What follows belongs to an exercise in optimizing a design on an open flow for small area, a short achievable clock period and few clock cycles; a production flow would make more cautious choices.
Function was checked by simulation only, so behaviour that the tests miss may differ from the original.
Not every run is shown, and edits may drop behaviour that the tests do not exercise.

$ cat design/flow/flow/run.sh
#!/bin/bash
# The standard layout (standard.sh: its synthesis, floorplan, placement, CTS and
# routing, unchanged), run with a stricter setup target for ORFS's timing repair:
# repair_timing aims for SETUP_SLACK_MARGIN ns of slack at the design's clock.
set -euo pipefail
export SETUP_SLACK_MARGIN=7
bash standard.sh > standard.log 2>&1
$ cat design/flow/standard.sh
#!/bin/bash
# synth_recipe.tcl (not shown) runs the flow's synth.tcl, then flattens the netlist and writes it again
# the make line also repeats each setting of config.mk as NAME=value (left out here)
make -C /OpenROAD-flow-scripts/flow DESIGN_CONFIG=/design/flow/config.mk WORK_HOME=/design/flow/orfs CLKGATE_MAP_FILE= SYNTH_SCRIPT=/design/flow/synth_recipe.tcl "${@:-finish}"
$ cat design/flow/config.mk
export PLATFORM = sky130hd
export DESIGN_NAME = Riscv_Multi_Cycle
export DESIGN_NICKNAME = Riscv_Multi_Cycle
export VERILOG_FILES = /design/flow/design.v
export SDC_FILE = /design/flow/constraint.sdc
export NUM_CORES = 4
export LEC_CHECK = 0
export CAP_MARGIN = 20
export CORE_MARGIN = 2
export CORE_UTILIZATION = 40
export SLEW_MARGIN = 20
$ cat design/flow/constraint.sdc
create_clock -name core_clock -period 12.0 [get_ports {clk}]
set_input_delay 2.4000 -clock core_clock [delete_from_list [all_inputs] [get_ports {clk}]]
set_output_delay 2.4000 -clock core_clock [all_outputs]
set_load 0.01 [all_outputs]
$ cat design/flow/design.v
module mul_hi (input [31:0] a, input [31:0] b, output [15:0] s, output [15:0] c);
wire one8, two8, neg8;
wire pp8_16;
wire pp8_17;
wire pp8_18;
wire pp8_19;
wire pp8_20;
wire pp8_21;
wire pp8_22;
wire pp8_23;
wire pp8_24;
wire pp8_25;
wire pp8_26;
wire pp8_27;
wire pp8_28;
wire pp8_29;
wire pp8_30;
wire pp8_31;
wire one9, two9, neg9;
wire pp9_18;
wire pp9_19;
wire pp9_20;
wire pp9_21;
wire pp9_22;
wire pp9_23;
wire pp9_24;
wire pp9_25;
wire pp9_26;
wire pp9_27;
wire pp9_28;
wire pp9_29;
wire pp9_30;
wire pp9_31;
wire one10, two10, neg10;
wire pp10_20;
wire pp10_21;
wire pp10_22;
wire pp10_23;
wire pp10_24;
wire pp10_25;
wire pp10_26;
wire pp10_27;
wire pp10_28;
wire pp10_29;
wire pp10_30;
wire pp10_31;
wire one11, two11, neg11;
wire pp11_22;
wire pp11_23;
wire pp11_24;
wire pp11_25;
wire pp11_26;
wire pp11_27;
wire pp11_28;
wire pp11_29;
wire pp11_30;
wire pp11_31;
wire one12, two12, neg12;
wire pp12_24;
wire pp12_25;
wire pp12_26;
wire pp12_27;
wire pp12_28;
wire pp12_29;
wire pp12_30;
wire pp12_31;
wire one13, two13, neg13;
wire pp13_26;
wire pp13_27;
wire pp13_28;
wire pp13_29;
wire pp13_30;
wire pp13_31;
wire one14, two14, neg14;
wire pp14_28;
wire pp14_29;
wire pp14_30;
wire pp14_31;
wire one15, two15, neg15;
wire pp15_30;
wire pp15_31;
wire s1, co1;
wire s2, co2;
wire s3, co3;
wire s4, co4;
wire s5, co5;
wire s6, co6;
wire s7, co7;
wire s8, co8;
wire s9, co9;
wire s10, co10;
wire s11, co11;
wire s12, co12;
wire s13, co13;
wire s14, co14;
wire s15, co15;
wire s16, co16;
wire s17, co17;
wire s18, co18;
wire s19, co19;
wire s20, co20;
wire s21, co21;
wire s22, co22;
wire s23, co23;
wire s24, co24;
wire s25, co25;
wire s26, co26;
wire s27, co27;
wire s28, co28;
wire s29, co29;
wire s30, co30;
wire s31, co31;
wire s32, co32;
wire s33, co33;
wire s34, co34;
wire s35, co35;
wire s36, co36;
wire s37, co37;
wire s38, co38;
wire s39, co39;
wire s40, co40;
wire s41, co41;
wire s42, co42;
wire s43, co43;
wire s44, co44;
wire s45, co45;
wire s46, co46;
wire s47, co47;
wire s48, co48;
wire s49, co49;
wire s50, co50;
wire s51, co51;
wire s52, co52;
wire s53, co53;
wire s54, co54;
wire s55, co55;
wire s56, co56;
assign one8 = b[16] ^ b[15];
assign two8 = (b[17] & ~b[16] & ~b[15]) | (~b[17] & b[16] & b[15]);
assign neg8 = b[17];
assign pp8_16 = ((one8 & a[0]) | (two8 & 1'b0)) ^ neg8;
assign pp8_17 = ((one8 & a[1]) | (two8 & a[0])) ^ neg8;
assign pp8_18 = ((one8 & a[2]) | (two8 & a[1])) ^ neg8;
assign pp8_19 = ((one8 & a[3]) | (two8 & a[2])) ^ neg8;
assign pp8_20 = ((one8 & a[4]) | (two8 & a[3])) ^ neg8;
assign pp8_21 = ((one8 & a[5]) | (two8 & a[4])) ^ neg8;
assign pp8_22 = ((one8 & a[6]) | (two8 & a[5])) ^ neg8;
assign pp8_23 = ((one8 & a[7]) | (two8 & a[6])) ^ neg8;
assign pp8_24 = ((one8 & a[8]) | (two8 & a[7])) ^ neg8;
assign pp8_25 = ((one8 & a[9]) | (two8 & a[8])) ^ neg8;
assign pp8_26 = ((one8 & a[10]) | (two8 & a[9])) ^ neg8;
assign pp8_27 = ((one8 & a[11]) | (two8 & a[10])) ^ neg8;
assign pp8_28 = ((one8 & a[12]) | (two8 & a[11])) ^ neg8;
assign pp8_29 = ((one8 & a[13]) | (two8 & a[12])) ^ neg8;
assign pp8_30 = ((one8 & a[14]) | (two8 & a[13])) ^ neg8;
assign pp8_31 = ((one8 & a[15]) | (two8 & a[14])) ^ neg8;
assign one9 = b[18] ^ b[17];
assign two9 = (b[19] & ~b[18] & ~b[17]) | (~b[19] & b[18] & b[17]);
assign neg9 = b[19];
assign pp9_18 = ((one9 & a[0]) | (two9 & 1'b0)) ^ neg9;
assign pp9_19 = ((one9 & a[1]) | (two9 & a[0])) ^ neg9;
assign pp9_20 = ((one9 & a[2]) | (two9 & a[1])) ^ neg9;
assign pp9_21 = ((one9 & a[3]) | (two9 & a[2])) ^ neg9;
assign pp9_22 = ((one9 & a[4]) | (two9 & a[3])) ^ neg9;
assign pp9_23 = ((one9 & a[5]) | (two9 & a[4])) ^ neg9;
assign pp9_24 = ((one9 & a[6]) | (two9 & a[5])) ^ neg9;
assign pp9_25 = ((one9 & a[7]) | (two9 & a[6])) ^ neg9;
assign pp9_26 = ((one9 & a[8]) | (two9 & a[7])) ^ neg9;
assign pp9_27 = ((one9 & a[9]) | (two9 & a[8])) ^ neg9;
assign pp9_28 = ((one9 & a[10]) | (two9 & a[9])) ^ neg9;
assign pp9_29 = ((one9 & a[11]) | (two9 & a[10])) ^ neg9;
assign pp9_30 = ((one9 & a[12]) | (two9 & a[11])) ^ neg9;
assign pp9_31 = ((one9 & a[13]) | (two9 & a[12])) ^ neg9;
assign one10 = b[20] ^ b[19];
assign two10 = (b[21] & ~b[20] & ~b[19]) | (~b[21] & b[20] & b[19]);
assign neg10 = b[21];
assign pp10_20 = ((one10 & a[0]) | (two10 & 1'b0)) ^ neg10;
assign pp10_21 = ((one10 & a[1]) | (two10 & a[0])) ^ neg10;
assign pp10_22 = ((one10 & a[2]) | (two10 & a[1])) ^ neg10;
assign pp10_23 = ((one10 & a[3]) | (two10 & a[2])) ^ neg10;
assign pp10_24 = ((one10 & a[4]) | (two10 & a[3])) ^ neg10;
assign pp10_25 = ((one10 & a[5]) | (two10 & a[4])) ^ neg10;
assign pp10_26 = ((one10 & a[6]) | (two10 & a[5])) ^ neg10;
assign pp10_27 = ((one10 & a[7]) | (two10 & a[6])) ^ neg10;
assign pp10_28 = ((one10 & a[8]) | (two10 & a[7])) ^ neg10;
assign pp10_29 = ((one10 & a[9]) | (two10 & a[8])) ^ neg10;
assign pp10_30 = ((one10 & a[10]) | (two10 & a[9])) ^ neg10;
assign pp10_31 = ((one10 & a[11]) | (two10 & a[10])) ^ neg10;
assign one11 = b[22] ^ b[21];
assign two11 = (b[23] & ~b[22] & ~b[21]) | (~b[23] & b[22] & b[21]);
assign neg11 = b[23];
assign pp11_22 = ((one11 & a[0]) | (two11 & 1'b0)) ^ neg11;
assign pp11_23 = ((one11 & a[1]) | (two11 & a[0])) ^ neg11;
assign pp11_24 = ((one11 & a[2]) | (two11 & a[1])) ^ neg11;
assign pp11_25 = ((one11 & a[3]) | (two11 & a[2])) ^ neg11;
assign pp11_26 = ((one11 & a[4]) | (two11 & a[3])) ^ neg11;
assign pp11_27 = ((one11 & a[5]) | (two11 & a[4])) ^ neg11;
assign pp11_28 = ((one11 & a[6]) | (two11 & a[5])) ^ neg11;
assign pp11_29 = ((one11 & a[7]) | (two11 & a[6])) ^ neg11;
assign pp11_30 = ((one11 & a[8]) | (two11 & a[7])) ^ neg11;
assign pp11_31 = ((one11 & a[9]) | (two11 & a[8])) ^ neg11;
assign one12 = b[24] ^ b[23];
assign two12 = (b[25] & ~b[24] & ~b[23]) | (~b[25] & b[24] & b[23]);
assign neg12 = b[25];
assign pp12_24 = ((one12 & a[0]) | (two12 & 1'b0)) ^ neg12;
assign pp12_25 = ((one12 & a[1]) | (two12 & a[0])) ^ neg12;
assign pp12_26 = ((one12 & a[2]) | (two12 & a[1])) ^ neg12;
assign pp12_27 = ((one12 & a[3]) | (two12 & a[2])) ^ neg12;
assign pp12_28 = ((one12 & a[4]) | (two12 & a[3])) ^ neg12;
assign pp12_29 = ((one12 & a[5]) | (two12 & a[4])) ^ neg12;
assign pp12_30 = ((one12 & a[6]) | (two12 & a[5])) ^ neg12;
assign pp12_31 = ((one12 & a[7]) | (two12 & a[6])) ^ neg12;
assign one13 = b[26] ^ b[25];
assign two13 = (b[27] & ~b[26] & ~b[25]) | (~b[27] & b[26] & b[25]);
assign neg13 = b[27];
assign pp13_26 = ((one13 & a[0]) | (two13 & 1'b0)) ^ neg13;
assign pp13_27 = ((one13 & a[1]) | (two13 & a[0])) ^ neg13;
assign pp13_28 = ((one13 & a[2]) | (two13 & a[1])) ^ neg13;
assign pp13_29 = ((one13 & a[3]) | (two13 & a[2])) ^ neg13;
assign pp13_30 = ((one13 & a[4]) | (two13 & a[3])) ^ neg13;
assign pp13_31 = ((one13 & a[5]) | (two13 & a[4])) ^ neg13;
assign one14 = b[28] ^ b[27];
assign two14 = (b[29] & ~b[28] & ~b[27]) | (~b[29] & b[28] & b[27]);
assign neg14 = b[29];
assign pp14_28 = ((one14 & a[0]) | (two14 & 1'b0)) ^ neg14;
assign pp14_29 = ((one14 & a[1]) | (two14 & a[0])) ^ neg14;
assign pp14_30 = ((one14 & a[2]) | (two14 & a[1])) ^ neg14;
assign pp14_31 = ((one14 & a[3]) | (two14 & a[2])) ^ neg14;
assign one15 = b[30] ^ b[29];
assign two15 = (b[31] & ~b[30] & ~b[29]) | (~b[31] & b[30] & b[29]);
assign neg15 = b[31];
assign pp15_30 = ((one15 & a[0]) | (two15 & 1'b0)) ^ neg15;
assign pp15_31 = ((one15 & a[1]) | (two15 & a[0])) ^ neg15;
assign s1 = pp8_26 ^ pp9_26;
assign co1 = pp8_26 & pp9_26;
assign s2 = pp8_27 ^ pp9_27;
assign co2 = pp8_27 & pp9_27;
assign s3 = pp8_28 ^ pp9_28 ^ pp10_28;
assign co3 = (pp8_28 & pp9_28) | (pp8_28 & pp10_28) | (pp9_28 & pp10_28);
assign s4 = pp11_28 ^ pp12_28;
assign co4 = pp11_28 & pp12_28;
assign s5 = pp8_29 ^ pp9_29 ^ pp10_29;
assign co5 = (pp8_29 & pp9_29) | (pp8_29 & pp10_29) | (pp9_29 & pp10_29);
assign s6 = pp11_29 ^ pp12_29;
assign co6 = pp11_29 & pp12_29;
assign s7 = pp8_30 ^ pp9_30 ^ pp10_30;
assign co7 = (pp8_30 & pp9_30) | (pp8_30 & pp10_30) | (pp9_30 & pp10_30);
assign s8 = pp11_30 ^ pp12_30 ^ pp13_30;
assign co8 = (pp11_30 & pp12_30) | (pp11_30 & pp13_30) | (pp12_30 & pp13_30);
assign s9 = pp14_30 ^ pp15_30;
assign co9 = pp14_30 & pp15_30;
assign s10 = pp8_31 ^ pp9_31 ^ pp10_31;
assign co10 = (pp8_31 & pp9_31) | (pp8_31 & pp10_31) | (pp9_31 & pp10_31);
assign s11 = pp11_31 ^ pp12_31 ^ pp13_31;
assign co11 = (pp11_31 & pp12_31) | (pp11_31 & pp13_31) | (pp12_31 & pp13_31);
assign s12 = pp14_31 ^ pp15_31;
assign co12 = pp14_31 & pp15_31;
assign s13 = pp8_22 ^ pp9_22;
assign co13 = pp8_22 & pp9_22;
assign s14 = pp8_23 ^ pp9_23;
assign co14 = pp8_23 & pp9_23;
assign s15 = pp8_24 ^ pp9_24 ^ pp10_24;
assign co15 = (pp8_24 & pp9_24) | (pp8_24 & pp10_24) | (pp9_24 & pp10_24);
assign s16 = pp11_24 ^ pp12_24;
assign co16 = pp11_24 & pp12_24;
assign s17 = pp8_25 ^ pp9_25 ^ pp10_25;
assign co17 = (pp8_25 & pp9_25) | (pp8_25 & pp10_25) | (pp9_25 & pp10_25);
assign s18 = pp11_25 ^ pp12_25;
assign co18 = pp11_25 & pp12_25;
assign s19 = s1 ^ pp10_26 ^ pp11_26;
assign co19 = (s1 & pp10_26) | (s1 & pp11_26) | (pp10_26 & pp11_26);
assign s20 = pp12_26 ^ pp13_26 ^ neg13;
assign co20 = (pp12_26 & pp13_26) | (pp12_26 & neg13) | (pp13_26 & neg13);
assign s21 = co1 ^ s2 ^ pp10_27;
assign co21 = (co1 & s2) | (co1 & pp10_27) | (s2 & pp10_27);
assign s22 = pp11_27 ^ pp12_27 ^ pp13_27;
assign co22 = (pp11_27 & pp12_27) | (pp11_27 & pp13_27) | (pp12_27 & pp13_27);
assign s23 = co2 ^ s3 ^ s4;
assign co23 = (co2 & s3) | (co2 & s4) | (s3 & s4);
assign s24 = pp13_28 ^ pp14_28 ^ neg14;
assign co24 = (pp13_28 & pp14_28) | (pp13_28 & neg14) | (pp14_28 & neg14);
assign s25 = co3 ^ co4 ^ s5;
assign co25 = (co3 & co4) | (co3 & s5) | (co4 & s5);
assign s26 = s6 ^ pp13_29 ^ pp14_29;
assign co26 = (s6 & pp13_29) | (s6 & pp14_29) | (pp13_29 & pp14_29);
assign s27 = co5 ^ co6 ^ s7;
assign co27 = (co5 & co6) | (co5 & s7) | (co6 & s7);
assign s28 = s8 ^ s9 ^ neg15;
assign co28 = (s8 & s9) | (s8 & neg15) | (s9 & neg15);
assign s29 = co7 ^ co8 ^ co9;
assign co29 = (co7 & co8) | (co7 & co9) | (co8 & co9);
assign s30 = s10 ^ s11 ^ s12;
assign co30 = (s10 & s11) | (s10 & s12) | (s11 & s12);
assign s31 = pp8_20 ^ pp9_20;
assign co31 = pp8_20 & pp9_20;
assign s32 = pp8_21 ^ pp9_21;
assign co32 = pp8_21 & pp9_21;
assign s33 = s13 ^ pp10_22 ^ pp11_22;
assign co33 = (s13 & pp10_22) | (s13 & pp11_22) | (pp10_22 & pp11_22);
assign s34 = co13 ^ s14 ^ pp10_23;
assign co34 = (co13 & s14) | (co13 & pp10_23) | (s14 & pp10_23);
assign s35 = co14 ^ s15 ^ s16;
assign co35 = (co14 & s15) | (co14 & s16) | (s15 & s16);
assign s36 = co15 ^ co16 ^ s17;
assign co36 = (co15 & co16) | (co15 & s17) | (co16 & s17);
assign s37 = co17 ^ co18 ^ s19;
assign co37 = (co17 & co18) | (co17 & s19) | (co18 & s19);
assign s38 = co19 ^ co20 ^ s21;
assign co38 = (co19 & co20) | (co19 & s21) | (co20 & s21);
assign s39 = co21 ^ co22 ^ s23;
assign co39 = (co21 & co22) | (co21 & s23) | (co22 & s23);
assign s40 = co23 ^ co24 ^ s25;
assign co40 = (co23 & co24) | (co23 & s25) | (co24 & s25);
assign s41 = co25 ^ co26 ^ s27;
assign co41 = (co25 & co26) | (co25 & s27) | (co26 & s27);
assign s42 = co27 ^ co28 ^ s29;
assign co42 = (co27 & co28) | (co27 & s29) | (co28 & s29);
assign s43 = pp8_18 ^ pp9_18;
assign co43 = pp8_18 & pp9_18;
assign s44 = pp8_19 ^ pp9_19;
assign co44 = pp8_19 & pp9_19;
assign s45 = s31 ^ pp10_20 ^ neg10;
assign co45 = (s31 & pp10_20) | (s31 & neg10) | (pp10_20 & neg10);
assign s46 = co31 ^ s32 ^ pp10_21;
assign co46 = (co31 & s32) | (co31 & pp10_21) | (s32 & pp10_21);
assign s47 = co32 ^ s33 ^ neg11;
assign co47 = (co32 & s33) | (co32 & neg11) | (s33 & neg11);
assign s48 = co33 ^ s34 ^ pp11_23;
assign co48 = (co33 & s34) | (co33 & pp11_23) | (s34 & pp11_23);
assign s49 = co34 ^ s35 ^ neg12;
assign co49 = (co34 & s35) | (co34 & neg12) | (s35 & neg12);
assign s50 = co35 ^ s36 ^ s18;
assign co50 = (co35 & s36) | (co35 & s18) | (s36 & s18);
assign s51 = co36 ^ s37 ^ s20;
assign co51 = (co36 & s37) | (co36 & s20) | (s37 & s20);
assign s52 = co37 ^ s38 ^ s22;
assign co52 = (co37 & s38) | (co37 & s22) | (s38 & s22);
assign s53 = co38 ^ s39 ^ s24;
assign co53 = (co38 & s39) | (co38 & s24) | (s39 & s24);
assign s54 = co39 ^ s40 ^ s26;
assign co54 = (co39 & s40) | (co39 & s26) | (s40 & s26);
assign s55 = co40 ^ s41 ^ s28;
assign co55 = (co40 & s41) | (co40 & s28) | (s41 & s28);
assign s56 = co41 ^ s42 ^ s30;
assign co56 = (co41 & s42) | (co41 & s30) | (s42 & s30);
assign s = {co55, co54, co53, co52, co51, co50, co49, co48, co47, co46, co45, co44, co43, s43, pp8_17, pp8_16};
assign c = {s56, s55, s54, s53, s52, s51, s50, s49, s48, s47, s46, s45, s44, neg9, 1'b0, neg8};
endmodule
module mul_lo (input [31:0] a, input [31:0] b, input [15:0] xs, input [15:0] xc, output [31:0] s, output [31:0] c);
wire one0, two0, neg0;
wire pp0_0;
wire pp0_1;
wire pp0_2;
wire pp0_3;
wire pp0_4;
wire pp0_5;
wire pp0_6;
wire pp0_7;
wire pp0_8;
wire pp0_9;
wire pp0_10;
wire pp0_11;
wire pp0_12;
wire pp0_13;
wire pp0_14;
wire pp0_15;
wire pp0_16;
wire pp0_17;
wire pp0_18;
wire pp0_19;
wire pp0_20;
wire pp0_21;
wire pp0_22;
wire pp0_23;
wire pp0_24;
wire pp0_25;
wire pp0_26;
wire pp0_27;
wire pp0_28;
wire pp0_29;
wire pp0_30;
wire pp0_31;
wire one1, two1, neg1;
wire pp1_2;
wire pp1_3;
wire pp1_4;
wire pp1_5;
wire pp1_6;
wire pp1_7;
wire pp1_8;
wire pp1_9;
wire pp1_10;
wire pp1_11;
wire pp1_12;
wire pp1_13;
wire pp1_14;
wire pp1_15;
wire pp1_16;
wire pp1_17;
wire pp1_18;
wire pp1_19;
wire pp1_20;
wire pp1_21;
wire pp1_22;
wire pp1_23;
wire pp1_24;
wire pp1_25;
wire pp1_26;
wire pp1_27;
wire pp1_28;
wire pp1_29;
wire pp1_30;
wire pp1_31;
wire one2, two2, neg2;
wire pp2_4;
wire pp2_5;
wire pp2_6;
wire pp2_7;
wire pp2_8;
wire pp2_9;
wire pp2_10;
wire pp2_11;
wire pp2_12;
wire pp2_13;
wire pp2_14;
wire pp2_15;
wire pp2_16;
wire pp2_17;
wire pp2_18;
wire pp2_19;
wire pp2_20;
wire pp2_21;
wire pp2_22;
wire pp2_23;
wire pp2_24;
wire pp2_25;
wire pp2_26;
wire pp2_27;
wire pp2_28;
wire pp2_29;
wire pp2_30;
wire pp2_31;
wire one3, two3, neg3;
wire pp3_6;
wire pp3_7;
wire pp3_8;
wire pp3_9;
wire pp3_10;
wire pp3_11;
wire pp3_12;
wire pp3_13;
wire pp3_14;
wire pp3_15;
wire pp3_16;
wire pp3_17;
wire pp3_18;
wire pp3_19;
wire pp3_20;
wire pp3_21;
wire pp3_22;
wire pp3_23;
wire pp3_24;
wire pp3_25;
wire pp3_26;
wire pp3_27;
wire pp3_28;
wire pp3_29;
wire pp3_30;
wire pp3_31;
wire one4, two4, neg4;
wire pp4_8;
wire pp4_9;
wire pp4_10;
wire pp4_11;
wire pp4_12;
wire pp4_13;
wire pp4_14;
wire pp4_15;
wire pp4_16;
wire pp4_17;
wire pp4_18;
wire pp4_19;
wire pp4_20;
wire pp4_21;
wire pp4_22;
wire pp4_23;
wire pp4_24;
wire pp4_25;
wire pp4_26;
wire pp4_27;
wire pp4_28;
wire pp4_29;
wire pp4_30;
wire pp4_31;
wire one5, two5, neg5;
wire pp5_10;
wire pp5_11;
wire pp5_12;
wire pp5_13;
wire pp5_14;
wire pp5_15;
wire pp5_16;
wire pp5_17;
wire pp5_18;
wire pp5_19;
wire pp5_20;
wire pp5_21;
wire pp5_22;
wire pp5_23;
wire pp5_24;
wire pp5_25;
wire pp5_26;
wire pp5_27;
wire pp5_28;
wire pp5_29;
wire pp5_30;
wire pp5_31;
wire one6, two6, neg6;
wire pp6_12;
wire pp6_13;
wire pp6_14;
wire pp6_15;
wire pp6_16;
wire pp6_17;
wire pp6_18;
wire pp6_19;
wire pp6_20;
wire pp6_21;
wire pp6_22;
wire pp6_23;
wire pp6_24;
wire pp6_25;
wire pp6_26;
wire pp6_27;
wire pp6_28;
wire pp6_29;
wire pp6_30;
wire pp6_31;
wire one7, two7, neg7;
wire pp7_14;
wire pp7_15;
wire pp7_16;
wire pp7_17;
wire pp7_18;
wire pp7_19;
wire pp7_20;
wire pp7_21;
wire pp7_22;
wire pp7_23;
wire pp7_24;
wire pp7_25;
wire pp7_26;
wire pp7_27;
wire pp7_28;
wire pp7_29;
wire pp7_30;
wire pp7_31;
wire s1, co1;
wire s2, co2;
wire s3, co3;
wire s4, co4;
wire s5, co5;
wire s6, co6;
wire s7, co7;
wire s8, co8;
wire s9, co9;
wire s10, co10;
wire s11, co11;
wire s12, co12;
wire s13, co13;
wire s14, co14;
wire s15, co15;
wire s16, co16;
wire s17, co17;
wire s18, co18;
wire s19, co19;
wire s20, co20;
wire s21, co21;
wire s22, co22;
wire s23, co23;
wire s24, co24;
wire s25, co25;
wire s26, co26;
wire s27, co27;
wire s28, co28;
wire s29, co29;
wire s30, co30;
wire s31, co31;
wire s32, co32;
wire s33, co33;
wire s34, co34;
wire s35, co35;
wire s36, co36;
wire s37, co37;
wire s38, co38;
wire s39, co39;
wire s40, co40;
wire s41, co41;
wire s42, co42;
wire s43, co43;
wire s44, co44;
wire s45, co45;
wire s46, co46;
wire s47, co47;
wire s48, co48;
wire s49, co49;
wire s50, co50;
wire s51, co51;
wire s52, co52;
wire s53, co53;
wire s54, co54;
wire s55, co55;
wire s56, co56;
wire s57, co57;
wire s58, co58;
wire s59, co59;
wire s60, co60;
wire s61, co61;
wire s62, co62;
wire s63, co63;
wire s64, co64;
wire s65, co65;
wire s66, co66;
wire s67, co67;
wire s68, co68;
wire s69, co69;
wire s70, co70;
wire s71, co71;
wire s72, co72;
wire s73, co73;
wire s74, co74;
wire s75, co75;
wire s76, co76;
wire s77, co77;
wire s78, co78;
wire s79, co79;
wire s80, co80;
wire s81, co81;
wire s82, co82;
wire s83, co83;
wire s84, co84;
wire s85, co85;
wire s86, co86;
wire s87, co87;
wire s88, co88;
wire s89, co89;
wire s90, co90;
wire s91, co91;
wire s92, co92;
wire s93, co93;
wire s94, co94;
wire s95, co95;
wire s96, co96;
wire s97, co97;
wire s98, co98;
wire s99, co99;
wire s100, co100;
wire s101, co101;
wire s102, co102;
wire s103, co103;
wire s104, co104;
wire s105, co105;
wire s106, co106;
wire s107, co107;
wire s108, co108;
wire s109, co109;
wire s110, co110;
wire s111, co111;
wire s112, co112;
wire s113, co113;
wire s114, co114;
wire s115, co115;
wire s116, co116;
wire s117, co117;
wire s118, co118;
wire s119, co119;
wire s120, co120;
wire s121, co121;
wire s122, co122;
wire s123, co123;
wire s124, co124;
wire s125, co125;
wire s126, co126;
wire s127, co127;
wire s128, co128;
wire s129, co129;
wire s130, co130;
wire s131, co131;
wire s132, co132;
wire s133, co133;
wire s134, co134;
wire s135, co135;
wire s136, co136;
wire s137, co137;
wire s138, co138;
wire s139, co139;
wire s140, co140;
wire s141, co141;
wire s142, co142;
wire s143, co143;
wire s144, co144;
wire s145, co145;
wire s146, co146;
wire s147, co147;
wire s148, co148;
wire s149, co149;
wire s150, co150;
wire s151, co151;
wire s152, co152;
wire s153, co153;
wire s154, co154;
wire s155, co155;
wire s156, co156;
wire s157, co157;
wire s158, co158;
wire s159, co159;
wire s160, co160;
wire s161, co161;
wire s162, co162;
wire s163, co163;
wire s164, co164;
wire s165, co165;
wire s166, co166;
wire s167, co167;
wire s168, co168;
wire s169, co169;
wire s170, co170;
wire s171, co171;
wire s172, co172;
wire s173, co173;
wire s174, co174;
wire s175, co175;
wire s176, co176;
wire s177, co177;
wire s178, co178;
wire s179, co179;
wire s180, co180;
wire s181, co181;
wire s182, co182;
wire s183, co183;
wire s184, co184;
assign one0 = b[0] ^ 1'b0;
assign two0 = (b[1] & ~b[0] & ~1'b0) | (~b[1] & b[0] & 1'b0);
assign neg0 = b[1];
assign pp0_0 = ((one0 & a[0]) | (two0 & 1'b0)) ^ neg0;
assign pp0_1 = ((one0 & a[1]) | (two0 & a[0])) ^ neg0;
assign pp0_2 = ((one0 & a[2]) | (two0 & a[1])) ^ neg0;
assign pp0_3 = ((one0 & a[3]) | (two0 & a[2])) ^ neg0;
assign pp0_4 = ((one0 & a[4]) | (two0 & a[3])) ^ neg0;
assign pp0_5 = ((one0 & a[5]) | (two0 & a[4])) ^ neg0;
assign pp0_6 = ((one0 & a[6]) | (two0 & a[5])) ^ neg0;
assign pp0_7 = ((one0 & a[7]) | (two0 & a[6])) ^ neg0;
assign pp0_8 = ((one0 & a[8]) | (two0 & a[7])) ^ neg0;
assign pp0_9 = ((one0 & a[9]) | (two0 & a[8])) ^ neg0;
assign pp0_10 = ((one0 & a[10]) | (two0 & a[9])) ^ neg0;
assign pp0_11 = ((one0 & a[11]) | (two0 & a[10])) ^ neg0;
assign pp0_12 = ((one0 & a[12]) | (two0 & a[11])) ^ neg0;
assign pp0_13 = ((one0 & a[13]) | (two0 & a[12])) ^ neg0;
assign pp0_14 = ((one0 & a[14]) | (two0 & a[13])) ^ neg0;
assign pp0_15 = ((one0 & a[15]) | (two0 & a[14])) ^ neg0;
assign pp0_16 = ((one0 & a[16]) | (two0 & a[15])) ^ neg0;
assign pp0_17 = ((one0 & a[17]) | (two0 & a[16])) ^ neg0;
assign pp0_18 = ((one0 & a[18]) | (two0 & a[17])) ^ neg0;
assign pp0_19 = ((one0 & a[19]) | (two0 & a[18])) ^ neg0;
assign pp0_20 = ((one0 & a[20]) | (two0 & a[19])) ^ neg0;
assign pp0_21 = ((one0 & a[21]) | (two0 & a[20])) ^ neg0;
assign pp0_22 = ((one0 & a[22]) | (two0 & a[21])) ^ neg0;
assign pp0_23 = ((one0 & a[23]) | (two0 & a[22])) ^ neg0;
assign pp0_24 = ((one0 & a[24]) | (two0 & a[23])) ^ neg0;
assign pp0_25 = ((one0 & a[25]) | (two0 & a[24])) ^ neg0;
assign pp0_26 = ((one0 & a[26]) | (two0 & a[25])) ^ neg0;
assign pp0_27 = ((one0 & a[27]) | (two0 & a[26])) ^ neg0;
assign pp0_28 = ((one0 & a[28]) | (two0 & a[27])) ^ neg0;
assign pp0_29 = ((one0 & a[29]) | (two0 & a[28])) ^ neg0;
assign pp0_30 = ((one0 & a[30]) | (two0 & a[29])) ^ neg0;
assign pp0_31 = ((one0 & a[31]) | (two0 & a[30])) ^ neg0;
assign one1 = b[2] ^ b[1];
assign two1 = (b[3] & ~b[2] & ~b[1]) | (~b[3] & b[2] & b[1]);
assign neg1 = b[3];
assign pp1_2 = ((one1 & a[0]) | (two1 & 1'b0)) ^ neg1;
assign pp1_3 = ((one1 & a[1]) | (two1 & a[0])) ^ neg1;
assign pp1_4 = ((one1 & a[2]) | (two1 & a[1])) ^ neg1;
assign pp1_5 = ((one1 & a[3]) | (two1 & a[2])) ^ neg1;
assign pp1_6 = ((one1 & a[4]) | (two1 & a[3])) ^ neg1;
assign pp1_7 = ((one1 & a[5]) | (two1 & a[4])) ^ neg1;
assign pp1_8 = ((one1 & a[6]) | (two1 & a[5])) ^ neg1;
assign pp1_9 = ((one1 & a[7]) | (two1 & a[6])) ^ neg1;
assign pp1_10 = ((one1 & a[8]) | (two1 & a[7])) ^ neg1;
assign pp1_11 = ((one1 & a[9]) | (two1 & a[8])) ^ neg1;
assign pp1_12 = ((one1 & a[10]) | (two1 & a[9])) ^ neg1;
assign pp1_13 = ((one1 & a[11]) | (two1 & a[10])) ^ neg1;
assign pp1_14 = ((one1 & a[12]) | (two1 & a[11])) ^ neg1;
assign pp1_15 = ((one1 & a[13]) | (two1 & a[12])) ^ neg1;
assign pp1_16 = ((one1 & a[14]) | (two1 & a[13])) ^ neg1;
assign pp1_17 = ((one1 & a[15]) | (two1 & a[14])) ^ neg1;
assign pp1_18 = ((one1 & a[16]) | (two1 & a[15])) ^ neg1;
assign pp1_19 = ((one1 & a[17]) | (two1 & a[16])) ^ neg1;
assign pp1_20 = ((one1 & a[18]) | (two1 & a[17])) ^ neg1;
assign pp1_21 = ((one1 & a[19]) | (two1 & a[18])) ^ neg1;
assign pp1_22 = ((one1 & a[20]) | (two1 & a[19])) ^ neg1;
assign pp1_23 = ((one1 & a[21]) | (two1 & a[20])) ^ neg1;
assign pp1_24 = ((one1 & a[22]) | (two1 & a[21])) ^ neg1;
assign pp1_25 = ((one1 & a[23]) | (two1 & a[22])) ^ neg1;
assign pp1_26 = ((one1 & a[24]) | (two1 & a[23])) ^ neg1;
assign pp1_27 = ((one1 & a[25]) | (two1 & a[24])) ^ neg1;
assign pp1_28 = ((one1 & a[26]) | (two1 & a[25])) ^ neg1;
assign pp1_29 = ((one1 & a[27]) | (two1 & a[26])) ^ neg1;
assign pp1_30 = ((one1 & a[28]) | (two1 & a[27])) ^ neg1;
assign pp1_31 = ((one1 & a[29]) | (two1 & a[28])) ^ neg1;
assign one2 = b[4] ^ b[3];
assign two2 = (b[5] & ~b[4] & ~b[3]) | (~b[5] & b[4] & b[3]);
assign neg2 = b[5];
assign pp2_4 = ((one2 & a[0]) | (two2 & 1'b0)) ^ neg2;
assign pp2_5 = ((one2 & a[1]) | (two2 & a[0])) ^ neg2;
assign pp2_6 = ((one2 & a[2]) | (two2 & a[1])) ^ neg2;
assign pp2_7 = ((one2 & a[3]) | (two2 & a[2])) ^ neg2;
assign pp2_8 = ((one2 & a[4]) | (two2 & a[3])) ^ neg2;
assign pp2_9 = ((one2 & a[5]) | (two2 & a[4])) ^ neg2;
assign pp2_10 = ((one2 & a[6]) | (two2 & a[5])) ^ neg2;
assign pp2_11 = ((one2 & a[7]) | (two2 & a[6])) ^ neg2;
assign pp2_12 = ((one2 & a[8]) | (two2 & a[7])) ^ neg2;
assign pp2_13 = ((one2 & a[9]) | (two2 & a[8])) ^ neg2;
assign pp2_14 = ((one2 & a[10]) | (two2 & a[9])) ^ neg2;
assign pp2_15 = ((one2 & a[11]) | (two2 & a[10])) ^ neg2;
assign pp2_16 = ((one2 & a[12]) | (two2 & a[11])) ^ neg2;
assign pp2_17 = ((one2 & a[13]) | (two2 & a[12])) ^ neg2;
assign pp2_18 = ((one2 & a[14]) | (two2 & a[13])) ^ neg2;
assign pp2_19 = ((one2 & a[15]) | (two2 & a[14])) ^ neg2;
assign pp2_20 = ((one2 & a[16]) | (two2 & a[15])) ^ neg2;
assign pp2_21 = ((one2 & a[17]) | (two2 & a[16])) ^ neg2;
assign pp2_22 = ((one2 & a[18]) | (two2 & a[17])) ^ neg2;
assign pp2_23 = ((one2 & a[19]) | (two2 & a[18])) ^ neg2;
assign pp2_24 = ((one2 & a[20]) | (two2 & a[19])) ^ neg2;
assign pp2_25 = ((one2 & a[21]) | (two2 & a[20])) ^ neg2;
assign pp2_26 = ((one2 & a[22]) | (two2 & a[21])) ^ neg2;
assign pp2_27 = ((one2 & a[23]) | (two2 & a[22])) ^ neg2;
assign pp2_28 = ((one2 & a[24]) | (two2 & a[23])) ^ neg2;
assign pp2_29 = ((one2 & a[25]) | (two2 & a[24])) ^ neg2;
assign pp2_30 = ((one2 & a[26]) | (two2 & a[25])) ^ neg2;
assign pp2_31 = ((one2 & a[27]) | (two2 & a[26])) ^ neg2;
assign one3 = b[6] ^ b[5];
assign two3 = (b[7] & ~b[6] & ~b[5]) | (~b[7] & b[6] & b[5]);
assign neg3 = b[7];
assign pp3_6 = ((one3 & a[0]) | (two3 & 1'b0)) ^ neg3;
assign pp3_7 = ((one3 & a[1]) | (two3 & a[0])) ^ neg3;
assign pp3_8 = ((one3 & a[2]) | (two3 & a[1])) ^ neg3;
assign pp3_9 = ((one3 & a[3]) | (two3 & a[2])) ^ neg3;
assign pp3_10 = ((one3 & a[4]) | (two3 & a[3])) ^ neg3;
assign pp3_11 = ((one3 & a[5]) | (two3 & a[4])) ^ neg3;
assign pp3_12 = ((one3 & a[6]) | (two3 & a[5])) ^ neg3;
assign pp3_13 = ((one3 & a[7]) | (two3 & a[6])) ^ neg3;
assign pp3_14 = ((one3 & a[8]) | (two3 & a[7])) ^ neg3;
assign pp3_15 = ((one3 & a[9]) | (two3 & a[8])) ^ neg3;
assign pp3_16 = ((one3 & a[10]) | (two3 & a[9])) ^ neg3;
assign pp3_17 = ((one3 & a[11]) | (two3 & a[10])) ^ neg3;
assign pp3_18 = ((one3 & a[12]) | (two3 & a[11])) ^ neg3;
assign pp3_19 = ((one3 & a[13]) | (two3 & a[12])) ^ neg3;
assign pp3_20 = ((one3 & a[14]) | (two3 & a[13])) ^ neg3;
assign pp3_21 = ((one3 & a[15]) | (two3 & a[14])) ^ neg3;
assign pp3_22 = ((one3 & a[16]) | (two3 & a[15])) ^ neg3;
assign pp3_23 = ((one3 & a[17]) | (two3 & a[16])) ^ neg3;
assign pp3_24 = ((one3 & a[18]) | (two3 & a[17])) ^ neg3;
assign pp3_25 = ((one3 & a[19]) | (two3 & a[18])) ^ neg3;
assign pp3_26 = ((one3 & a[20]) | (two3 & a[19])) ^ neg3;
assign pp3_27 = ((one3 & a[21]) | (two3 & a[20])) ^ neg3;
assign pp3_28 = ((one3 & a[22]) | (two3 & a[21])) ^ neg3;
assign pp3_29 = ((one3 & a[23]) | (two3 & a[22])) ^ neg3;
assign pp3_30 = ((one3 & a[24]) | (two3 & a[23])) ^ neg3;
assign pp3_31 = ((one3 & a[25]) | (two3 & a[24])) ^ neg3;
assign one4 = b[8] ^ b[7];
assign two4 = (b[9] & ~b[8] & ~b[7]) | (~b[9] & b[8] & b[7]);
assign neg4 = b[9];
assign pp4_8 = ((one4 & a[0]) | (two4 & 1'b0)) ^ neg4;
assign pp4_9 = ((one4 & a[1]) | (two4 & a[0])) ^ neg4;
assign pp4_10 = ((one4 & a[2]) | (two4 & a[1])) ^ neg4;
assign pp4_11 = ((one4 & a[3]) | (two4 & a[2])) ^ neg4;
assign pp4_12 = ((one4 & a[4]) | (two4 & a[3])) ^ neg4;
assign pp4_13 = ((one4 & a[5]) | (two4 & a[4])) ^ neg4;
assign pp4_14 = ((one4 & a[6]) | (two4 & a[5])) ^ neg4;
assign pp4_15 = ((one4 & a[7]) | (two4 & a[6])) ^ neg4;
assign pp4_16 = ((one4 & a[8]) | (two4 & a[7])) ^ neg4;
assign pp4_17 = ((one4 & a[9]) | (two4 & a[8])) ^ neg4;
assign pp4_18 = ((one4 & a[10]) | (two4 & a[9])) ^ neg4;
assign pp4_19 = ((one4 & a[11]) | (two4 & a[10])) ^ neg4;
assign pp4_20 = ((one4 & a[12]) | (two4 & a[11])) ^ neg4;
assign pp4_21 = ((one4 & a[13]) | (two4 & a[12])) ^ neg4;
assign pp4_22 = ((one4 & a[14]) | (two4 & a[13])) ^ neg4;
assign pp4_23 = ((one4 & a[15]) | (two4 & a[14])) ^ neg4;
assign pp4_24 = ((one4 & a[16]) | (two4 & a[15])) ^ neg4;
assign pp4_25 = ((one4 & a[17]) | (two4 & a[16])) ^ neg4;
assign pp4_26 = ((one4 & a[18]) | (two4 & a[17])) ^ neg4;
assign pp4_27 = ((one4 & a[19]) | (two4 & a[18])) ^ neg4;
assign pp4_28 = ((one4 & a[20]) | (two4 & a[19])) ^ neg4;
assign pp4_29 = ((one4 & a[21]) | (two4 & a[20])) ^ neg4;
assign pp4_30 = ((one4 & a[22]) | (two4 & a[21])) ^ neg4;
assign pp4_31 = ((one4 & a[23]) | (two4 & a[22])) ^ neg4;
assign one5 = b[10] ^ b[9];
assign two5 = (b[11] & ~b[10] & ~b[9]) | (~b[11] & b[10] & b[9]);
assign neg5 = b[11];
assign pp5_10 = ((one5 & a[0]) | (two5 & 1'b0)) ^ neg5;
assign pp5_11 = ((one5 & a[1]) | (two5 & a[0])) ^ neg5;
assign pp5_12 = ((one5 & a[2]) | (two5 & a[1])) ^ neg5;
assign pp5_13 = ((one5 & a[3]) | (two5 & a[2])) ^ neg5;
assign pp5_14 = ((one5 & a[4]) | (two5 & a[3])) ^ neg5;
assign pp5_15 = ((one5 & a[5]) | (two5 & a[4])) ^ neg5;
assign pp5_16 = ((one5 & a[6]) | (two5 & a[5])) ^ neg5;
assign pp5_17 = ((one5 & a[7]) | (two5 & a[6])) ^ neg5;
assign pp5_18 = ((one5 & a[8]) | (two5 & a[7])) ^ neg5;
assign pp5_19 = ((one5 & a[9]) | (two5 & a[8])) ^ neg5;
assign pp5_20 = ((one5 & a[10]) | (two5 & a[9])) ^ neg5;
assign pp5_21 = ((one5 & a[11]) | (two5 & a[10])) ^ neg5;
assign pp5_22 = ((one5 & a[12]) | (two5 & a[11])) ^ neg5;
assign pp5_23 = ((one5 & a[13]) | (two5 & a[12])) ^ neg5;
assign pp5_24 = ((one5 & a[14]) | (two5 & a[13])) ^ neg5;
assign pp5_25 = ((one5 & a[15]) | (two5 & a[14])) ^ neg5;
assign pp5_26 = ((one5 & a[16]) | (two5 & a[15])) ^ neg5;
assign pp5_27 = ((one5 & a[17]) | (two5 & a[16])) ^ neg5;
assign pp5_28 = ((one5 & a[18]) | (two5 & a[17])) ^ neg5;
assign pp5_29 = ((one5 & a[19]) | (two5 & a[18])) ^ neg5;
assign pp5_30 = ((one5 & a[20]) | (two5 & a[19])) ^ neg5;
assign pp5_31 = ((one5 & a[21]) | (two5 & a[20])) ^ neg5;
assign one6 = b[12] ^ b[11];
assign two6 = (b[13] & ~b[12] & ~b[11]) | (~b[13] & b[12] & b[11]);
assign neg6 = b[13];
assign pp6_12 = ((one6 & a[0]) | (two6 & 1'b0)) ^ neg6;
assign pp6_13 = ((one6 & a[1]) | (two6 & a[0])) ^ neg6;
assign pp6_14 = ((one6 & a[2]) | (two6 & a[1])) ^ neg6;
assign pp6_15 = ((one6 & a[3]) | (two6 & a[2])) ^ neg6;
assign pp6_16 = ((one6 & a[4]) | (two6 & a[3])) ^ neg6;
assign pp6_17 = ((one6 & a[5]) | (two6 & a[4])) ^ neg6;
assign pp6_18 = ((one6 & a[6]) | (two6 & a[5])) ^ neg6;
assign pp6_19 = ((one6 & a[7]) | (two6 & a[6])) ^ neg6;
assign pp6_20 = ((one6 & a[8]) | (two6 & a[7])) ^ neg6;
assign pp6_21 = ((one6 & a[9]) | (two6 & a[8])) ^ neg6;
assign pp6_22 = ((one6 & a[10]) | (two6 & a[9])) ^ neg6;
assign pp6_23 = ((one6 & a[11]) | (two6 & a[10])) ^ neg6;
assign pp6_24 = ((one6 & a[12]) | (two6 & a[11])) ^ neg6;
assign pp6_25 = ((one6 & a[13]) | (two6 & a[12])) ^ neg6;
assign pp6_26 = ((one6 & a[14]) | (two6 & a[13])) ^ neg6;
assign pp6_27 = ((one6 & a[15]) | (two6 & a[14])) ^ neg6;
assign pp6_28 = ((one6 & a[16]) | (two6 & a[15])) ^ neg6;
assign pp6_29 = ((one6 & a[17]) | (two6 & a[16])) ^ neg6;
assign pp6_30 = ((one6 & a[18]) | (two6 & a[17])) ^ neg6;
assign pp6_31 = ((one6 & a[19]) | (two6 & a[18])) ^ neg6;
assign one7 = b[14] ^ b[13];
assign two7 = (b[15] & ~b[14] & ~b[13]) | (~b[15] & b[14] & b[13]);
assign neg7 = b[15];
assign pp7_14 = ((one7 & a[0]) | (two7 & 1'b0)) ^ neg7;
assign pp7_15 = ((one7 & a[1]) | (two7 & a[0])) ^ neg7;
assign pp7_16 = ((one7 & a[2]) | (two7 & a[1])) ^ neg7;
assign pp7_17 = ((one7 & a[3]) | (two7 & a[2])) ^ neg7;
assign pp7_18 = ((one7 & a[4]) | (two7 & a[3])) ^ neg7;
assign pp7_19 = ((one7 & a[5]) | (two7 & a[4])) ^ neg7;
assign pp7_20 = ((one7 & a[6]) | (two7 & a[5])) ^ neg7;
assign pp7_21 = ((one7 & a[7]) | (two7 & a[6])) ^ neg7;
assign pp7_22 = ((one7 & a[8]) | (two7 & a[7])) ^ neg7;
assign pp7_23 = ((one7 & a[9]) | (two7 & a[8])) ^ neg7;
assign pp7_24 = ((one7 & a[10]) | (two7 & a[9])) ^ neg7;
assign pp7_25 = ((one7 & a[11]) | (two7 & a[10])) ^ neg7;
assign pp7_26 = ((one7 & a[12]) | (two7 & a[11])) ^ neg7;
assign pp7_27 = ((one7 & a[13]) | (two7 & a[12])) ^ neg7;
assign pp7_28 = ((one7 & a[14]) | (two7 & a[13])) ^ neg7;
assign pp7_29 = ((one7 & a[15]) | (two7 & a[14])) ^ neg7;
assign pp7_30 = ((one7 & a[16]) | (two7 & a[15])) ^ neg7;
assign pp7_31 = ((one7 & a[17]) | (two7 & a[16])) ^ neg7;
assign s1 = pp0_16 ^ pp1_16;
assign co1 = pp0_16 & pp1_16;
assign s2 = pp0_17 ^ pp1_17 ^ pp2_17;
assign co2 = (pp0_17 & pp1_17) | (pp0_17 & pp2_17) | (pp1_17 & pp2_17);
assign s3 = pp0_18 ^ pp1_18 ^ pp2_18;
assign co3 = (pp0_18 & pp1_18) | (pp0_18 & pp2_18) | (pp1_18 & pp2_18);
assign s4 = pp0_19 ^ pp1_19 ^ pp2_19;
assign co4 = (pp0_19 & pp1_19) | (pp0_19 & pp2_19) | (pp1_19 & pp2_19);
assign s5 = pp0_20 ^ pp1_20 ^ pp2_20;
assign co5 = (pp0_20 & pp1_20) | (pp0_20 & pp2_20) | (pp1_20 & pp2_20);
assign s6 = pp0_21 ^ pp1_21 ^ pp2_21;
assign co6 = (pp0_21 & pp1_21) | (pp0_21 & pp2_21) | (pp1_21 & pp2_21);
assign s7 = pp0_22 ^ pp1_22 ^ pp2_22;
assign co7 = (pp0_22 & pp1_22) | (pp0_22 & pp2_22) | (pp1_22 & pp2_22);
assign s8 = pp0_23 ^ pp1_23 ^ pp2_23;
assign co8 = (pp0_23 & pp1_23) | (pp0_23 & pp2_23) | (pp1_23 & pp2_23);
assign s9 = pp0_24 ^ pp1_24 ^ pp2_24;
assign co9 = (pp0_24 & pp1_24) | (pp0_24 & pp2_24) | (pp1_24 & pp2_24);
assign s10 = pp0_25 ^ pp1_25 ^ pp2_25;
assign co10 = (pp0_25 & pp1_25) | (pp0_25 & pp2_25) | (pp1_25 & pp2_25);
assign s11 = pp0_26 ^ pp1_26 ^ pp2_26;
assign co11 = (pp0_26 & pp1_26) | (pp0_26 & pp2_26) | (pp1_26 & pp2_26);
assign s12 = pp0_27 ^ pp1_27 ^ pp2_27;
assign co12 = (pp0_27 & pp1_27) | (pp0_27 & pp2_27) | (pp1_27 & pp2_27);
assign s13 = pp0_28 ^ pp1_28 ^ pp2_28;
assign co13 = (pp0_28 & pp1_28) | (pp0_28 & pp2_28) | (pp1_28 & pp2_28);
assign s14 = pp0_29 ^ pp1_29 ^ pp2_29;
assign co14 = (pp0_29 & pp1_29) | (pp0_29 & pp2_29) | (pp1_29 & pp2_29);
assign s15 = pp0_30 ^ pp1_30 ^ pp2_30;
assign co15 = (pp0_30 & pp1_30) | (pp0_30 & pp2_30) | (pp1_30 & pp2_30);
assign s16 = pp0_31 ^ pp1_31 ^ pp2_31;
assign co16 = (pp0_31 & pp1_31) | (pp0_31 & pp2_31) | (pp1_31 & pp2_31);
assign s17 = pp0_10 ^ pp1_10;
assign co17 = pp0_10 & pp1_10;
assign s18 = pp0_11 ^ pp1_11;
assign co18 = pp0_11 & pp1_11;
assign s19 = pp0_12 ^ pp1_12 ^ pp2_12;
assign co19 = (pp0_12 & pp1_12) | (pp0_12 & pp2_12) | (pp1_12 & pp2_12);
assign s20 = pp3_12 ^ pp4_12;
assign co20 = pp3_12 & pp4_12;
assign s21 = pp0_13 ^ pp1_13 ^ pp2_13;
assign co21 = (pp0_13 & pp1_13) | (pp0_13 & pp2_13) | (pp1_13 & pp2_13);
assign s22 = pp3_13 ^ pp4_13;
assign co22 = pp3_13 & pp4_13;
assign s23 = pp0_14 ^ pp1_14 ^ pp2_14;
assign co23 = (pp0_14 & pp1_14) | (pp0_14 & pp2_14) | (pp1_14 & pp2_14);
assign s24 = pp3_14 ^ pp4_14 ^ pp5_14;
assign co24 = (pp3_14 & pp4_14) | (pp3_14 & pp5_14) | (pp4_14 & pp5_14);
assign s25 = pp6_14 ^ pp7_14;
assign co25 = pp6_14 & pp7_14;
assign s26 = pp0_15 ^ pp1_15 ^ pp2_15;
assign co26 = (pp0_15 & pp1_15) | (pp0_15 & pp2_15) | (pp1_15 & pp2_15);
assign s27 = pp3_15 ^ pp4_15 ^ pp5_15;
assign co27 = (pp3_15 & pp4_15) | (pp3_15 & pp5_15) | (pp4_15 & pp5_15);
assign s28 = pp6_15 ^ pp7_15;
assign co28 = pp6_15 & pp7_15;
assign s29 = s1 ^ pp2_16 ^ pp3_16;
assign co29 = (s1 & pp2_16) | (s1 & pp3_16) | (pp2_16 & pp3_16);
assign s30 = pp4_16 ^ pp5_16 ^ pp6_16;
assign co30 = (pp4_16 & pp5_16) | (pp4_16 & pp6_16) | (pp5_16 & pp6_16);
assign s31 = pp7_16 ^ xs[0] ^ xc[0];
assign co31 = (pp7_16 & xs[0]) | (pp7_16 & xc[0]) | (xs[0] & xc[0]);
assign s32 = co1 ^ s2 ^ pp3_17;
assign co32 = (co1 & s2) | (co1 & pp3_17) | (s2 & pp3_17);
assign s33 = pp4_17 ^ pp5_17 ^ pp6_17;
assign co33 = (pp4_17 & pp5_17) | (pp4_17 & pp6_17) | (pp5_17 & pp6_17);
assign s34 = pp7_17 ^ xs[1] ^ xc[1];
assign co34 = (pp7_17 & xs[1]) | (pp7_17 & xc[1]) | (xs[1] & xc[1]);
assign s35 = co2 ^ s3 ^ pp3_18;
assign co35 = (co2 & s3) | (co2 & pp3_18) | (s3 & pp3_18);
assign s36 = pp4_18 ^ pp5_18 ^ pp6_18;
assign co36 = (pp4_18 & pp5_18) | (pp4_18 & pp6_18) | (pp5_18 & pp6_18);
assign s37 = pp7_18 ^ xs[2] ^ xc[2];
assign co37 = (pp7_18 & xs[2]) | (pp7_18 & xc[2]) | (xs[2] & xc[2]);
assign s38 = co3 ^ s4 ^ pp3_19;
assign co38 = (co3 & s4) | (co3 & pp3_19) | (s4 & pp3_19);
assign s39 = pp4_19 ^ pp5_19 ^ pp6_19;
assign co39 = (pp4_19 & pp5_19) | (pp4_19 & pp6_19) | (pp5_19 & pp6_19);
assign s40 = pp7_19 ^ xs[3] ^ xc[3];
assign co40 = (pp7_19 & xs[3]) | (pp7_19 & xc[3]) | (xs[3] & xc[3]);
assign s41 = co4 ^ s5 ^ pp3_20;
assign co41 = (co4 & s5) | (co4 & pp3_20) | (s5 & pp3_20);
assign s42 = pp4_20 ^ pp5_20 ^ pp6_20;
assign co42 = (pp4_20 & pp5_20) | (pp4_20 & pp6_20) | (pp5_20 & pp6_20);
assign s43 = pp7_20 ^ xs[4] ^ xc[4];
assign co43 = (pp7_20 & xs[4]) | (pp7_20 & xc[4]) | (xs[4] & xc[4]);
assign s44 = co5 ^ s6 ^ pp3_21;
assign co44 = (co5 & s6) | (co5 & pp3_21) | (s6 & pp3_21);
assign s45 = pp4_21 ^ pp5_21 ^ pp6_21;
assign co45 = (pp4_21 & pp5_21) | (pp4_21 & pp6_21) | (pp5_21 & pp6_21);
assign s46 = pp7_21 ^ xs[5] ^ xc[5];
assign co46 = (pp7_21 & xs[5]) | (pp7_21 & xc[5]) | (xs[5] & xc[5]);
assign s47 = co6 ^ s7 ^ pp3_22;
assign co47 = (co6 & s7) | (co6 & pp3_22) | (s7 & pp3_22);
assign s48 = pp4_22 ^ pp5_22 ^ pp6_22;
assign co48 = (pp4_22 & pp5_22) | (pp4_22 & pp6_22) | (pp5_22 & pp6_22);
assign s49 = pp7_22 ^ xs[6] ^ xc[6];
assign co49 = (pp7_22 & xs[6]) | (pp7_22 & xc[6]) | (xs[6] & xc[6]);
assign s50 = co7 ^ s8 ^ pp3_23;
assign co50 = (co7 & s8) | (co7 & pp3_23) | (s8 & pp3_23);
assign s51 = pp4_23 ^ pp5_23 ^ pp6_23;
assign co51 = (pp4_23 & pp5_23) | (pp4_23 & pp6_23) | (pp5_23 & pp6_23);
assign s52 = pp7_23 ^ xs[7] ^ xc[7];
assign co52 = (pp7_23 & xs[7]) | (pp7_23 & xc[7]) | (xs[7] & xc[7]);
assign s53 = co8 ^ s9 ^ pp3_24;
assign co53 = (co8 & s9) | (co8 & pp3_24) | (s9 & pp3_24);
assign s54 = pp4_24 ^ pp5_24 ^ pp6_24;
assign co54 = (pp4_24 & pp5_24) | (pp4_24 & pp6_24) | (pp5_24 & pp6_24);
assign s55 = pp7_24 ^ xs[8] ^ xc[8];
assign co55 = (pp7_24 & xs[8]) | (pp7_24 & xc[8]) | (xs[8] & xc[8]);
assign s56 = co9 ^ s10 ^ pp3_25;
assign co56 = (co9 & s10) | (co9 & pp3_25) | (s10 & pp3_25);
assign s57 = pp4_25 ^ pp5_25 ^ pp6_25;
assign co57 = (pp4_25 & pp5_25) | (pp4_25 & pp6_25) | (pp5_25 & pp6_25);
assign s58 = pp7_25 ^ xs[9] ^ xc[9];
assign co58 = (pp7_25 & xs[9]) | (pp7_25 & xc[9]) | (xs[9] & xc[9]);
assign s59 = co10 ^ s11 ^ pp3_26;
assign co59 = (co10 & s11) | (co10 & pp3_26) | (s11 & pp3_26);
assign s60 = pp4_26 ^ pp5_26 ^ pp6_26;
assign co60 = (pp4_26 & pp5_26) | (pp4_26 & pp6_26) | (pp5_26 & pp6_26);
assign s61 = pp7_26 ^ xs[10] ^ xc[10];
assign co61 = (pp7_26 & xs[10]) | (pp7_26 & xc[10]) | (xs[10] & xc[10]);
assign s62 = co11 ^ s12 ^ pp3_27;
assign co62 = (co11 & s12) | (co11 & pp3_27) | (s12 & pp3_27);
assign s63 = pp4_27 ^ pp5_27 ^ pp6_27;
assign co63 = (pp4_27 & pp5_27) | (pp4_27 & pp6_27) | (pp5_27 & pp6_27);
assign s64 = pp7_27 ^ xs[11] ^ xc[11];
assign co64 = (pp7_27 & xs[11]) | (pp7_27 & xc[11]) | (xs[11] & xc[11]);
assign s65 = co12 ^ s13 ^ pp3_28;
assign co65 = (co12 & s13) | (co12 & pp3_28) | (s13 & pp3_28);
assign s66 = pp4_28 ^ pp5_28 ^ pp6_28;
assign co66 = (pp4_28 & pp5_28) | (pp4_28 & pp6_28) | (pp5_28 & pp6_28);
assign s67 = pp7_28 ^ xs[12] ^ xc[12];
assign co67 = (pp7_28 & xs[12]) | (pp7_28 & xc[12]) | (xs[12] & xc[12]);
assign s68 = co13 ^ s14 ^ pp3_29;
assign co68 = (co13 & s14) | (co13 & pp3_29) | (s14 & pp3_29);
assign s69 = pp4_29 ^ pp5_29 ^ pp6_29;
assign co69 = (pp4_29 & pp5_29) | (pp4_29 & pp6_29) | (pp5_29 & pp6_29);
assign s70 = pp7_29 ^ xs[13] ^ xc[13];
assign co70 = (pp7_29 & xs[13]) | (pp7_29 & xc[13]) | (xs[13] & xc[13]);
assign s71 = co14 ^ s15 ^ pp3_30;
assign co71 = (co14 & s15) | (co14 & pp3_30) | (s15 & pp3_30);
assign s72 = pp4_30 ^ pp5_30 ^ pp6_30;
assign co72 = (pp4_30 & pp5_30) | (pp4_30 & pp6_30) | (pp5_30 & pp6_30);
assign s73 = pp7_30 ^ xs[14] ^ xc[14];
assign co73 = (pp7_30 & xs[14]) | (pp7_30 & xc[14]) | (xs[14] & xc[14]);
assign s74 = co15 ^ s16 ^ pp3_31;
assign co74 = (co15 & s16) | (co15 & pp3_31) | (s16 & pp3_31);
assign s75 = pp4_31 ^ pp5_31 ^ pp6_31;
assign co75 = (pp4_31 & pp5_31) | (pp4_31 & pp6_31) | (pp5_31 & pp6_31);
assign s76 = pp7_31 ^ xs[15] ^ xc[15];
assign co76 = (pp7_31 & xs[15]) | (pp7_31 & xc[15]) | (xs[15] & xc[15]);
assign s77 = pp0_6 ^ pp1_6;
assign co77 = pp0_6 & pp1_6;
assign s78 = pp0_7 ^ pp1_7;
assign co78 = pp0_7 & pp1_7;
assign s79 = pp0_8 ^ pp1_8 ^ pp2_8;
assign co79 = (pp0_8 & pp1_8) | (pp0_8 & pp2_8) | (pp1_8 & pp2_8);
assign s80 = pp3_8 ^ pp4_8;
assign co80 = pp3_8 & pp4_8;
assign s81 = pp0_9 ^ pp1_9 ^ pp2_9;
assign co81 = (pp0_9 & pp1_9) | (pp0_9 & pp2_9) | (pp1_9 & pp2_9);
assign s82 = pp3_9 ^ pp4_9;
assign co82 = pp3_9 & pp4_9;
assign s83 = s17 ^ pp2_10 ^ pp3_10;
assign co83 = (s17 & pp2_10) | (s17 & pp3_10) | (pp2_10 & pp3_10);
assign s84 = pp4_10 ^ pp5_10 ^ neg5;
assign co84 = (pp4_10 & pp5_10) | (pp4_10 & neg5) | (pp5_10 & neg5);
assign s85 = co17 ^ s18 ^ pp2_11;
assign co85 = (co17 & s18) | (co17 & pp2_11) | (s18 & pp2_11);
assign s86 = pp3_11 ^ pp4_11 ^ pp5_11;
assign co86 = (pp3_11 & pp4_11) | (pp3_11 & pp5_11) | (pp4_11 & pp5_11);
assign s87 = co18 ^ s19 ^ s20;
assign co87 = (co18 & s19) | (co18 & s20) | (s19 & s20);
assign s88 = pp5_12 ^ pp6_12 ^ neg6;
assign co88 = (pp5_12 & pp6_12) | (pp5_12 & neg6) | (pp6_12 & neg6);
assign s89 = co19 ^ co20 ^ s21;
assign co89 = (co19 & co20) | (co19 & s21) | (co20 & s21);
assign s90 = s22 ^ pp5_13 ^ pp6_13;
assign co90 = (s22 & pp5_13) | (s22 & pp6_13) | (pp5_13 & pp6_13);
assign s91 = co21 ^ co22 ^ s23;
assign co91 = (co21 & co22) | (co21 & s23) | (co22 & s23);
assign s92 = s24 ^ s25 ^ neg7;
assign co92 = (s24 & s25) | (s24 & neg7) | (s25 & neg7);
assign s93 = co23 ^ co24 ^ co25;
assign co93 = (co23 & co24) | (co23 & co25) | (co24 & co25);
assign s94 = s26 ^ s27 ^ s28;
assign co94 = (s26 & s27) | (s26 & s28) | (s27 & s28);
assign s95 = co26 ^ co27 ^ co28;
assign co95 = (co26 & co27) | (co26 & co28) | (co27 & co28);
assign s96 = s29 ^ s30 ^ s31;
assign co96 = (s29 & s30) | (s29 & s31) | (s30 & s31);
assign s97 = co29 ^ co30 ^ co31;
assign co97 = (co29 & co30) | (co29 & co31) | (co30 & co31);
assign s98 = s32 ^ s33 ^ s34;
assign co98 = (s32 & s33) | (s32 & s34) | (s33 & s34);
assign s99 = co32 ^ co33 ^ co34;
assign co99 = (co32 & co33) | (co32 & co34) | (co33 & co34);
assign s100 = s35 ^ s36 ^ s37;
assign co100 = (s35 & s36) | (s35 & s37) | (s36 & s37);
assign s101 = co35 ^ co36 ^ co37;
assign co101 = (co35 & co36) | (co35 & co37) | (co36 & co37);
assign s102 = s38 ^ s39 ^ s40;
assign co102 = (s38 & s39) | (s38 & s40) | (s39 & s40);
assign s103 = co38 ^ co39 ^ co40;
assign co103 = (co38 & co39) | (co38 & co40) | (co39 & co40);
assign s104 = s41 ^ s42 ^ s43;
assign co104 = (s41 & s42) | (s41 & s43) | (s42 & s43);
assign s105 = co41 ^ co42 ^ co43;
assign co105 = (co41 & co42) | (co41 & co43) | (co42 & co43);
assign s106 = s44 ^ s45 ^ s46;
assign co106 = (s44 & s45) | (s44 & s46) | (s45 & s46);
assign s107 = co44 ^ co45 ^ co46;
assign co107 = (co44 & co45) | (co44 & co46) | (co45 & co46);
assign s108 = s47 ^ s48 ^ s49;
assign co108 = (s47 & s48) | (s47 & s49) | (s48 & s49);
assign s109 = co47 ^ co48 ^ co49;
assign co109 = (co47 & co48) | (co47 & co49) | (co48 & co49);
assign s110 = s50 ^ s51 ^ s52;
assign co110 = (s50 & s51) | (s50 & s52) | (s51 & s52);
assign s111 = co50 ^ co51 ^ co52;
assign co111 = (co50 & co51) | (co50 & co52) | (co51 & co52);
assign s112 = s53 ^ s54 ^ s55;
assign co112 = (s53 & s54) | (s53 & s55) | (s54 & s55);
assign s113 = co53 ^ co54 ^ co55;
assign co113 = (co53 & co54) | (co53 & co55) | (co54 & co55);
assign s114 = s56 ^ s57 ^ s58;
assign co114 = (s56 & s57) | (s56 & s58) | (s57 & s58);
assign s115 = co56 ^ co57 ^ co58;
assign co115 = (co56 & co57) | (co56 & co58) | (co57 & co58);
assign s116 = s59 ^ s60 ^ s61;
assign co116 = (s59 & s60) | (s59 & s61) | (s60 & s61);
assign s117 = co59 ^ co60 ^ co61;
assign co117 = (co59 & co60) | (co59 & co61) | (co60 & co61);
assign s118 = s62 ^ s63 ^ s64;
assign co118 = (s62 & s63) | (s62 & s64) | (s63 & s64);
assign s119 = co62 ^ co63 ^ co64;
assign co119 = (co62 & co63) | (co62 & co64) | (co63 & co64);
assign s120 = s65 ^ s66 ^ s67;
assign co120 = (s65 & s66) | (s65 & s67) | (s66 & s67);
assign s121 = co65 ^ co66 ^ co67;
assign co121 = (co65 & co66) | (co65 & co67) | (co66 & co67);
assign s122 = s68 ^ s69 ^ s70;
assign co122 = (s68 & s69) | (s68 & s70) | (s69 & s70);
assign s123 = co68 ^ co69 ^ co70;
assign co123 = (co68 & co69) | (co68 & co70) | (co69 & co70);
assign s124 = s71 ^ s72 ^ s73;
assign co124 = (s71 & s72) | (s71 & s73) | (s72 & s73);
assign s125 = co71 ^ co72 ^ co73;
assign co125 = (co71 & co72) | (co71 & co73) | (co72 & co73);
assign s126 = s74 ^ s75 ^ s76;
assign co126 = (s74 & s75) | (s74 & s76) | (s75 & s76);
assign s127 = pp0_4 ^ pp1_4;
assign co127 = pp0_4 & pp1_4;
assign s128 = pp0_5 ^ pp1_5;
assign co128 = pp0_5 & pp1_5;
assign s129 = s77 ^ pp2_6 ^ pp3_6;
assign co129 = (s77 & pp2_6) | (s77 & pp3_6) | (pp2_6 & pp3_6);
assign s130 = co77 ^ s78 ^ pp2_7;
assign co130 = (co77 & s78) | (co77 & pp2_7) | (s78 & pp2_7);
assign s131 = co78 ^ s79 ^ s80;
assign co131 = (co78 & s79) | (co78 & s80) | (s79 & s80);
assign s132 = co79 ^ co80 ^ s81;
assign co132 = (co79 & co80) | (co79 & s81) | (co80 & s81);
assign s133 = co81 ^ co82 ^ s83;
assign co133 = (co81 & co82) | (co81 & s83) | (co82 & s83);
assign s134 = co83 ^ co84 ^ s85;
assign co134 = (co83 & co84) | (co83 & s85) | (co84 & s85);
assign s135 = co85 ^ co86 ^ s87;
assign co135 = (co85 & co86) | (co85 & s87) | (co86 & s87);
assign s136 = co87 ^ co88 ^ s89;
assign co136 = (co87 & co88) | (co87 & s89) | (co88 & s89);
assign s137 = co89 ^ co90 ^ s91;
assign co137 = (co89 & co90) | (co89 & s91) | (co90 & s91);
assign s138 = co91 ^ co92 ^ s93;
assign co138 = (co91 & co92) | (co91 & s93) | (co92 & s93);
assign s139 = co93 ^ co94 ^ s95;
assign co139 = (co93 & co94) | (co93 & s95) | (co94 & s95);
assign s140 = co95 ^ co96 ^ s97;
assign co140 = (co95 & co96) | (co95 & s97) | (co96 & s97);
assign s141 = co97 ^ co98 ^ s99;
assign co141 = (co97 & co98) | (co97 & s99) | (co98 & s99);
assign s142 = co99 ^ co100 ^ s101;
assign co142 = (co99 & co100) | (co99 & s101) | (co100 & s101);
assign s143 = co101 ^ co102 ^ s103;
assign co143 = (co101 & co102) | (co101 & s103) | (co102 & s103);
assign s144 = co103 ^ co104 ^ s105;
assign co144 = (co103 & co104) | (co103 & s105) | (co104 & s105);
assign s145 = co105 ^ co106 ^ s107;
assign co145 = (co105 & co106) | (co105 & s107) | (co106 & s107);
assign s146 = co107 ^ co108 ^ s109;
assign co146 = (co107 & co108) | (co107 & s109) | (co108 & s109);
assign s147 = co109 ^ co110 ^ s111;
assign co147 = (co109 & co110) | (co109 & s111) | (co110 & s111);
assign s148 = co111 ^ co112 ^ s113;
assign co148 = (co111 & co112) | (co111 & s113) | (co112 & s113);
assign s149 = co113 ^ co114 ^ s115;
assign co149 = (co113 & co114) | (co113 & s115) | (co114 & s115);
assign s150 = co115 ^ co116 ^ s117;
assign co150 = (co115 & co116) | (co115 & s117) | (co116 & s117);
assign s151 = co117 ^ co118 ^ s119;
assign co151 = (co117 & co118) | (co117 & s119) | (co118 & s119);
assign s152 = co119 ^ co120 ^ s121;
assign co152 = (co119 & co120) | (co119 & s121) | (co120 & s121);
assign s153 = co121 ^ co122 ^ s123;
assign co153 = (co121 & co122) | (co121 & s123) | (co122 & s123);
assign s154 = co123 ^ co124 ^ s125;
assign co154 = (co123 & co124) | (co123 & s125) | (co124 & s125);
assign s155 = pp0_2 ^ pp1_2;
assign co155 = pp0_2 & pp1_2;
assign s156 = pp0_3 ^ pp1_3;
assign co156 = pp0_3 & pp1_3;
assign s157 = s127 ^ pp2_4 ^ neg2;
assign co157 = (s127 & pp2_4) | (s127 & neg2) | (pp2_4 & neg2);
assign s158 = co127 ^ s128 ^ pp2_5;
assign co158 = (co127 & s128) | (co127 & pp2_5) | (s128 & pp2_5);
assign s159 = co128 ^ s129 ^ neg3;
assign co159 = (co128 & s129) | (co128 & neg3) | (s129 & neg3);
assign s160 = co129 ^ s130 ^ pp3_7;
assign co160 = (co129 & s130) | (co129 & pp3_7) | (s130 & pp3_7);
assign s161 = co130 ^ s131 ^ neg4;
assign co161 = (co130 & s131) | (co130 & neg4) | (s131 & neg4);
assign s162 = co131 ^ s132 ^ s82;
assign co162 = (co131 & s132) | (co131 & s82) | (s132 & s82);
assign s163 = co132 ^ s133 ^ s84;
assign co163 = (co132 & s133) | (co132 & s84) | (s133 & s84);
assign s164 = co133 ^ s134 ^ s86;
assign co164 = (co133 & s134) | (co133 & s86) | (s134 & s86);
assign s165 = co134 ^ s135 ^ s88;
assign co165 = (co134 & s135) | (co134 & s88) | (s135 & s88);
assign s166 = co135 ^ s136 ^ s90;
assign co166 = (co135 & s136) | (co135 & s90) | (s136 & s90);
assign s167 = co136 ^ s137 ^ s92;
assign co167 = (co136 & s137) | (co136 & s92) | (s137 & s92);
assign s168 = co137 ^ s138 ^ s94;
assign co168 = (co137 & s138) | (co137 & s94) | (s138 & s94);
assign s169 = co138 ^ s139 ^ s96;
assign co169 = (co138 & s139) | (co138 & s96) | (s139 & s96);
assign s170 = co139 ^ s140 ^ s98;
assign co170 = (co139 & s140) | (co139 & s98) | (s140 & s98);
assign s171 = co140 ^ s141 ^ s100;
assign co171 = (co140 & s141) | (co140 & s100) | (s141 & s100);
assign s172 = co141 ^ s142 ^ s102;
assign co172 = (co141 & s142) | (co141 & s102) | (s142 & s102);
assign s173 = co142 ^ s143 ^ s104;
assign co173 = (co142 & s143) | (co142 & s104) | (s143 & s104);
assign s174 = co143 ^ s144 ^ s106;
assign co174 = (co143 & s144) | (co143 & s106) | (s144 & s106);
assign s175 = co144 ^ s145 ^ s108;
assign co175 = (co144 & s145) | (co144 & s108) | (s145 & s108);
assign s176 = co145 ^ s146 ^ s110;
assign co176 = (co145 & s146) | (co145 & s110) | (s146 & s110);
assign s177 = co146 ^ s147 ^ s112;
assign co177 = (co146 & s147) | (co146 & s112) | (s147 & s112);
assign s178 = co147 ^ s148 ^ s114;
assign co178 = (co147 & s148) | (co147 & s114) | (s148 & s114);
assign s179 = co148 ^ s149 ^ s116;
assign co179 = (co148 & s149) | (co148 & s116) | (s149 & s116);
assign s180 = co149 ^ s150 ^ s118;
assign co180 = (co149 & s150) | (co149 & s118) | (s150 & s118);
assign s181 = co150 ^ s151 ^ s120;
assign co181 = (co150 & s151) | (co150 & s120) | (s151 & s120);
assign s182 = co151 ^ s152 ^ s122;
assign co182 = (co151 & s152) | (co151 & s122) | (s152 & s122);
assign s183 = co152 ^ s153 ^ s124;
assign co183 = (co152 & s153) | (co152 & s124) | (s153 & s124);
assign s184 = co153 ^ s154 ^ s126;
assign co184 = (co153 & s154) | (co153 & s126) | (s154 & s126);
assign s = {co183, co182, co181, co180, co179, co178, co177, co176, co175, co174, co173, co172, co171, co170, co169, co168, co167, co166, co165, co164, co163, co162, co161, co160, co159, co158, co157, co156, co155, s155, pp0_1, pp0_0};
assign c = {s184, s183, s182, s181, s180, s179, s178, s177, s176, s175, s174, s173, s172, s171, s170, s169, s168, s167, s166, s165, s164, s163, s162, s161, s160, s159, s158, s157, s156, neg1, 1'b0, neg0};
endmodule
module Riscv_Multi_Cycle
(
	input 			clk,
	input 			reset,
	output	[31:0]	mem_addr,
	output	[31:0]	mem_wdata,
	output			mem_we,
	input		[31:0]	mem_rdata
);
	reg	[31:0]	f_pc;		 
	reg			vD;
	reg	[31:1]	oh1, oh2;	 
	reg	[4:0]	rs1D, rs2D, rdD;
	reg	[19:0]	immD;		 
	reg	[31:0]	tgtD;		 
	reg			d_rtype, d_mul, d_lw, d_sw, d_br, d_bne, d_jal, d_jalr, d_aui;
	reg			d_add, d_and, d_sll, d_slt, d_wr, ptkD;
	reg			vE;
	reg	[31:0]	A, B2;		 
	reg	[31:0]	X;			 
	reg	[4:0]	rdE;
	reg			e_mul, e_lw, e_sw, e_br, e_bne, e_jalr, e_x;
	reg			e_add, e_and, e_sll, e_slt, e_wr, ptkE;
	reg			mul2, mul3;		 
	reg			redir;			 
	reg			s_x, s_t;		 
	reg	[31:1]	valid;		 
	wire	[1023:0]	xf;
	wire			wen;
	wire	[31:0]	wdata;
	assign xf[31:0] = 32'b0;
	genvar gi;
	generate
		for (gi = 1; gi < 32; gi = gi + 1) begin : xr
			reg [31:0] q;
			always @(posedge clk)
				if (wen && rdE == gi) q <= wdata;
			assign xf[32*gi +: 32] = q;
		end
	endgenerate
	always @(posedge clk or negedge reset)
		if (!reset) valid <= 31'b0;
		else if (wen && rdE != 5'd0) valid[rdE] <= 1'b1;
	wire	[31:1]	sel1 = oh1 & valid;
	wire	[31:1]	sel2 = oh2 & valid;
	reg	[31:0]	rs1v, rs2v;
	integer k;
	always @* begin
		rs1v = (oh1[2] & ~valid[2]) ? 32'h7FFFEFFC : 32'b0;
		rs2v = (oh2[2] & ~valid[2]) ? 32'h7FFFEFFC : 32'b0;
		for (k = 1; k < 32; k = k + 1) begin
			rs1v = rs1v | ({32{sel1[k]}} & xf[32*k +: 32]);
			rs2v = rs2v | ({32{sel2[k]}} & xf[32*k +: 32]);
		end
	end
	wire			e_first = vE & ~mul2 & ~mul3;
	wire			e_mem = vE & (e_lw | e_sw);
	wire	[31:0]	sum = A + B2;
	wire	[31:0]	sllv = (|B2[31:5]) ? 32'b0 : (A << B2[4:0]);
	wire			lo_lt = A[10:0] < B2[10:0];
	wire			sltv = B2[11] ? (~&A[31:11] | lo_lt) : (~|A[31:11] & lo_lt);
	wire	[31:0]	alu_res = ({32{e_add | mul3}} & sum) | ({32{e_and}} & (A & B2)) |
							  ({32{e_sll}} & sllv) | {31'b0, e_slt & sltv} |
							  ({32{e_x}} & X);
	wire			taken = e_bne ^ (A == B2);
	wire			squash = e_first & ((e_br & (taken ^ ptkE)) | e_jalr);
	wire	[15:0]	hs, hc;
	wire	[31:0]	ls, lc;
	wire	[31:0]	simmD = {{20{immD[11]}}, immD[11:0]};
	wire	[31:0]	addrD = rs1v + simmD;
	mul_hi mh (.a(A), .b(B2), .s(hs), .c(hc));
	mul_lo ml (.a(A), .b(B2), .xs(X[31:16]), .xc(X[15:0]), .s(ls), .c(lc));
	assign wen   = (e_first & e_wr) | mul3;
	assign wdata = e_lw ? mem_rdata : alu_res;
	wire			e_done = ~vE | mul3 | ~e_mul;
	wire	[31:0]	F = s_x ? X : s_t ? tgtD : f_pc;
	assign mem_addr  = F;
	assign mem_wdata = B2;
	assign mem_we    = e_mem & e_sw;
	wire	[31:0]	i = mem_rdata;
	wire	[4:0]	op = i[6:2];
	wire			is_r   = (op == 5'b01100);
	wire			is_i   = (op == 5'b00100);
	wire			is_aui = (op == 5'b00101);
	wire			is_lw  = (op == 5'b00000);
	wire			is_sw  = (op == 5'b01000);
	wire			is_br  = (op == 5'b11000);
	wire			is_jal = (op == 5'b11011);
	wire			is_jalr= (op == 5'b11001);
	wire			is_alu = (is_r & ~i[25]) | is_i;
	wire	[31:0]	dec1 = 32'b1 << i[19:15];
	wire	[31:0]	dec2 = 32'b1 << i[24:20];
	wire	[20:0]	bj = ~i[2] ? {{9{i[31]}}, i[7], i[30:25], i[11:8], 1'b0} :
							 {i[31], i[19:12], i[20], i[30:21], 1'b0};
	wire	[21:0]	tlo = {1'b0, F[20:0]} + {1'b0, bj};
	wire	[10:0]	fhi_p = F[31:21] + 11'd1;
	wire	[10:0]	fhi_m = F[31:21] - 11'd1;
	wire	[10:0]	thi = (tlo[21] & ~i[31]) ? fhi_p : (~tlo[21] & i[31]) ? fhi_m : F[31:21];
	wire			ptk_in = is_jal | (is_br & i[12]);
	wire			byp1 = wen & (rs1D == rdE) & (rs1D != 5'd0);
	wire			byp2 = wen & (rs2D == rdE) & (rs2D != 5'd0);
	wire			d_adv = e_done & ~((d_lw | d_sw) & byp1);
	wire			ldD = ~e_mem & (d_adv | ~vD);
	wire			s_x_n = squash | (d_adv & vD & ~redir & (d_lw | d_sw));
	wire			s_t_n = ldD ? (~squash & ptk_in) : d_adv ? 1'b0 : (vD & ptkD);
	always @(posedge clk or negedge reset) begin
		if (!reset) begin
			f_pc  <= 32'h00400000;
			vD    <= 1'b0;
			vE    <= 1'b0;
			mul2  <= 1'b0;
			mul3  <= 1'b0;
			redir <= 1'b0;
			s_x   <= 1'b0;
			s_t   <= 1'b0;
		end else begin
			redir <= squash;
			s_x   <= s_x_n;
			s_t   <= s_t_n;
			mul2  <= e_first & e_mul;
			mul3  <= mul2;
			if (ldD) begin
				f_pc <= F + 32'd4;
				vD   <= ~squash;
			end else if (d_adv) begin
				if (vD & ptkD) f_pc <= tgtD;
				vD   <= 1'b0;
			end
			if (d_adv)
				vE   <= vD & ~squash & ~redir;
			else if (e_done)
				vE   <= 1'b0;
		end
	end
	always @(posedge clk) begin
		if (ldD) begin
			tgtD    <= {thi, tlo[20:0]};
			oh1     <= dec1[31:1];
			oh2     <= dec2[31:1];
			rs1D    <= i[19:15];
			rs2D    <= i[24:20];
			rdD     <= i[11:7];
			immD    <= is_aui ? i[31:12] - 20'd1 : {8'b0, is_sw ? {i[31:25], i[11:7]} : i[31:20]};
			d_rtype <= is_r;
			d_mul   <= is_r & i[25];
			d_lw    <= is_lw;
			d_sw    <= is_sw;
			d_br    <= is_br;
			d_bne   <= i[12];
			d_jal   <= is_jal;
			d_jalr  <= is_jalr;
			d_aui   <= is_aui;
			d_add   <= (is_alu & (i[14:12] == 3'b000)) | is_aui;
			d_sll   <= is_alu & (i[14:12] == 3'b001);
			d_slt   <= is_alu & (i[14:12] == 3'b010);
			d_and   <= is_alu & (i[14:12] == 3'b111);
			d_wr    <= is_alu | is_aui | is_jal | is_lw;
			ptkD    <= ptk_in;
		end
		if (d_adv) begin
			A       <= d_aui ? f_pc : byp1 ? wdata : rs1v;
			B2      <= d_aui ? {immD, 12'hFFC} : ~(d_rtype | d_sw | d_br) ? simmD : byp2 ? wdata : rs2v;
			X       <= (d_lw | d_sw) ? addrD : (d_jal | (d_br & ptkD)) ? f_pc : tgtD;
			rdE     <= rdD;
			e_mul   <= d_mul;
			e_lw    <= d_lw;
			e_sw    <= d_sw;
			e_br    <= d_br;
			e_bne   <= d_bne;
			e_jalr  <= d_jalr;
			e_x     <= d_jal;
			e_add   <= d_add;
			e_and   <= d_and;
			e_sll   <= d_sll;
			e_slt   <= d_slt;
			e_wr    <= d_wr;
			ptkE    <= ptkD;
		end else if (e_first & e_mul) begin
			X       <= {hs, hc};
		end else if (mul2) begin
			A       <= ls;
			B2      <= lc;
		end
		if (squash)
			X       <= e_jalr ? A : X;
	end
endmodule
==> results.toml, run 1 <==
[outcome]
status = "finished clean"

[finish]
nets = 7238
inverters_excl_clock = 291
buf_share_pct = 5.80
nClkBuffers = 175
largest_register_ffs = 992
final_common_cell = "edfxtp_1"
top_register = "xr.q"
buffers = 512
fin_area_um2 = 89700
regArea_um2 = 39300
diodes = 22
layout_common_cells = "1,250 x edfxtp_1, 479 x a22oi_1, 424 x nand2_1"
area_delta_synth_final_pct = 16.0
seq_cell_count = 1320
clock_cell_area_share_pct = 5.12
multi_input_area_share_pct = 40.4

[yosys]
synthSimpleGateAreaFrac_pct = 9.17
ys_top_cells_by_area = "edfxtp_1 49%, fa_1 5.0%, a22oi_1 4.7%"
synthAdderAreaFrac_pct = 8.03
yosys-mux-area-fraction_pct = 2.57
ys_types = 91
synth_edf_count = 1250
syn_inst = 6810
synth-seq-cells = 1320
yosysWarnings = 1
synth_top_cells_by_count = "1,250 x edfxtp_1, 482 x a22oi_1, 482 x clkbuf_1"
avgSynthCellArea_um2 = 11.4
seq_area_frac_synth_pct = 50.8

[clock_tree]
cts_hold_buf = 0
root_buffer = "clkbuf_16"
tritoncts = "yes"
cts.repair_timing.setup_buffer_count = 78
cts_buffer_depth = 3
cts.repair.resized = 301
numCtsBuffers = 138

[global_route]
grt_pass1_wl_mm = 530
busiest_layer = "met2"
use_met2_pct = 56.5
grt_max_degree = 80
use_met3_pct = 15.2
overflow = 0
use_met1_pct = 45.3
antenna_found_initial = 26

[die]
initial_core_util_pct = 40.2
die_area_um2 = 197000
die_x_um = 444

[worst_setup_path]
crit_path_end_kind = "flip-flop"
path_delay_family = "compound AO/OA/AOI/OAI gates"
crit_fanout = 8
cpMaxStageDelayCell = "clkdlybuf4s50_1"
rr_worst_depth = 10
crit_path_cell_trace = "clkdlybuf4s50_1 -> buf_4 -> ha_1 -> and3_1 -> a211oi_1 -> nand2_1 -> a21o_1 -> o41a_4 -> a311oi_4 -> buf_12 -> buf_6 -> buf_16 -> mux2i_4 -> xnor2_1"
start_kind = "input port"
crit_end = "tgtD[24]"
cp.depth = 14
rr_endpoint = "B2[8]"
path_class = "in -> reg"
critPathRequiredTime_ps = 12560
slowest_delay_ps = 450
crit_start = "mem_rdata[29]"

[timing]
setup_ws_ps = 6890
fmax_ghz = 0.196
fin_crit_ps = 5110
finalCritPeriodShare_pct = 42.6
report.final.slew_viol_count = 0
worst_pin_slew_ps = 1290
max_slew_margin_pct = 13.2
fin_hold_ws_ps = 418
rsz0062_at_grt = "yes"

[detailed_routing]
top_layer = "met5"
totalWireLength_mm = 393
wl_per_cell_um = 41.3
drt_iter0_drc = 13600
route.vias.total = 69400
vias_per_cell = 7.29
detail-route-antenna-nets = 0
wl_met2_mm = 164
firstDrtPassIters = 11

[place]
hpwl_mm = 236

[hold_path]
holdPathEnd = "rdE[3]"

[job]
drv_cap = 0
Testbench counts for the RTL of run 1, summed over its fixed seeds: cycles 57,563.
Run 1, clock distribution:
Scale: 1 px per µm.
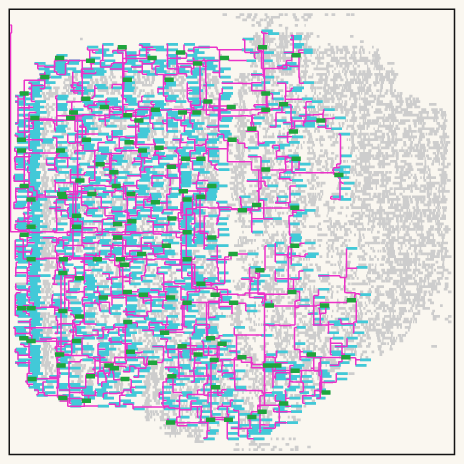
Green is clock-net drivers, count 138. Magenta is clock wires, length 16,900 µm. Cyan is flip-flops, count 1,320.
There are 139 routed clock nets.
Clock Latency Late Sink: 810 ps
Setup Skew: 24.2 ps

Run 1, port wiring:
Scale: 1 px per µm.
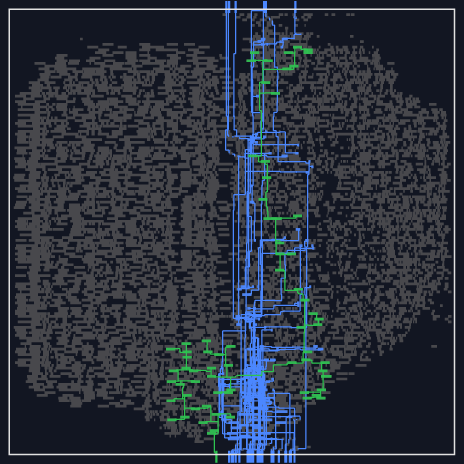
Blue is mem_rdata, bits 32, direction input, edge 25 south, 7 north, end cells 171, buffers 50, wire 8,130 µm. Green is reset, bits 1, direction input, edge south, end cells 70, buffers 2, wire 1,100 µm.
I/O pin total: 99
IO Port Bufs: 98

Run 1, cell placement:
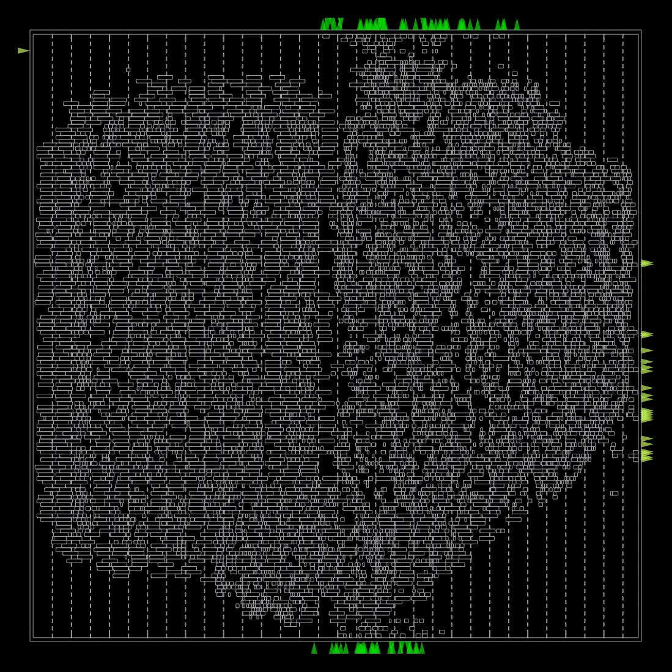
inserted tap cell count: 2,526
Core Rows: 161
fraction of area in registers: 43.8%
Fillers: 17,300
Layout Cells excl Fill: 9,515

--- run 2 (diff from run 1) ---
--- a/design/flow/design.v
+++ b/design/flow/design.v
@@ -1346,6 +1346,7 @@
 	reg	[31:0]	f_pc;		 
 	reg			vD;
 	reg	[31:1]	oh1, oh2;	 
+	reg			i2_1, i2_2;	 
 	reg	[4:0]	rs1D, rs2D, rdD;
 	reg	[19:0]	immD;		 
 	reg	[31:0]	tgtD;		 
@@ -1355,7 +1356,7 @@
 	reg	[31:0]	A, B2;		 
 	reg	[31:0]	X;			 
 	reg	[4:0]	rdE;
-	reg			e_mul, e_lw, e_sw, e_br, e_bne, e_jalr, e_x;
+	reg			e_mul, e_lw, e_sw, e_br, e_bne, e_x;
 	reg			e_add, e_and, e_sll, e_slt, e_wr, ptkE;
 	reg			mul2, mul3;		 
 	reg			redir;			 
@@ -1377,16 +1378,14 @@
 	always @(posedge clk or negedge reset)
 		if (!reset) valid <= 31'b0;
 		else if (wen && rdE != 5'd0) valid[rdE] <= 1'b1;
-	wire	[31:1]	sel1 = oh1 & valid;
-	wire	[31:1]	sel2 = oh2 & valid;
 	reg	[31:0]	rs1v, rs2v;
 	integer k;
 	always @* begin
-		rs1v = (oh1[2] & ~valid[2]) ? 32'h7FFFEFFC : 32'b0;
-		rs2v = (oh2[2] & ~valid[2]) ? 32'h7FFFEFFC : 32'b0;
+		rs1v = i2_1 ? 32'h7FFFEFFC : 32'b0;
+		rs2v = i2_2 ? 32'h7FFFEFFC : 32'b0;
 		for (k = 1; k < 32; k = k + 1) begin
-			rs1v = rs1v | ({32{sel1[k]}} & xf[32*k +: 32]);
-			rs2v = rs2v | ({32{sel2[k]}} & xf[32*k +: 32]);
+			rs1v = rs1v | ({32{oh1[k]}} & xf[32*k +: 32]);
+			rs2v = rs2v | ({32{oh2[k]}} & xf[32*k +: 32]);
 		end
 	end
 	wire			e_first = vE & ~mul2 & ~mul3;
@@ -1399,7 +1398,7 @@
 							  ({32{e_sll}} & sllv) | {31'b0, e_slt & sltv} |
 							  ({32{e_x}} & X);
 	wire			taken = e_bne ^ (A == B2);
-	wire			squash = e_first & ((e_br & (taken ^ ptkE)) | e_jalr);
+	wire			squash = e_first & e_br & (taken ^ ptkE);
 	wire	[15:0]	hs, hc;
 	wire	[31:0]	ls, lc;
 	wire	[31:0]	simmD = {{20{immD[11]}}, immD[11:0]};
@@ -1410,7 +1409,7 @@
 	assign wdata = e_lw ? mem_rdata : alu_res;
 	wire			e_done = ~vE | mul3 | ~e_mul;
 	wire	[31:0]	F = s_x ? X : s_t ? tgtD : f_pc;
-	assign mem_addr  = F;
+	assign mem_addr  = {F[31:2], 2'b00};
 	assign mem_wdata = B2;
 	assign mem_we    = e_mem & e_sw;
 	wire	[31:0]	i = mem_rdata;
@@ -1426,6 +1425,10 @@
 	wire			is_alu = (is_r & ~i[25]) | is_i;
 	wire	[31:0]	dec1 = 32'b1 << i[19:15];
 	wire	[31:0]	dec2 = 32'b1 << i[24:20];
+	wire	[31:0]	decw = 32'b1 << rdE;
+	wire	[31:1]	vnext = valid | ({31{wen}} & decw[31:1]);
+	wire	[31:0]	dr1 = 32'b1 << rs1D;
+	wire	[31:0]	dr2 = 32'b1 << rs2D;
 	wire	[20:0]	bj = ~i[2] ? {{9{i[31]}}, i[7], i[30:25], i[11:8], 1'b0} :
 							 {i[31], i[19:12], i[20], i[30:21], 1'b0};
 	wire	[21:0]	tlo = {1'b0, F[20:0]} + {1'b0, bj};
@@ -1435,10 +1438,13 @@
 	wire			ptk_in = is_jal | (is_br & i[12]);
 	wire			byp1 = wen & (rs1D == rdE) & (rs1D != 5'd0);
 	wire			byp2 = wen & (rs2D == rdE) & (rs2D != 5'd0);
-	wire			d_adv = e_done & ~((d_lw | d_sw) & byp1);
-	wire			ldD = ~e_mem & (d_adv | ~vD);
-	wire			s_x_n = squash | (d_adv & vD & ~redir & (d_lw | d_sw));
-	wire			s_t_n = ldD ? (~squash & ptk_in) : d_adv ? 1'b0 : (vD & ptkD);
+	wire			d_adv = e_done & ~((d_lw | d_sw | d_jalr) & byp1);
+	wire			jadv = d_adv & vD & d_jalr;
+	wire			ldD = ~e_mem & (d_adv | ~vD) & ~jadv;
+	wire			d_res = d_br & ~byp1 & ~byp2;
+	wire			d_misp = d_adv & vD & d_res & (d_bne ^ (rs1v == rs2v) ^ ptkD);
+	wire			s_x_n = squash | d_misp | (d_adv & vD & ~redir & (d_lw | d_sw | d_jalr));
+	wire			s_t_n = ldD ? (~squash & ~d_misp & ptk_in) : d_adv ? 1'b0 : (vD & ptkD);
 	always @(posedge clk or negedge reset) begin
 		if (!reset) begin
 			f_pc  <= 32'h00400000;
@@ -1456,8 +1462,8 @@
 			mul2  <= e_first & e_mul;
 			mul3  <= mul2;
 			if (ldD) begin
-				f_pc <= F + 32'd4;
-				vD   <= ~squash;
+				f_pc <= {F[31:2] + 30'd1, 2'b00};
+				vD   <= ~squash & ~d_misp;
 			end else if (d_adv) begin
 				if (vD & ptkD) f_pc <= tgtD;
 				vD   <= 1'b0;
@@ -1470,9 +1476,11 @@
 	end
 	always @(posedge clk) begin
 		if (ldD) begin
-			tgtD    <= {thi, tlo[20:0]};
-			oh1     <= dec1[31:1];
-			oh2     <= dec2[31:1];
+			tgtD    <= {thi, tlo[20:2], 2'b00};
+			oh1     <= dec1[31:1] & vnext;
+			oh2     <= dec2[31:1] & vnext;
+			i2_1    <= dec1[2] & ~vnext[2];
+			i2_2    <= dec2[2] & ~vnext[2];
 			rs1D    <= i[19:15];
 			rs2D    <= i[24:20];
 			rdD     <= i[11:7];
@@ -1493,17 +1501,22 @@
 			d_wr    <= is_alu | is_aui | is_jal | is_lw;
 			ptkD    <= ptk_in;
 		end
+ 		if (!ldD) begin
+			oh1     <= oh1 | ({31{byp1}} & dr1[31:1]);
+			oh2     <= oh2 | ({31{byp2}} & dr2[31:1]);
+			i2_1    <= i2_1 & ~byp1;
+			i2_2    <= i2_2 & ~byp2;
+		end
 		if (d_adv) begin
 			A       <= d_aui ? f_pc : byp1 ? wdata : rs1v;
 			B2      <= d_aui ? {immD, 12'hFFC} : ~(d_rtype | d_sw | d_br) ? simmD : byp2 ? wdata : rs2v;
-			X       <= (d_lw | d_sw) ? addrD : (d_jal | (d_br & ptkD)) ? f_pc : tgtD;
+			X       <= (d_lw | d_sw | d_jalr) ? addrD : (d_jal | (d_br & ptkD)) ? f_pc : tgtD;
 			rdE     <= rdD;
 			e_mul   <= d_mul;
 			e_lw    <= d_lw;
 			e_sw    <= d_sw;
-			e_br    <= d_br;
+			e_br    <= d_br & ~d_res;
 			e_bne   <= d_bne;
-			e_jalr  <= d_jalr;
 			e_x     <= d_jal;
 			e_add   <= d_add;
 			e_and   <= d_and;
@@ -1517,7 +1530,7 @@
 			A       <= ls;
 			B2      <= lc;
 		end
-		if (squash)
-			X       <= e_jalr ? A : X;
+		if (squash)		 
+			X       <= X;
 	end
 endmodule
==> design/flow/flow/run.sh (replaced) <==
#!/bin/bash
# The standard layout (standard.sh: its synthesis, floorplan, placement, CTS and
# routing, unchanged), run with a stricter setup target for ORFS's timing repair:
# repair_timing aims for SETUP_SLACK_MARGIN ns of slack at the design's clock.
set -euo pipefail
export SETUP_SLACK_MARGIN=8
bash standard.sh > standard.log 2>&1
--- a/design/flow/config.mk
+++ b/design/flow/config.mk
@@ -7,5 +7,6 @@
 export LEC_CHECK = 0
 export CAP_MARGIN = 20
 export CORE_MARGIN = 2
-export CORE_UTILIZATION = 40
+export CORE_UTILIZATION = 55
 export SLEW_MARGIN = 20
+export TNS_END_PERCENT = 0
==> results.toml, run 2 <==
[yosys]
ys_types = 91
yosysWarnings = 1
async_flop_share_pct = 5.16
synth_xor_area_share_pct = 4.38
ys_top_cells_by_area = "edfxtp_1 46%, a22oi_1 7.5%, fa_1 5.0%"
synth.most_common_cell = "edfxtp_1"
synth_area_um2 = 77800
synth_compound_area_share_pct = 21.2
synth_top_area_share_pct = 45.8
syn_inst = 6954
synth_top_family_by_area = "compound AO/OA/AOI/OAI gates"
synth-seq-cells = 1317
synthSimpleGateAreaFrac_pct = 9.76
synth_flop_cell = "edfxtp_1"
synth_top_cells_by_count = "1,185 x edfxtp_1, 777 x a22oi_1, 417 x a21oi_1"
avgSynthCellArea_um2 = 11.2
yosys.area.top_type = "edfxtp_1"
seq_area_frac_synth_pct = 49.6
synthAdderAreaFrac_pct = 7.79
synth_edf_count = 1185
yosys-mux-area-fraction_pct = 2.59

[die]
coreArea_um2 = 140000
io_pins = 99
taps = 1876
num_rows = 137
initial_core_util_pct = 55.6
die_area_um2 = 144000
die_x_um = 380
dieHeight_um = 380

[worst_setup_path]
cpMostUsedCell = "o21ai_0"
start_kind = "flip-flop"
cpMaxStageDelayCell = "a22oi_1"
critPathRequiredTime_ps = 12560
rr_worst_depth = 14
slowest_delay_ps = 640
r2r_start = "A[10]"
regToRegSetupSlack_ps = 7160
crit_arrival_ps = 5410
cp.depth = 14
path_class = "reg -> reg"
critPathBufInv = 2
rr_endpoint = "B2[21]"
crit_end = "B2[21]"
path_delay_family = "simple AND/OR/NAND/NOR gates"
crit_start = "A[10]"
crit_path_end_kind = "flip-flop"
crit_fanout = 33
crit_path_cell_trace = "buf_6 -> ha_1 -> nand4b_1 -> or4_1 -> nor2_1 -> o21ai_0 -> and2_1 -> xnor2_1 -> a22oi_1 -> a2bb2oi_2 -> buf_4 -> mux2_2 -> a21oi_1 -> o21ai_0"

[detailed_routing]
top_layer = "met5"
vias_per_cell = 8.07
drt-met1-wl_mm = 125
firstDrtPassIters = 13
totalWireLength_mm = 401
wl_per_cell_um = 44.2
drt_iter0_drc = 15800
route.detailed.drc = 0
wl_met3_mm = 67.2
detail-route-antenna-nets = 0
wl_met2_mm = 160
route.vias.total = 73300

[clock_tree]
cts.htree.levels = 4
cts.clk_slew.worst_paths_ps = 70
cts.repair_timing.setup_buffer_count = 101
cts_hold_buf = 0
numCtsBuffers = 142
cts.repair.resized = 392
tritoncts = "yes"
root_buffer = "clkbuf_16"
clk_latency_ps = 840
cts_num_sinks = 1317
cts_buffer_depth = 3

[finish]
inverters_excl_clock = 291
drive_above_1_share_pct = 16.1
buf_share_pct = 5.87
finish.utilization_pct = 64.1
largest_class = "flip-flops and latches"
regArea_um2 = 38700
area_delta_synth_final_pct = 15.4
multi_input_area_share_pct = 41.4
seq_share_pct = 43.1
multi_input_comb_area_um2 = 37100
nClkBuffers = 170
buffers = 537
fin_area_um2 = 89700
layout_common_cells = "1,185 x edfxtp_1, 774 x a22oi_1, 387 x a21oi_1"
seq_cell_count = 1317
top_register = "xr.q"
nets = 7443
multi_input_cells = 4771
diodes = 16
fillers = 10900
final_common_cell = "edfxtp_1"
largest_register_ffs = 992
clock_cell_area_share_pct = 5.61
finalNonFillerCells = 9073

[place]
placed_area_um2 = 81100
place_congestion = 1.07
portBuffers = 96
hpwl_mm = 244
place_inst = 8616
dp_slack_ps = 5280

[timing]
finalCritPeriodShare_pct = 40.4
worst_pin_slew_ps = 1230
fmax_ghz = 0.206
rsz0062_at_grt = "yes"
timing.setup.tns_ps = 0
fin_crit_ps = 4840
hold_violations = 0
max_slew_margin_pct = 18.3
setup_ws_ps = 7160
report.final.slew_viol_count = 0
setup_viol = 0
fin_hold_ws_ps = 421

[global_route]
grt_use_total_pct = 53.9
antenna_found_initial = 33
overflow = 0
grt_pass1_wl_mm = 543
use_met2_pct = 75.4
grt_pass1_vias = 67800
grt_max_degree = 121
use_met1_pct = 63.2
busiest_layer = "met2"
use_met3_pct = 23.3

[hold_path]
holdPathEnd = "e_and"
holdPathStages = 0
hp-start = "d_and"
holdCritPathClass = "reg -> reg"

[job]
drv_cap = 0

[outcome]
status = "finished clean"
Testbench counts for the RTL of run 2, summed over its fixed seeds: cycles 55,858.
Run 2, clock distribution:
Scale: 1.5 px per µm.
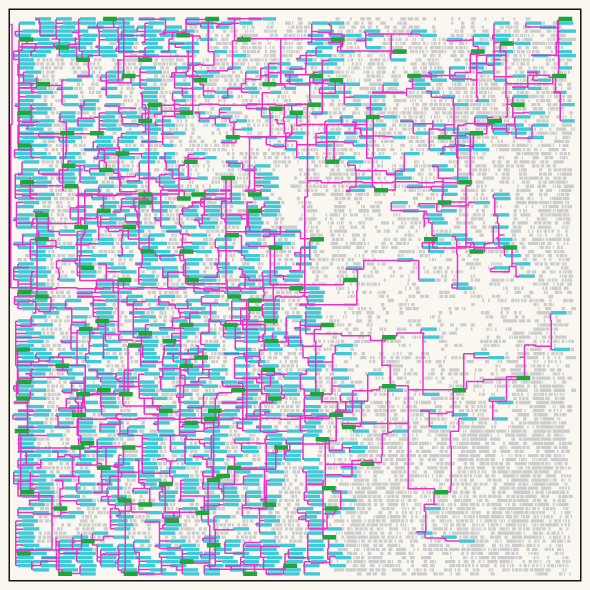
Green is clock-net drivers, count 142. Magenta is clock wires, length 16,600 µm. Cyan is flip-flops, count 1,317.
Position of the flops: spread over the die. There are 143 routed clock nets.
Setup Skew: 69.8 ps

Run 2, zoomed window:
Window x 75 to 115, y 75 to 115 µm. Cells in grey, sequential cells in the stronger grey; small squares are vias.
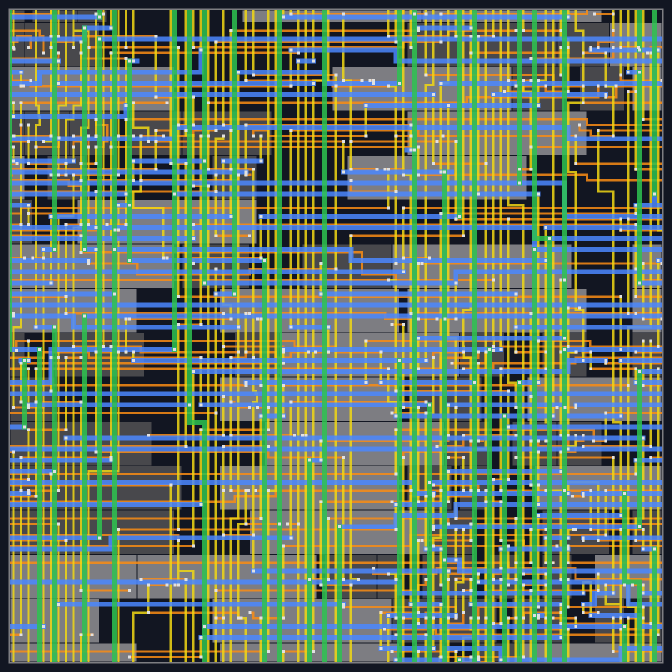
Yellow is M2. Blue is M3. Green is M4. Orange is M1.
Most frequent: edfxtp_1 (20), a22oi_1 (11), nand3_1 (6). 61 logic cells have their middle in the window. Netlist names of flops here include xr.q (20). Sequential cells in the window: 20.

--- run 3 (diff from run 2) ---
==> design/flow/flow/run.sh (replaced) <==
#!/bin/bash
# The standard layout (standard.sh: its synthesis, floorplan, placement, CTS and
# routing, unchanged) with three settings of ORFS's own:
#  - repair_timing aims for SETUP_SLACK_MARGIN ns of slack at the design's clock;
#  - the buffers that ORFS puts on every input and output port start as buf_4;
#  - CTS adds no dummy loads to the clock tree.
set -euo pipefail
export SETUP_SLACK_MARGIN=8
export BUFFER_PORTS_ARGS="-buffer_cell sky130_fd_sc_hd__buf_4"
export CTS_ARGS="-sink_clustering_enable -repair_clock_nets -dont_use_dummy_load"
bash standard.sh > standard.log 2>&1
==> results.toml, run 3 <==
[detailed_routing]
vias_per_cell = 8.20
wl_met2_mm = 161
drt-met1-wl_mm = 128
route.detailed.drc = 0
wl_met3_mm = 70.1
drt_iter0_drc = 16900
wl_per_cell_um = 45.8
firstDrtPassIters = 13
route.vias.total = 73300
detail-route-antenna-nets = 0
top_layer = "met5"

[yosys]
synth_compound_area_share_pct = 21.2
synthSimpleGateAreaFrac_pct = 9.76
synth_xor_area_share_pct = 4.38
avgSynthCellArea_um2 = 11.2
yosys-mux-area-fraction_pct = 2.59
synth_top_family_by_area = "compound AO/OA/AOI/OAI gates"
synthAdderAreaFrac_pct = 7.79
yosysWarnings = 1
async_flop_share_pct = 5.16
yosys.area.top_type = "edfxtp_1"
synth_top_cells_by_count = "1,185 x edfxtp_1, 777 x a22oi_1, 417 x a21oi_1"
synth_area_um2 = 77800

[outcome]
status = "finished clean"

[global_route]
grt_pass1_vias = 67500
use_met2_pct = 76.2
antenna_found_initial = 29
use_met1_pct = 64.6
grt_use_total_pct = 55.1
busiest_layer = "met2"
use_met3_pct = 25.9

[clock_tree]
cts_num_sinks = 1317
cts.htree.levels = 4
cts.repair.resized = 347
numCtsBuffers = 141
clk_latency_ps = 830
root_buffer = "clkbuf_16"
cts.repair_timing.setup_buffer_count = 124
cts_hold_buf = 0
cts_buffer_depth = 3
cts.clk_slew.worst_paths_ps = 60

[hold_path]
holdPathEnd = "rdE[2]"
holdCritPathClass = "reg -> reg"

[finish]
largest_register_ffs = 992
clock_cell_area_share_pct = 4.01
largest_class = "flip-flops and latches"
final_common_cell = "edfxtp_1"
multi_input_comb_area_um2 = 37000
nets = 7427
buf_share_pct = 5.87
top_register = "xr.q"
multi_input_cells = 4771
nClkBuffers = 141
diodes = 22
area_delta_synth_final_pct = 13.1
layout_common_cells = "1,185 x edfxtp_1, 774 x a22oi_1, 416 x buf_4"
inverters_excl_clock = 291
drive_above_1_share_pct = 15.7
multi_input_area_share_pct = 42.1
buffers = 522
regArea_um2 = 38700
seq_share_pct = 44.0
fin_area_um2 = 87900
fillers = 11000

[place]
portBuffers = 96
hpwl_mm = 254
place_congestion = 1.10
placed_area_um2 = 80900
place_inst = 8614
dp_slack_ps = 5940

[worst_setup_path]
cpMostUsedCell = "a21oi_1"
cpMaxStageDelayCell = "a21oi_1"
crit_arrival_ps = 5420
rr_endpoint = "A[14]"
crit_fanout = 41
crit_start = "B2[0]"
start_kind = "flip-flop"
crit_path_cell_trace = "buf_8 -> clkinvlp_4 -> buf_4 -> ha_1 -> mux2i_1 -> a21oi_1 -> a21oi_1 -> o21ai_0 -> a2bb2oi_2 -> buf_4 -> nor2_1 -> nor3_1 -> a21oi_1 -> o21ai_0"
crit_path_end_kind = "flip-flop"
crit_end = "A[14]"
critPathRequiredTime_ps = 12500
path_delay_family = "compound AO/OA/AOI/OAI gates"
path_class = "reg -> reg"
r2r_start = "B2[0]"

[timing]
setup_viol = 0
finalCritPeriodShare_pct = 41.1
worst_pin_slew_ps = 1210
fin_hold_ws_ps = 420
report.final.slew_viol_count = 0
hold_violations = 0
fmax_ghz = 0.203
fin_crit_ps = 4930
timing.setup.tns_ps = 0

[die]
die_area_um2 = 144000
io_pins = 99
die_x_um = 380
num_rows = 137
initial_core_util_pct = 55.6

[job]
drv_cap = 0
Run 3, cell placement:
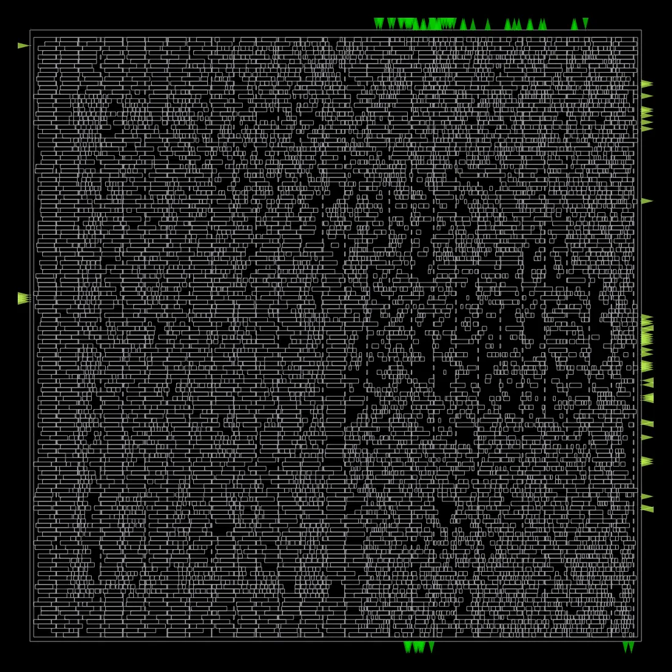
Layout Cells excl Fill: 8,940
number of sequential cells: 1,317
Core Box Area: 140,000 µm²
inserted tap cell count: 1,876
Final Util: 62.9%

Run 3, zoomed window:
Window x 75 to 115, y 75 to 115 µm. Cells in grey, sequential cells in the stronger grey; small squares are vias.
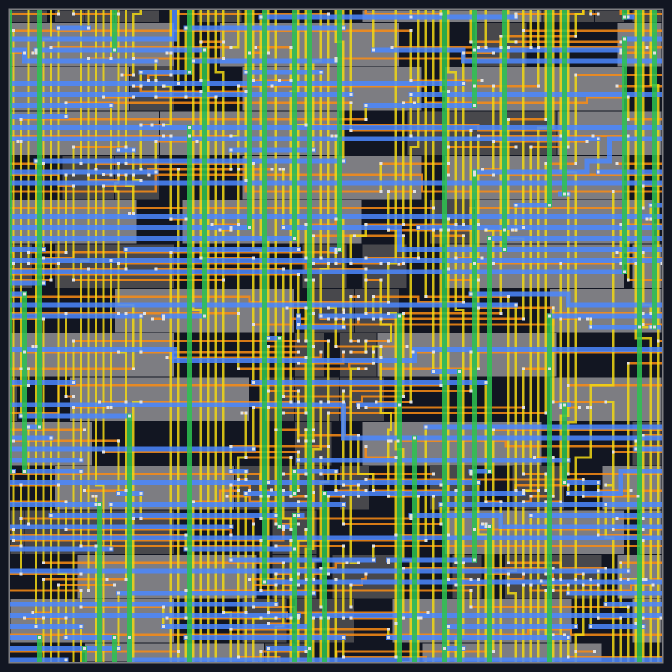
Blue is M3. Yellow is M2. Green is M4. Orange is M1.
Sequential cells in the window: 26. Most frequent: edfxtp_1 (26), a22oi_1 (14), nand3_1 (4). Netlist names of flops here include xr.q (26). 58 logic cells have their middle in the window.

--- run 4: outline of the changes from run 3 ---
design/flow/design.v: 1536 -> 1490 lines; modules unchanged: 0
  mul_csa: new, 1282 lines
  Riscv_Multi_Cycle: edited, 200 -> 208 lines
  removed: mul_hi, mul_lo
==> results.toml, run 4 <==
[outcome]
status = "finished clean"

[worst_setup_path]
regToRegSetupSlack_ps = 6860
start_kind = "flip-flop"
cp.depth = 11
slowest_delay_ps = 960
crit_fanout = 20
critPathRequiredTime_ps = 12670
rr_endpoint = "s_t"
crit_path_cell_trace = "buf_4 -> a22oi_1 -> nand3_1 -> or4_1 -> xor2_1 -> nor4_4 -> nand4_1 -> nor2_2 -> xnor2_1 -> or4_4 -> a31o_1"
rr_worst_depth = 11
path_delay_family = "simple AND/OR/NAND/NOR gates"
crit_arrival_ps = 5810
crit_end = "s_t"
crit_start = "oh2[27]"
cpMaxStageDelayCell = "dfxtp_2"

[timing]
timing.setup.tns_ps = 0
report.final.slew_viol_count = 0
worst_pin_slew_ps = 1370
fin_crit_ps = 5140
fmax_ghz = 0.194
setup_viol = 0
setup_ws_ps = 6860
rsz0062_at_grt = "yes"
hold_violations = 0
fin_hold_ws_ps = 429
max_slew_margin_pct = 8.84

[finish]
clock_cell_area_share_pct = 4.28
seq_share_pct = 47.0
fin_area_um2 = 85300
diodes = 15
largest_class = "flip-flops and latches"
drive_above_1_share_pct = 13.0
multi_input_area_share_pct = 40.3
multi_input_cells = 4409
final_common_cell = "edfxtp_1"
seq_cell_count = 1364
top_register = "xr.q"
buf_share_pct = 4.33
inverters_excl_clock = 281
finalNonFillerCells = 8510
regArea_um2 = 40100
layout_common_cells = "1,233 x edfxtp_1, 850 x a22oi_1, 362 x buf_4"
area_delta_synth_final_pct = 10.9
buffers = 419
nets = 6990
multi_input_comb_area_um2 = 34400
nClkBuffers = 146

[detailed_routing]
route.detailed.drc = 0
wl_per_cell_um = 44.3
wl_met3_mm = 62.6
drt_iter0_drc = 14500
totalWireLength_mm = 377
top_layer = "met5"
wl_met2_mm = 152
vias_per_cell = 8.06
drt-met1-wl_mm = 120
firstDrtPassIters = 11
detail-route-antenna-nets = 0

[clock_tree]
cts.repair.resized = 116
tritoncts = "yes"
cts_hold_buf = 0
root_buffer = "clkbuf_16"
cts_buffer_depth = 3
cts.clk_slew.worst_paths_ps = 60
cts.htree.levels = 4
numCtsBuffers = 146
cts.repair_timing.setup_buffer_count = 71

[die]
dieHeight_um = 378
die_x_um = 378
coreArea_um2 = 139000
num_rows = 137
taps = 1876
initial_core_util_pct = 55.3
die_area_um2 = 143000
io_pins = 99

[global_route]
grt_max_degree = 114
busiest_layer = "met2"
overflow = 0
grt_pass1_vias = 63900
use_met1_pct = 61.2
use_met2_pct = 72.5
grt_use_total_pct = 51.6
grt_pass1_wl_mm = 508
use_met3_pct = 22.3

[yosys]
synth_top_cells_by_count = "1,233 x edfxtp_1, 858 x a22oi_1, 348 x clkbuf_1"
ys_types = 85
synth_top_family_by_area = "compound AO/OA/AOI/OAI gates"
synthSimpleGateAreaFrac_pct = 8.71
synth_edf_count = 1233
synth_flop_cell = "edfxtp_1"
synth_top_area_share_pct = 48.1
synth.most_common_cell = "edfxtp_1"
async_flop_share_pct = 4.91
avgSynthCellArea_um2 = 11.7
yosys-mux-area-fraction_pct = 2.74
synth-seq-cells = 1364
synth_area_um2 = 77000
synth_xor_area_share_pct = 5.47
synth_compound_area_share_pct = 19.4
ys_top_cells_by_area = "edfxtp_1 48%, a22oi_1 8.4%, fa_1 5.0%"
synthAdderAreaFrac_pct = 7.32
yosysWarnings = 1
syn_inst = 6598

[place]
dp_slack_ps = 6070
placed_area_um2 = 79900
place_inst = 8241
portBuffers = 96
hpwl_mm = 229
place_congestion = 1.04

[hold_path]
holdCritPathClass = "reg -> reg"
holdPathStages = 0
hp-start = "d_add"
holdPathEnd = "e_add"

[job]
drv_cap = 0
Testbench counts for the RTL of run 4, summed over its fixed seeds: cycles 53,448.
Run 4, zoomed window:
Window x 75 to 115, y 75 to 115 µm. Cells in grey, sequential cells in the stronger grey; small squares are vias.
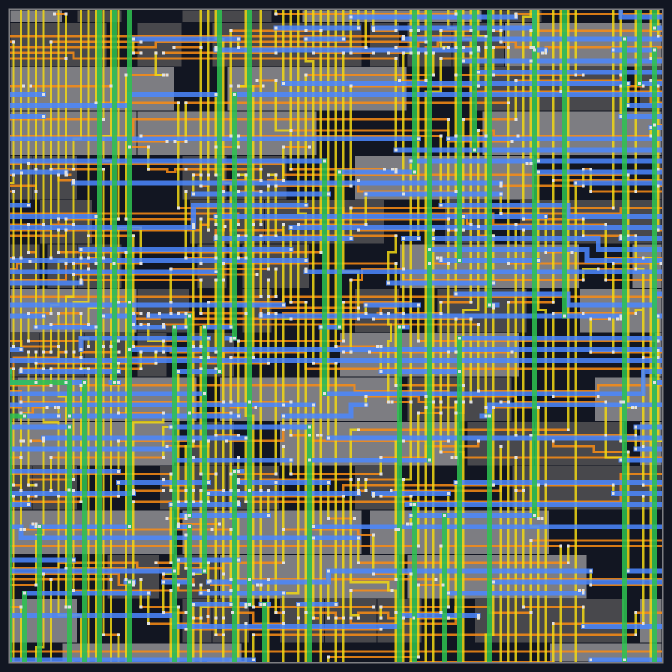
Orange is M1. Blue is M3. Yellow is M2. Green is M4.
Netlist names of flops here include xr.q (19). Most frequent: edfxtp_1 (19), a22oi_1 (17). 68 logic cells have their middle in the window. Sequential cells in the window: 19.

Run 4, clock distribution:
Scale: 1.5 px per µm.
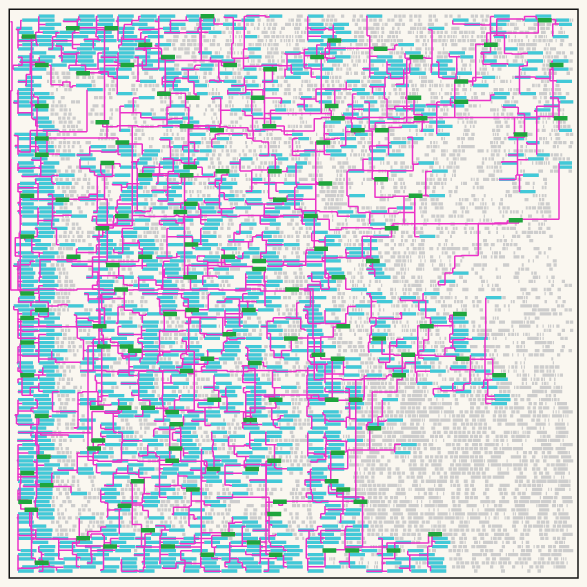
Magenta is clock wires, length 16,600 µm. Cyan is flip-flops, count 1,364. Green is clock-net drivers, count 146.
Position of the flops: spread over the die. There are 147 routed clock nets.
Setup Skew: 98.5 ps
Clock Latency Late Sink: 830 ps


==> screenshots <==
Static IR drop.
Plate I
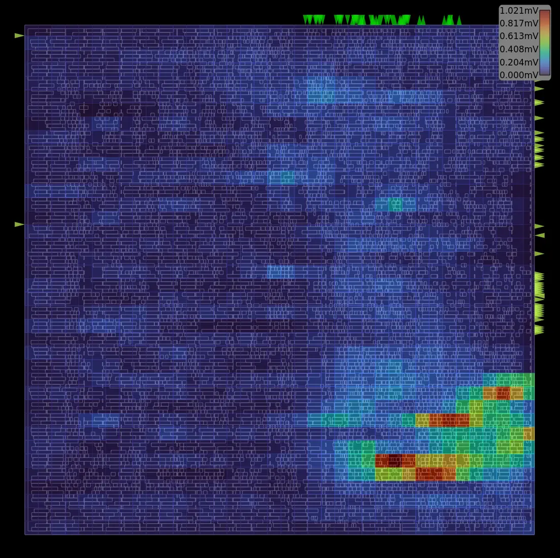
Plate II
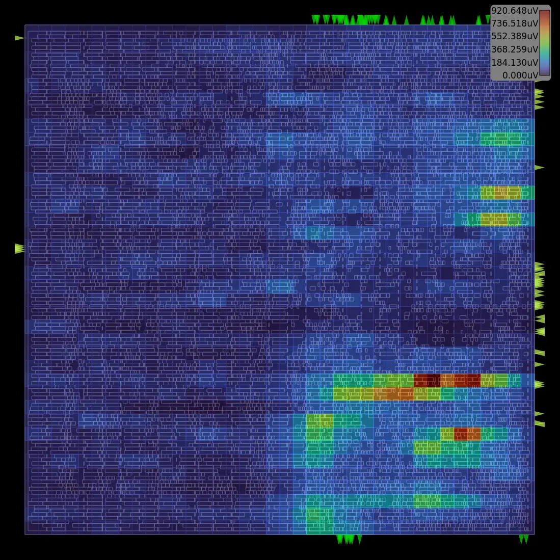
Plate III
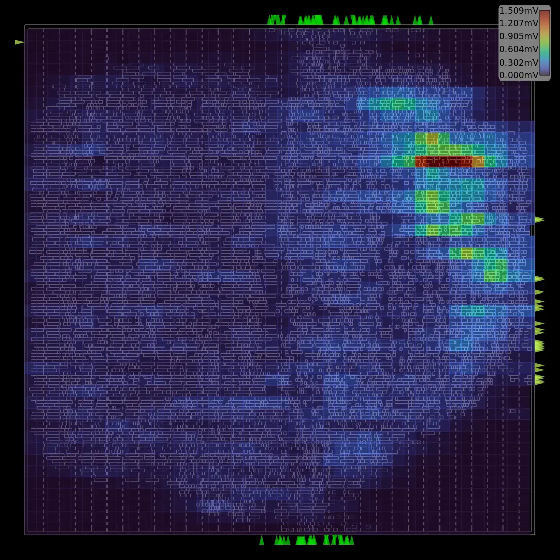
- Plate I = run 4
- Plate III = run 1
- Plate II = run 3


==> layout pictures side by side <==
Port wiring.
Scale: 1 px per µm.
shot_01.png
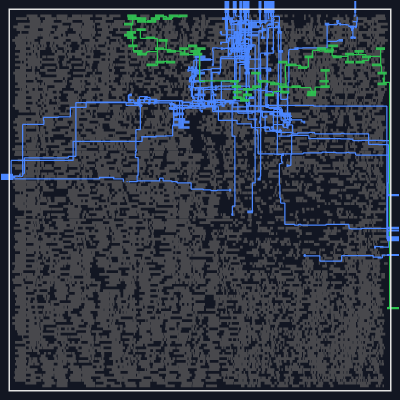
shot_02.png
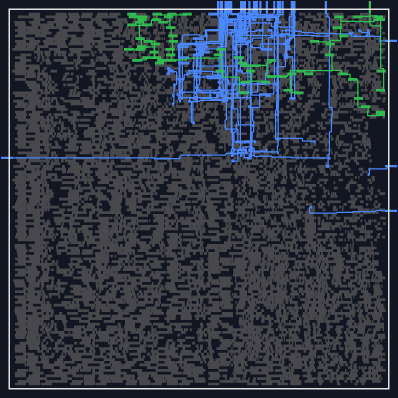
shot_02.png comes from run 4.
shot_01.png comes from run 2.

## port drivers added, routing unchanged
How much do the figures lean on ideal ports? The routed layouts below were timed once more, with nothing changed but the port constraints.
Step 1, drivers: a clkbuf_16 drives clk and a buf_2 each remaining input, both assumed.
Step 2, shift: input delay + t, output delay - t, t = (earliest + latest rising clock arrival at the registers) / 2. This alone moves slack from input paths to output paths.
Three values: ideal, step 1, step 2; two values: the first two.
run	shift t [ns]	slack for setup (ns)	hold WS [ns]	worst setup path at the end
run 1	0.879	6.888 / 6.822 / 5.943	0.418 / 0.418 / 0.418	input to register
run 2	0.891	7.155 / 7.133 / 6.242	0.421 / 0.421 / 0.421	input to register
run 3	0.869	7.072 / 7.072 / 6.278	0.420 / 0.420 / 0.420	input to register
run 4	0.865	6.858 / 6.858 / 6.249	0.429 / 0.429 / 0.429	input to register
After both steps setup and hold are still met in every run listed. For run 1, which loses most, drivers alone change the setup slack by -0.066 ns; drivers and shift together by -0.945 ns.
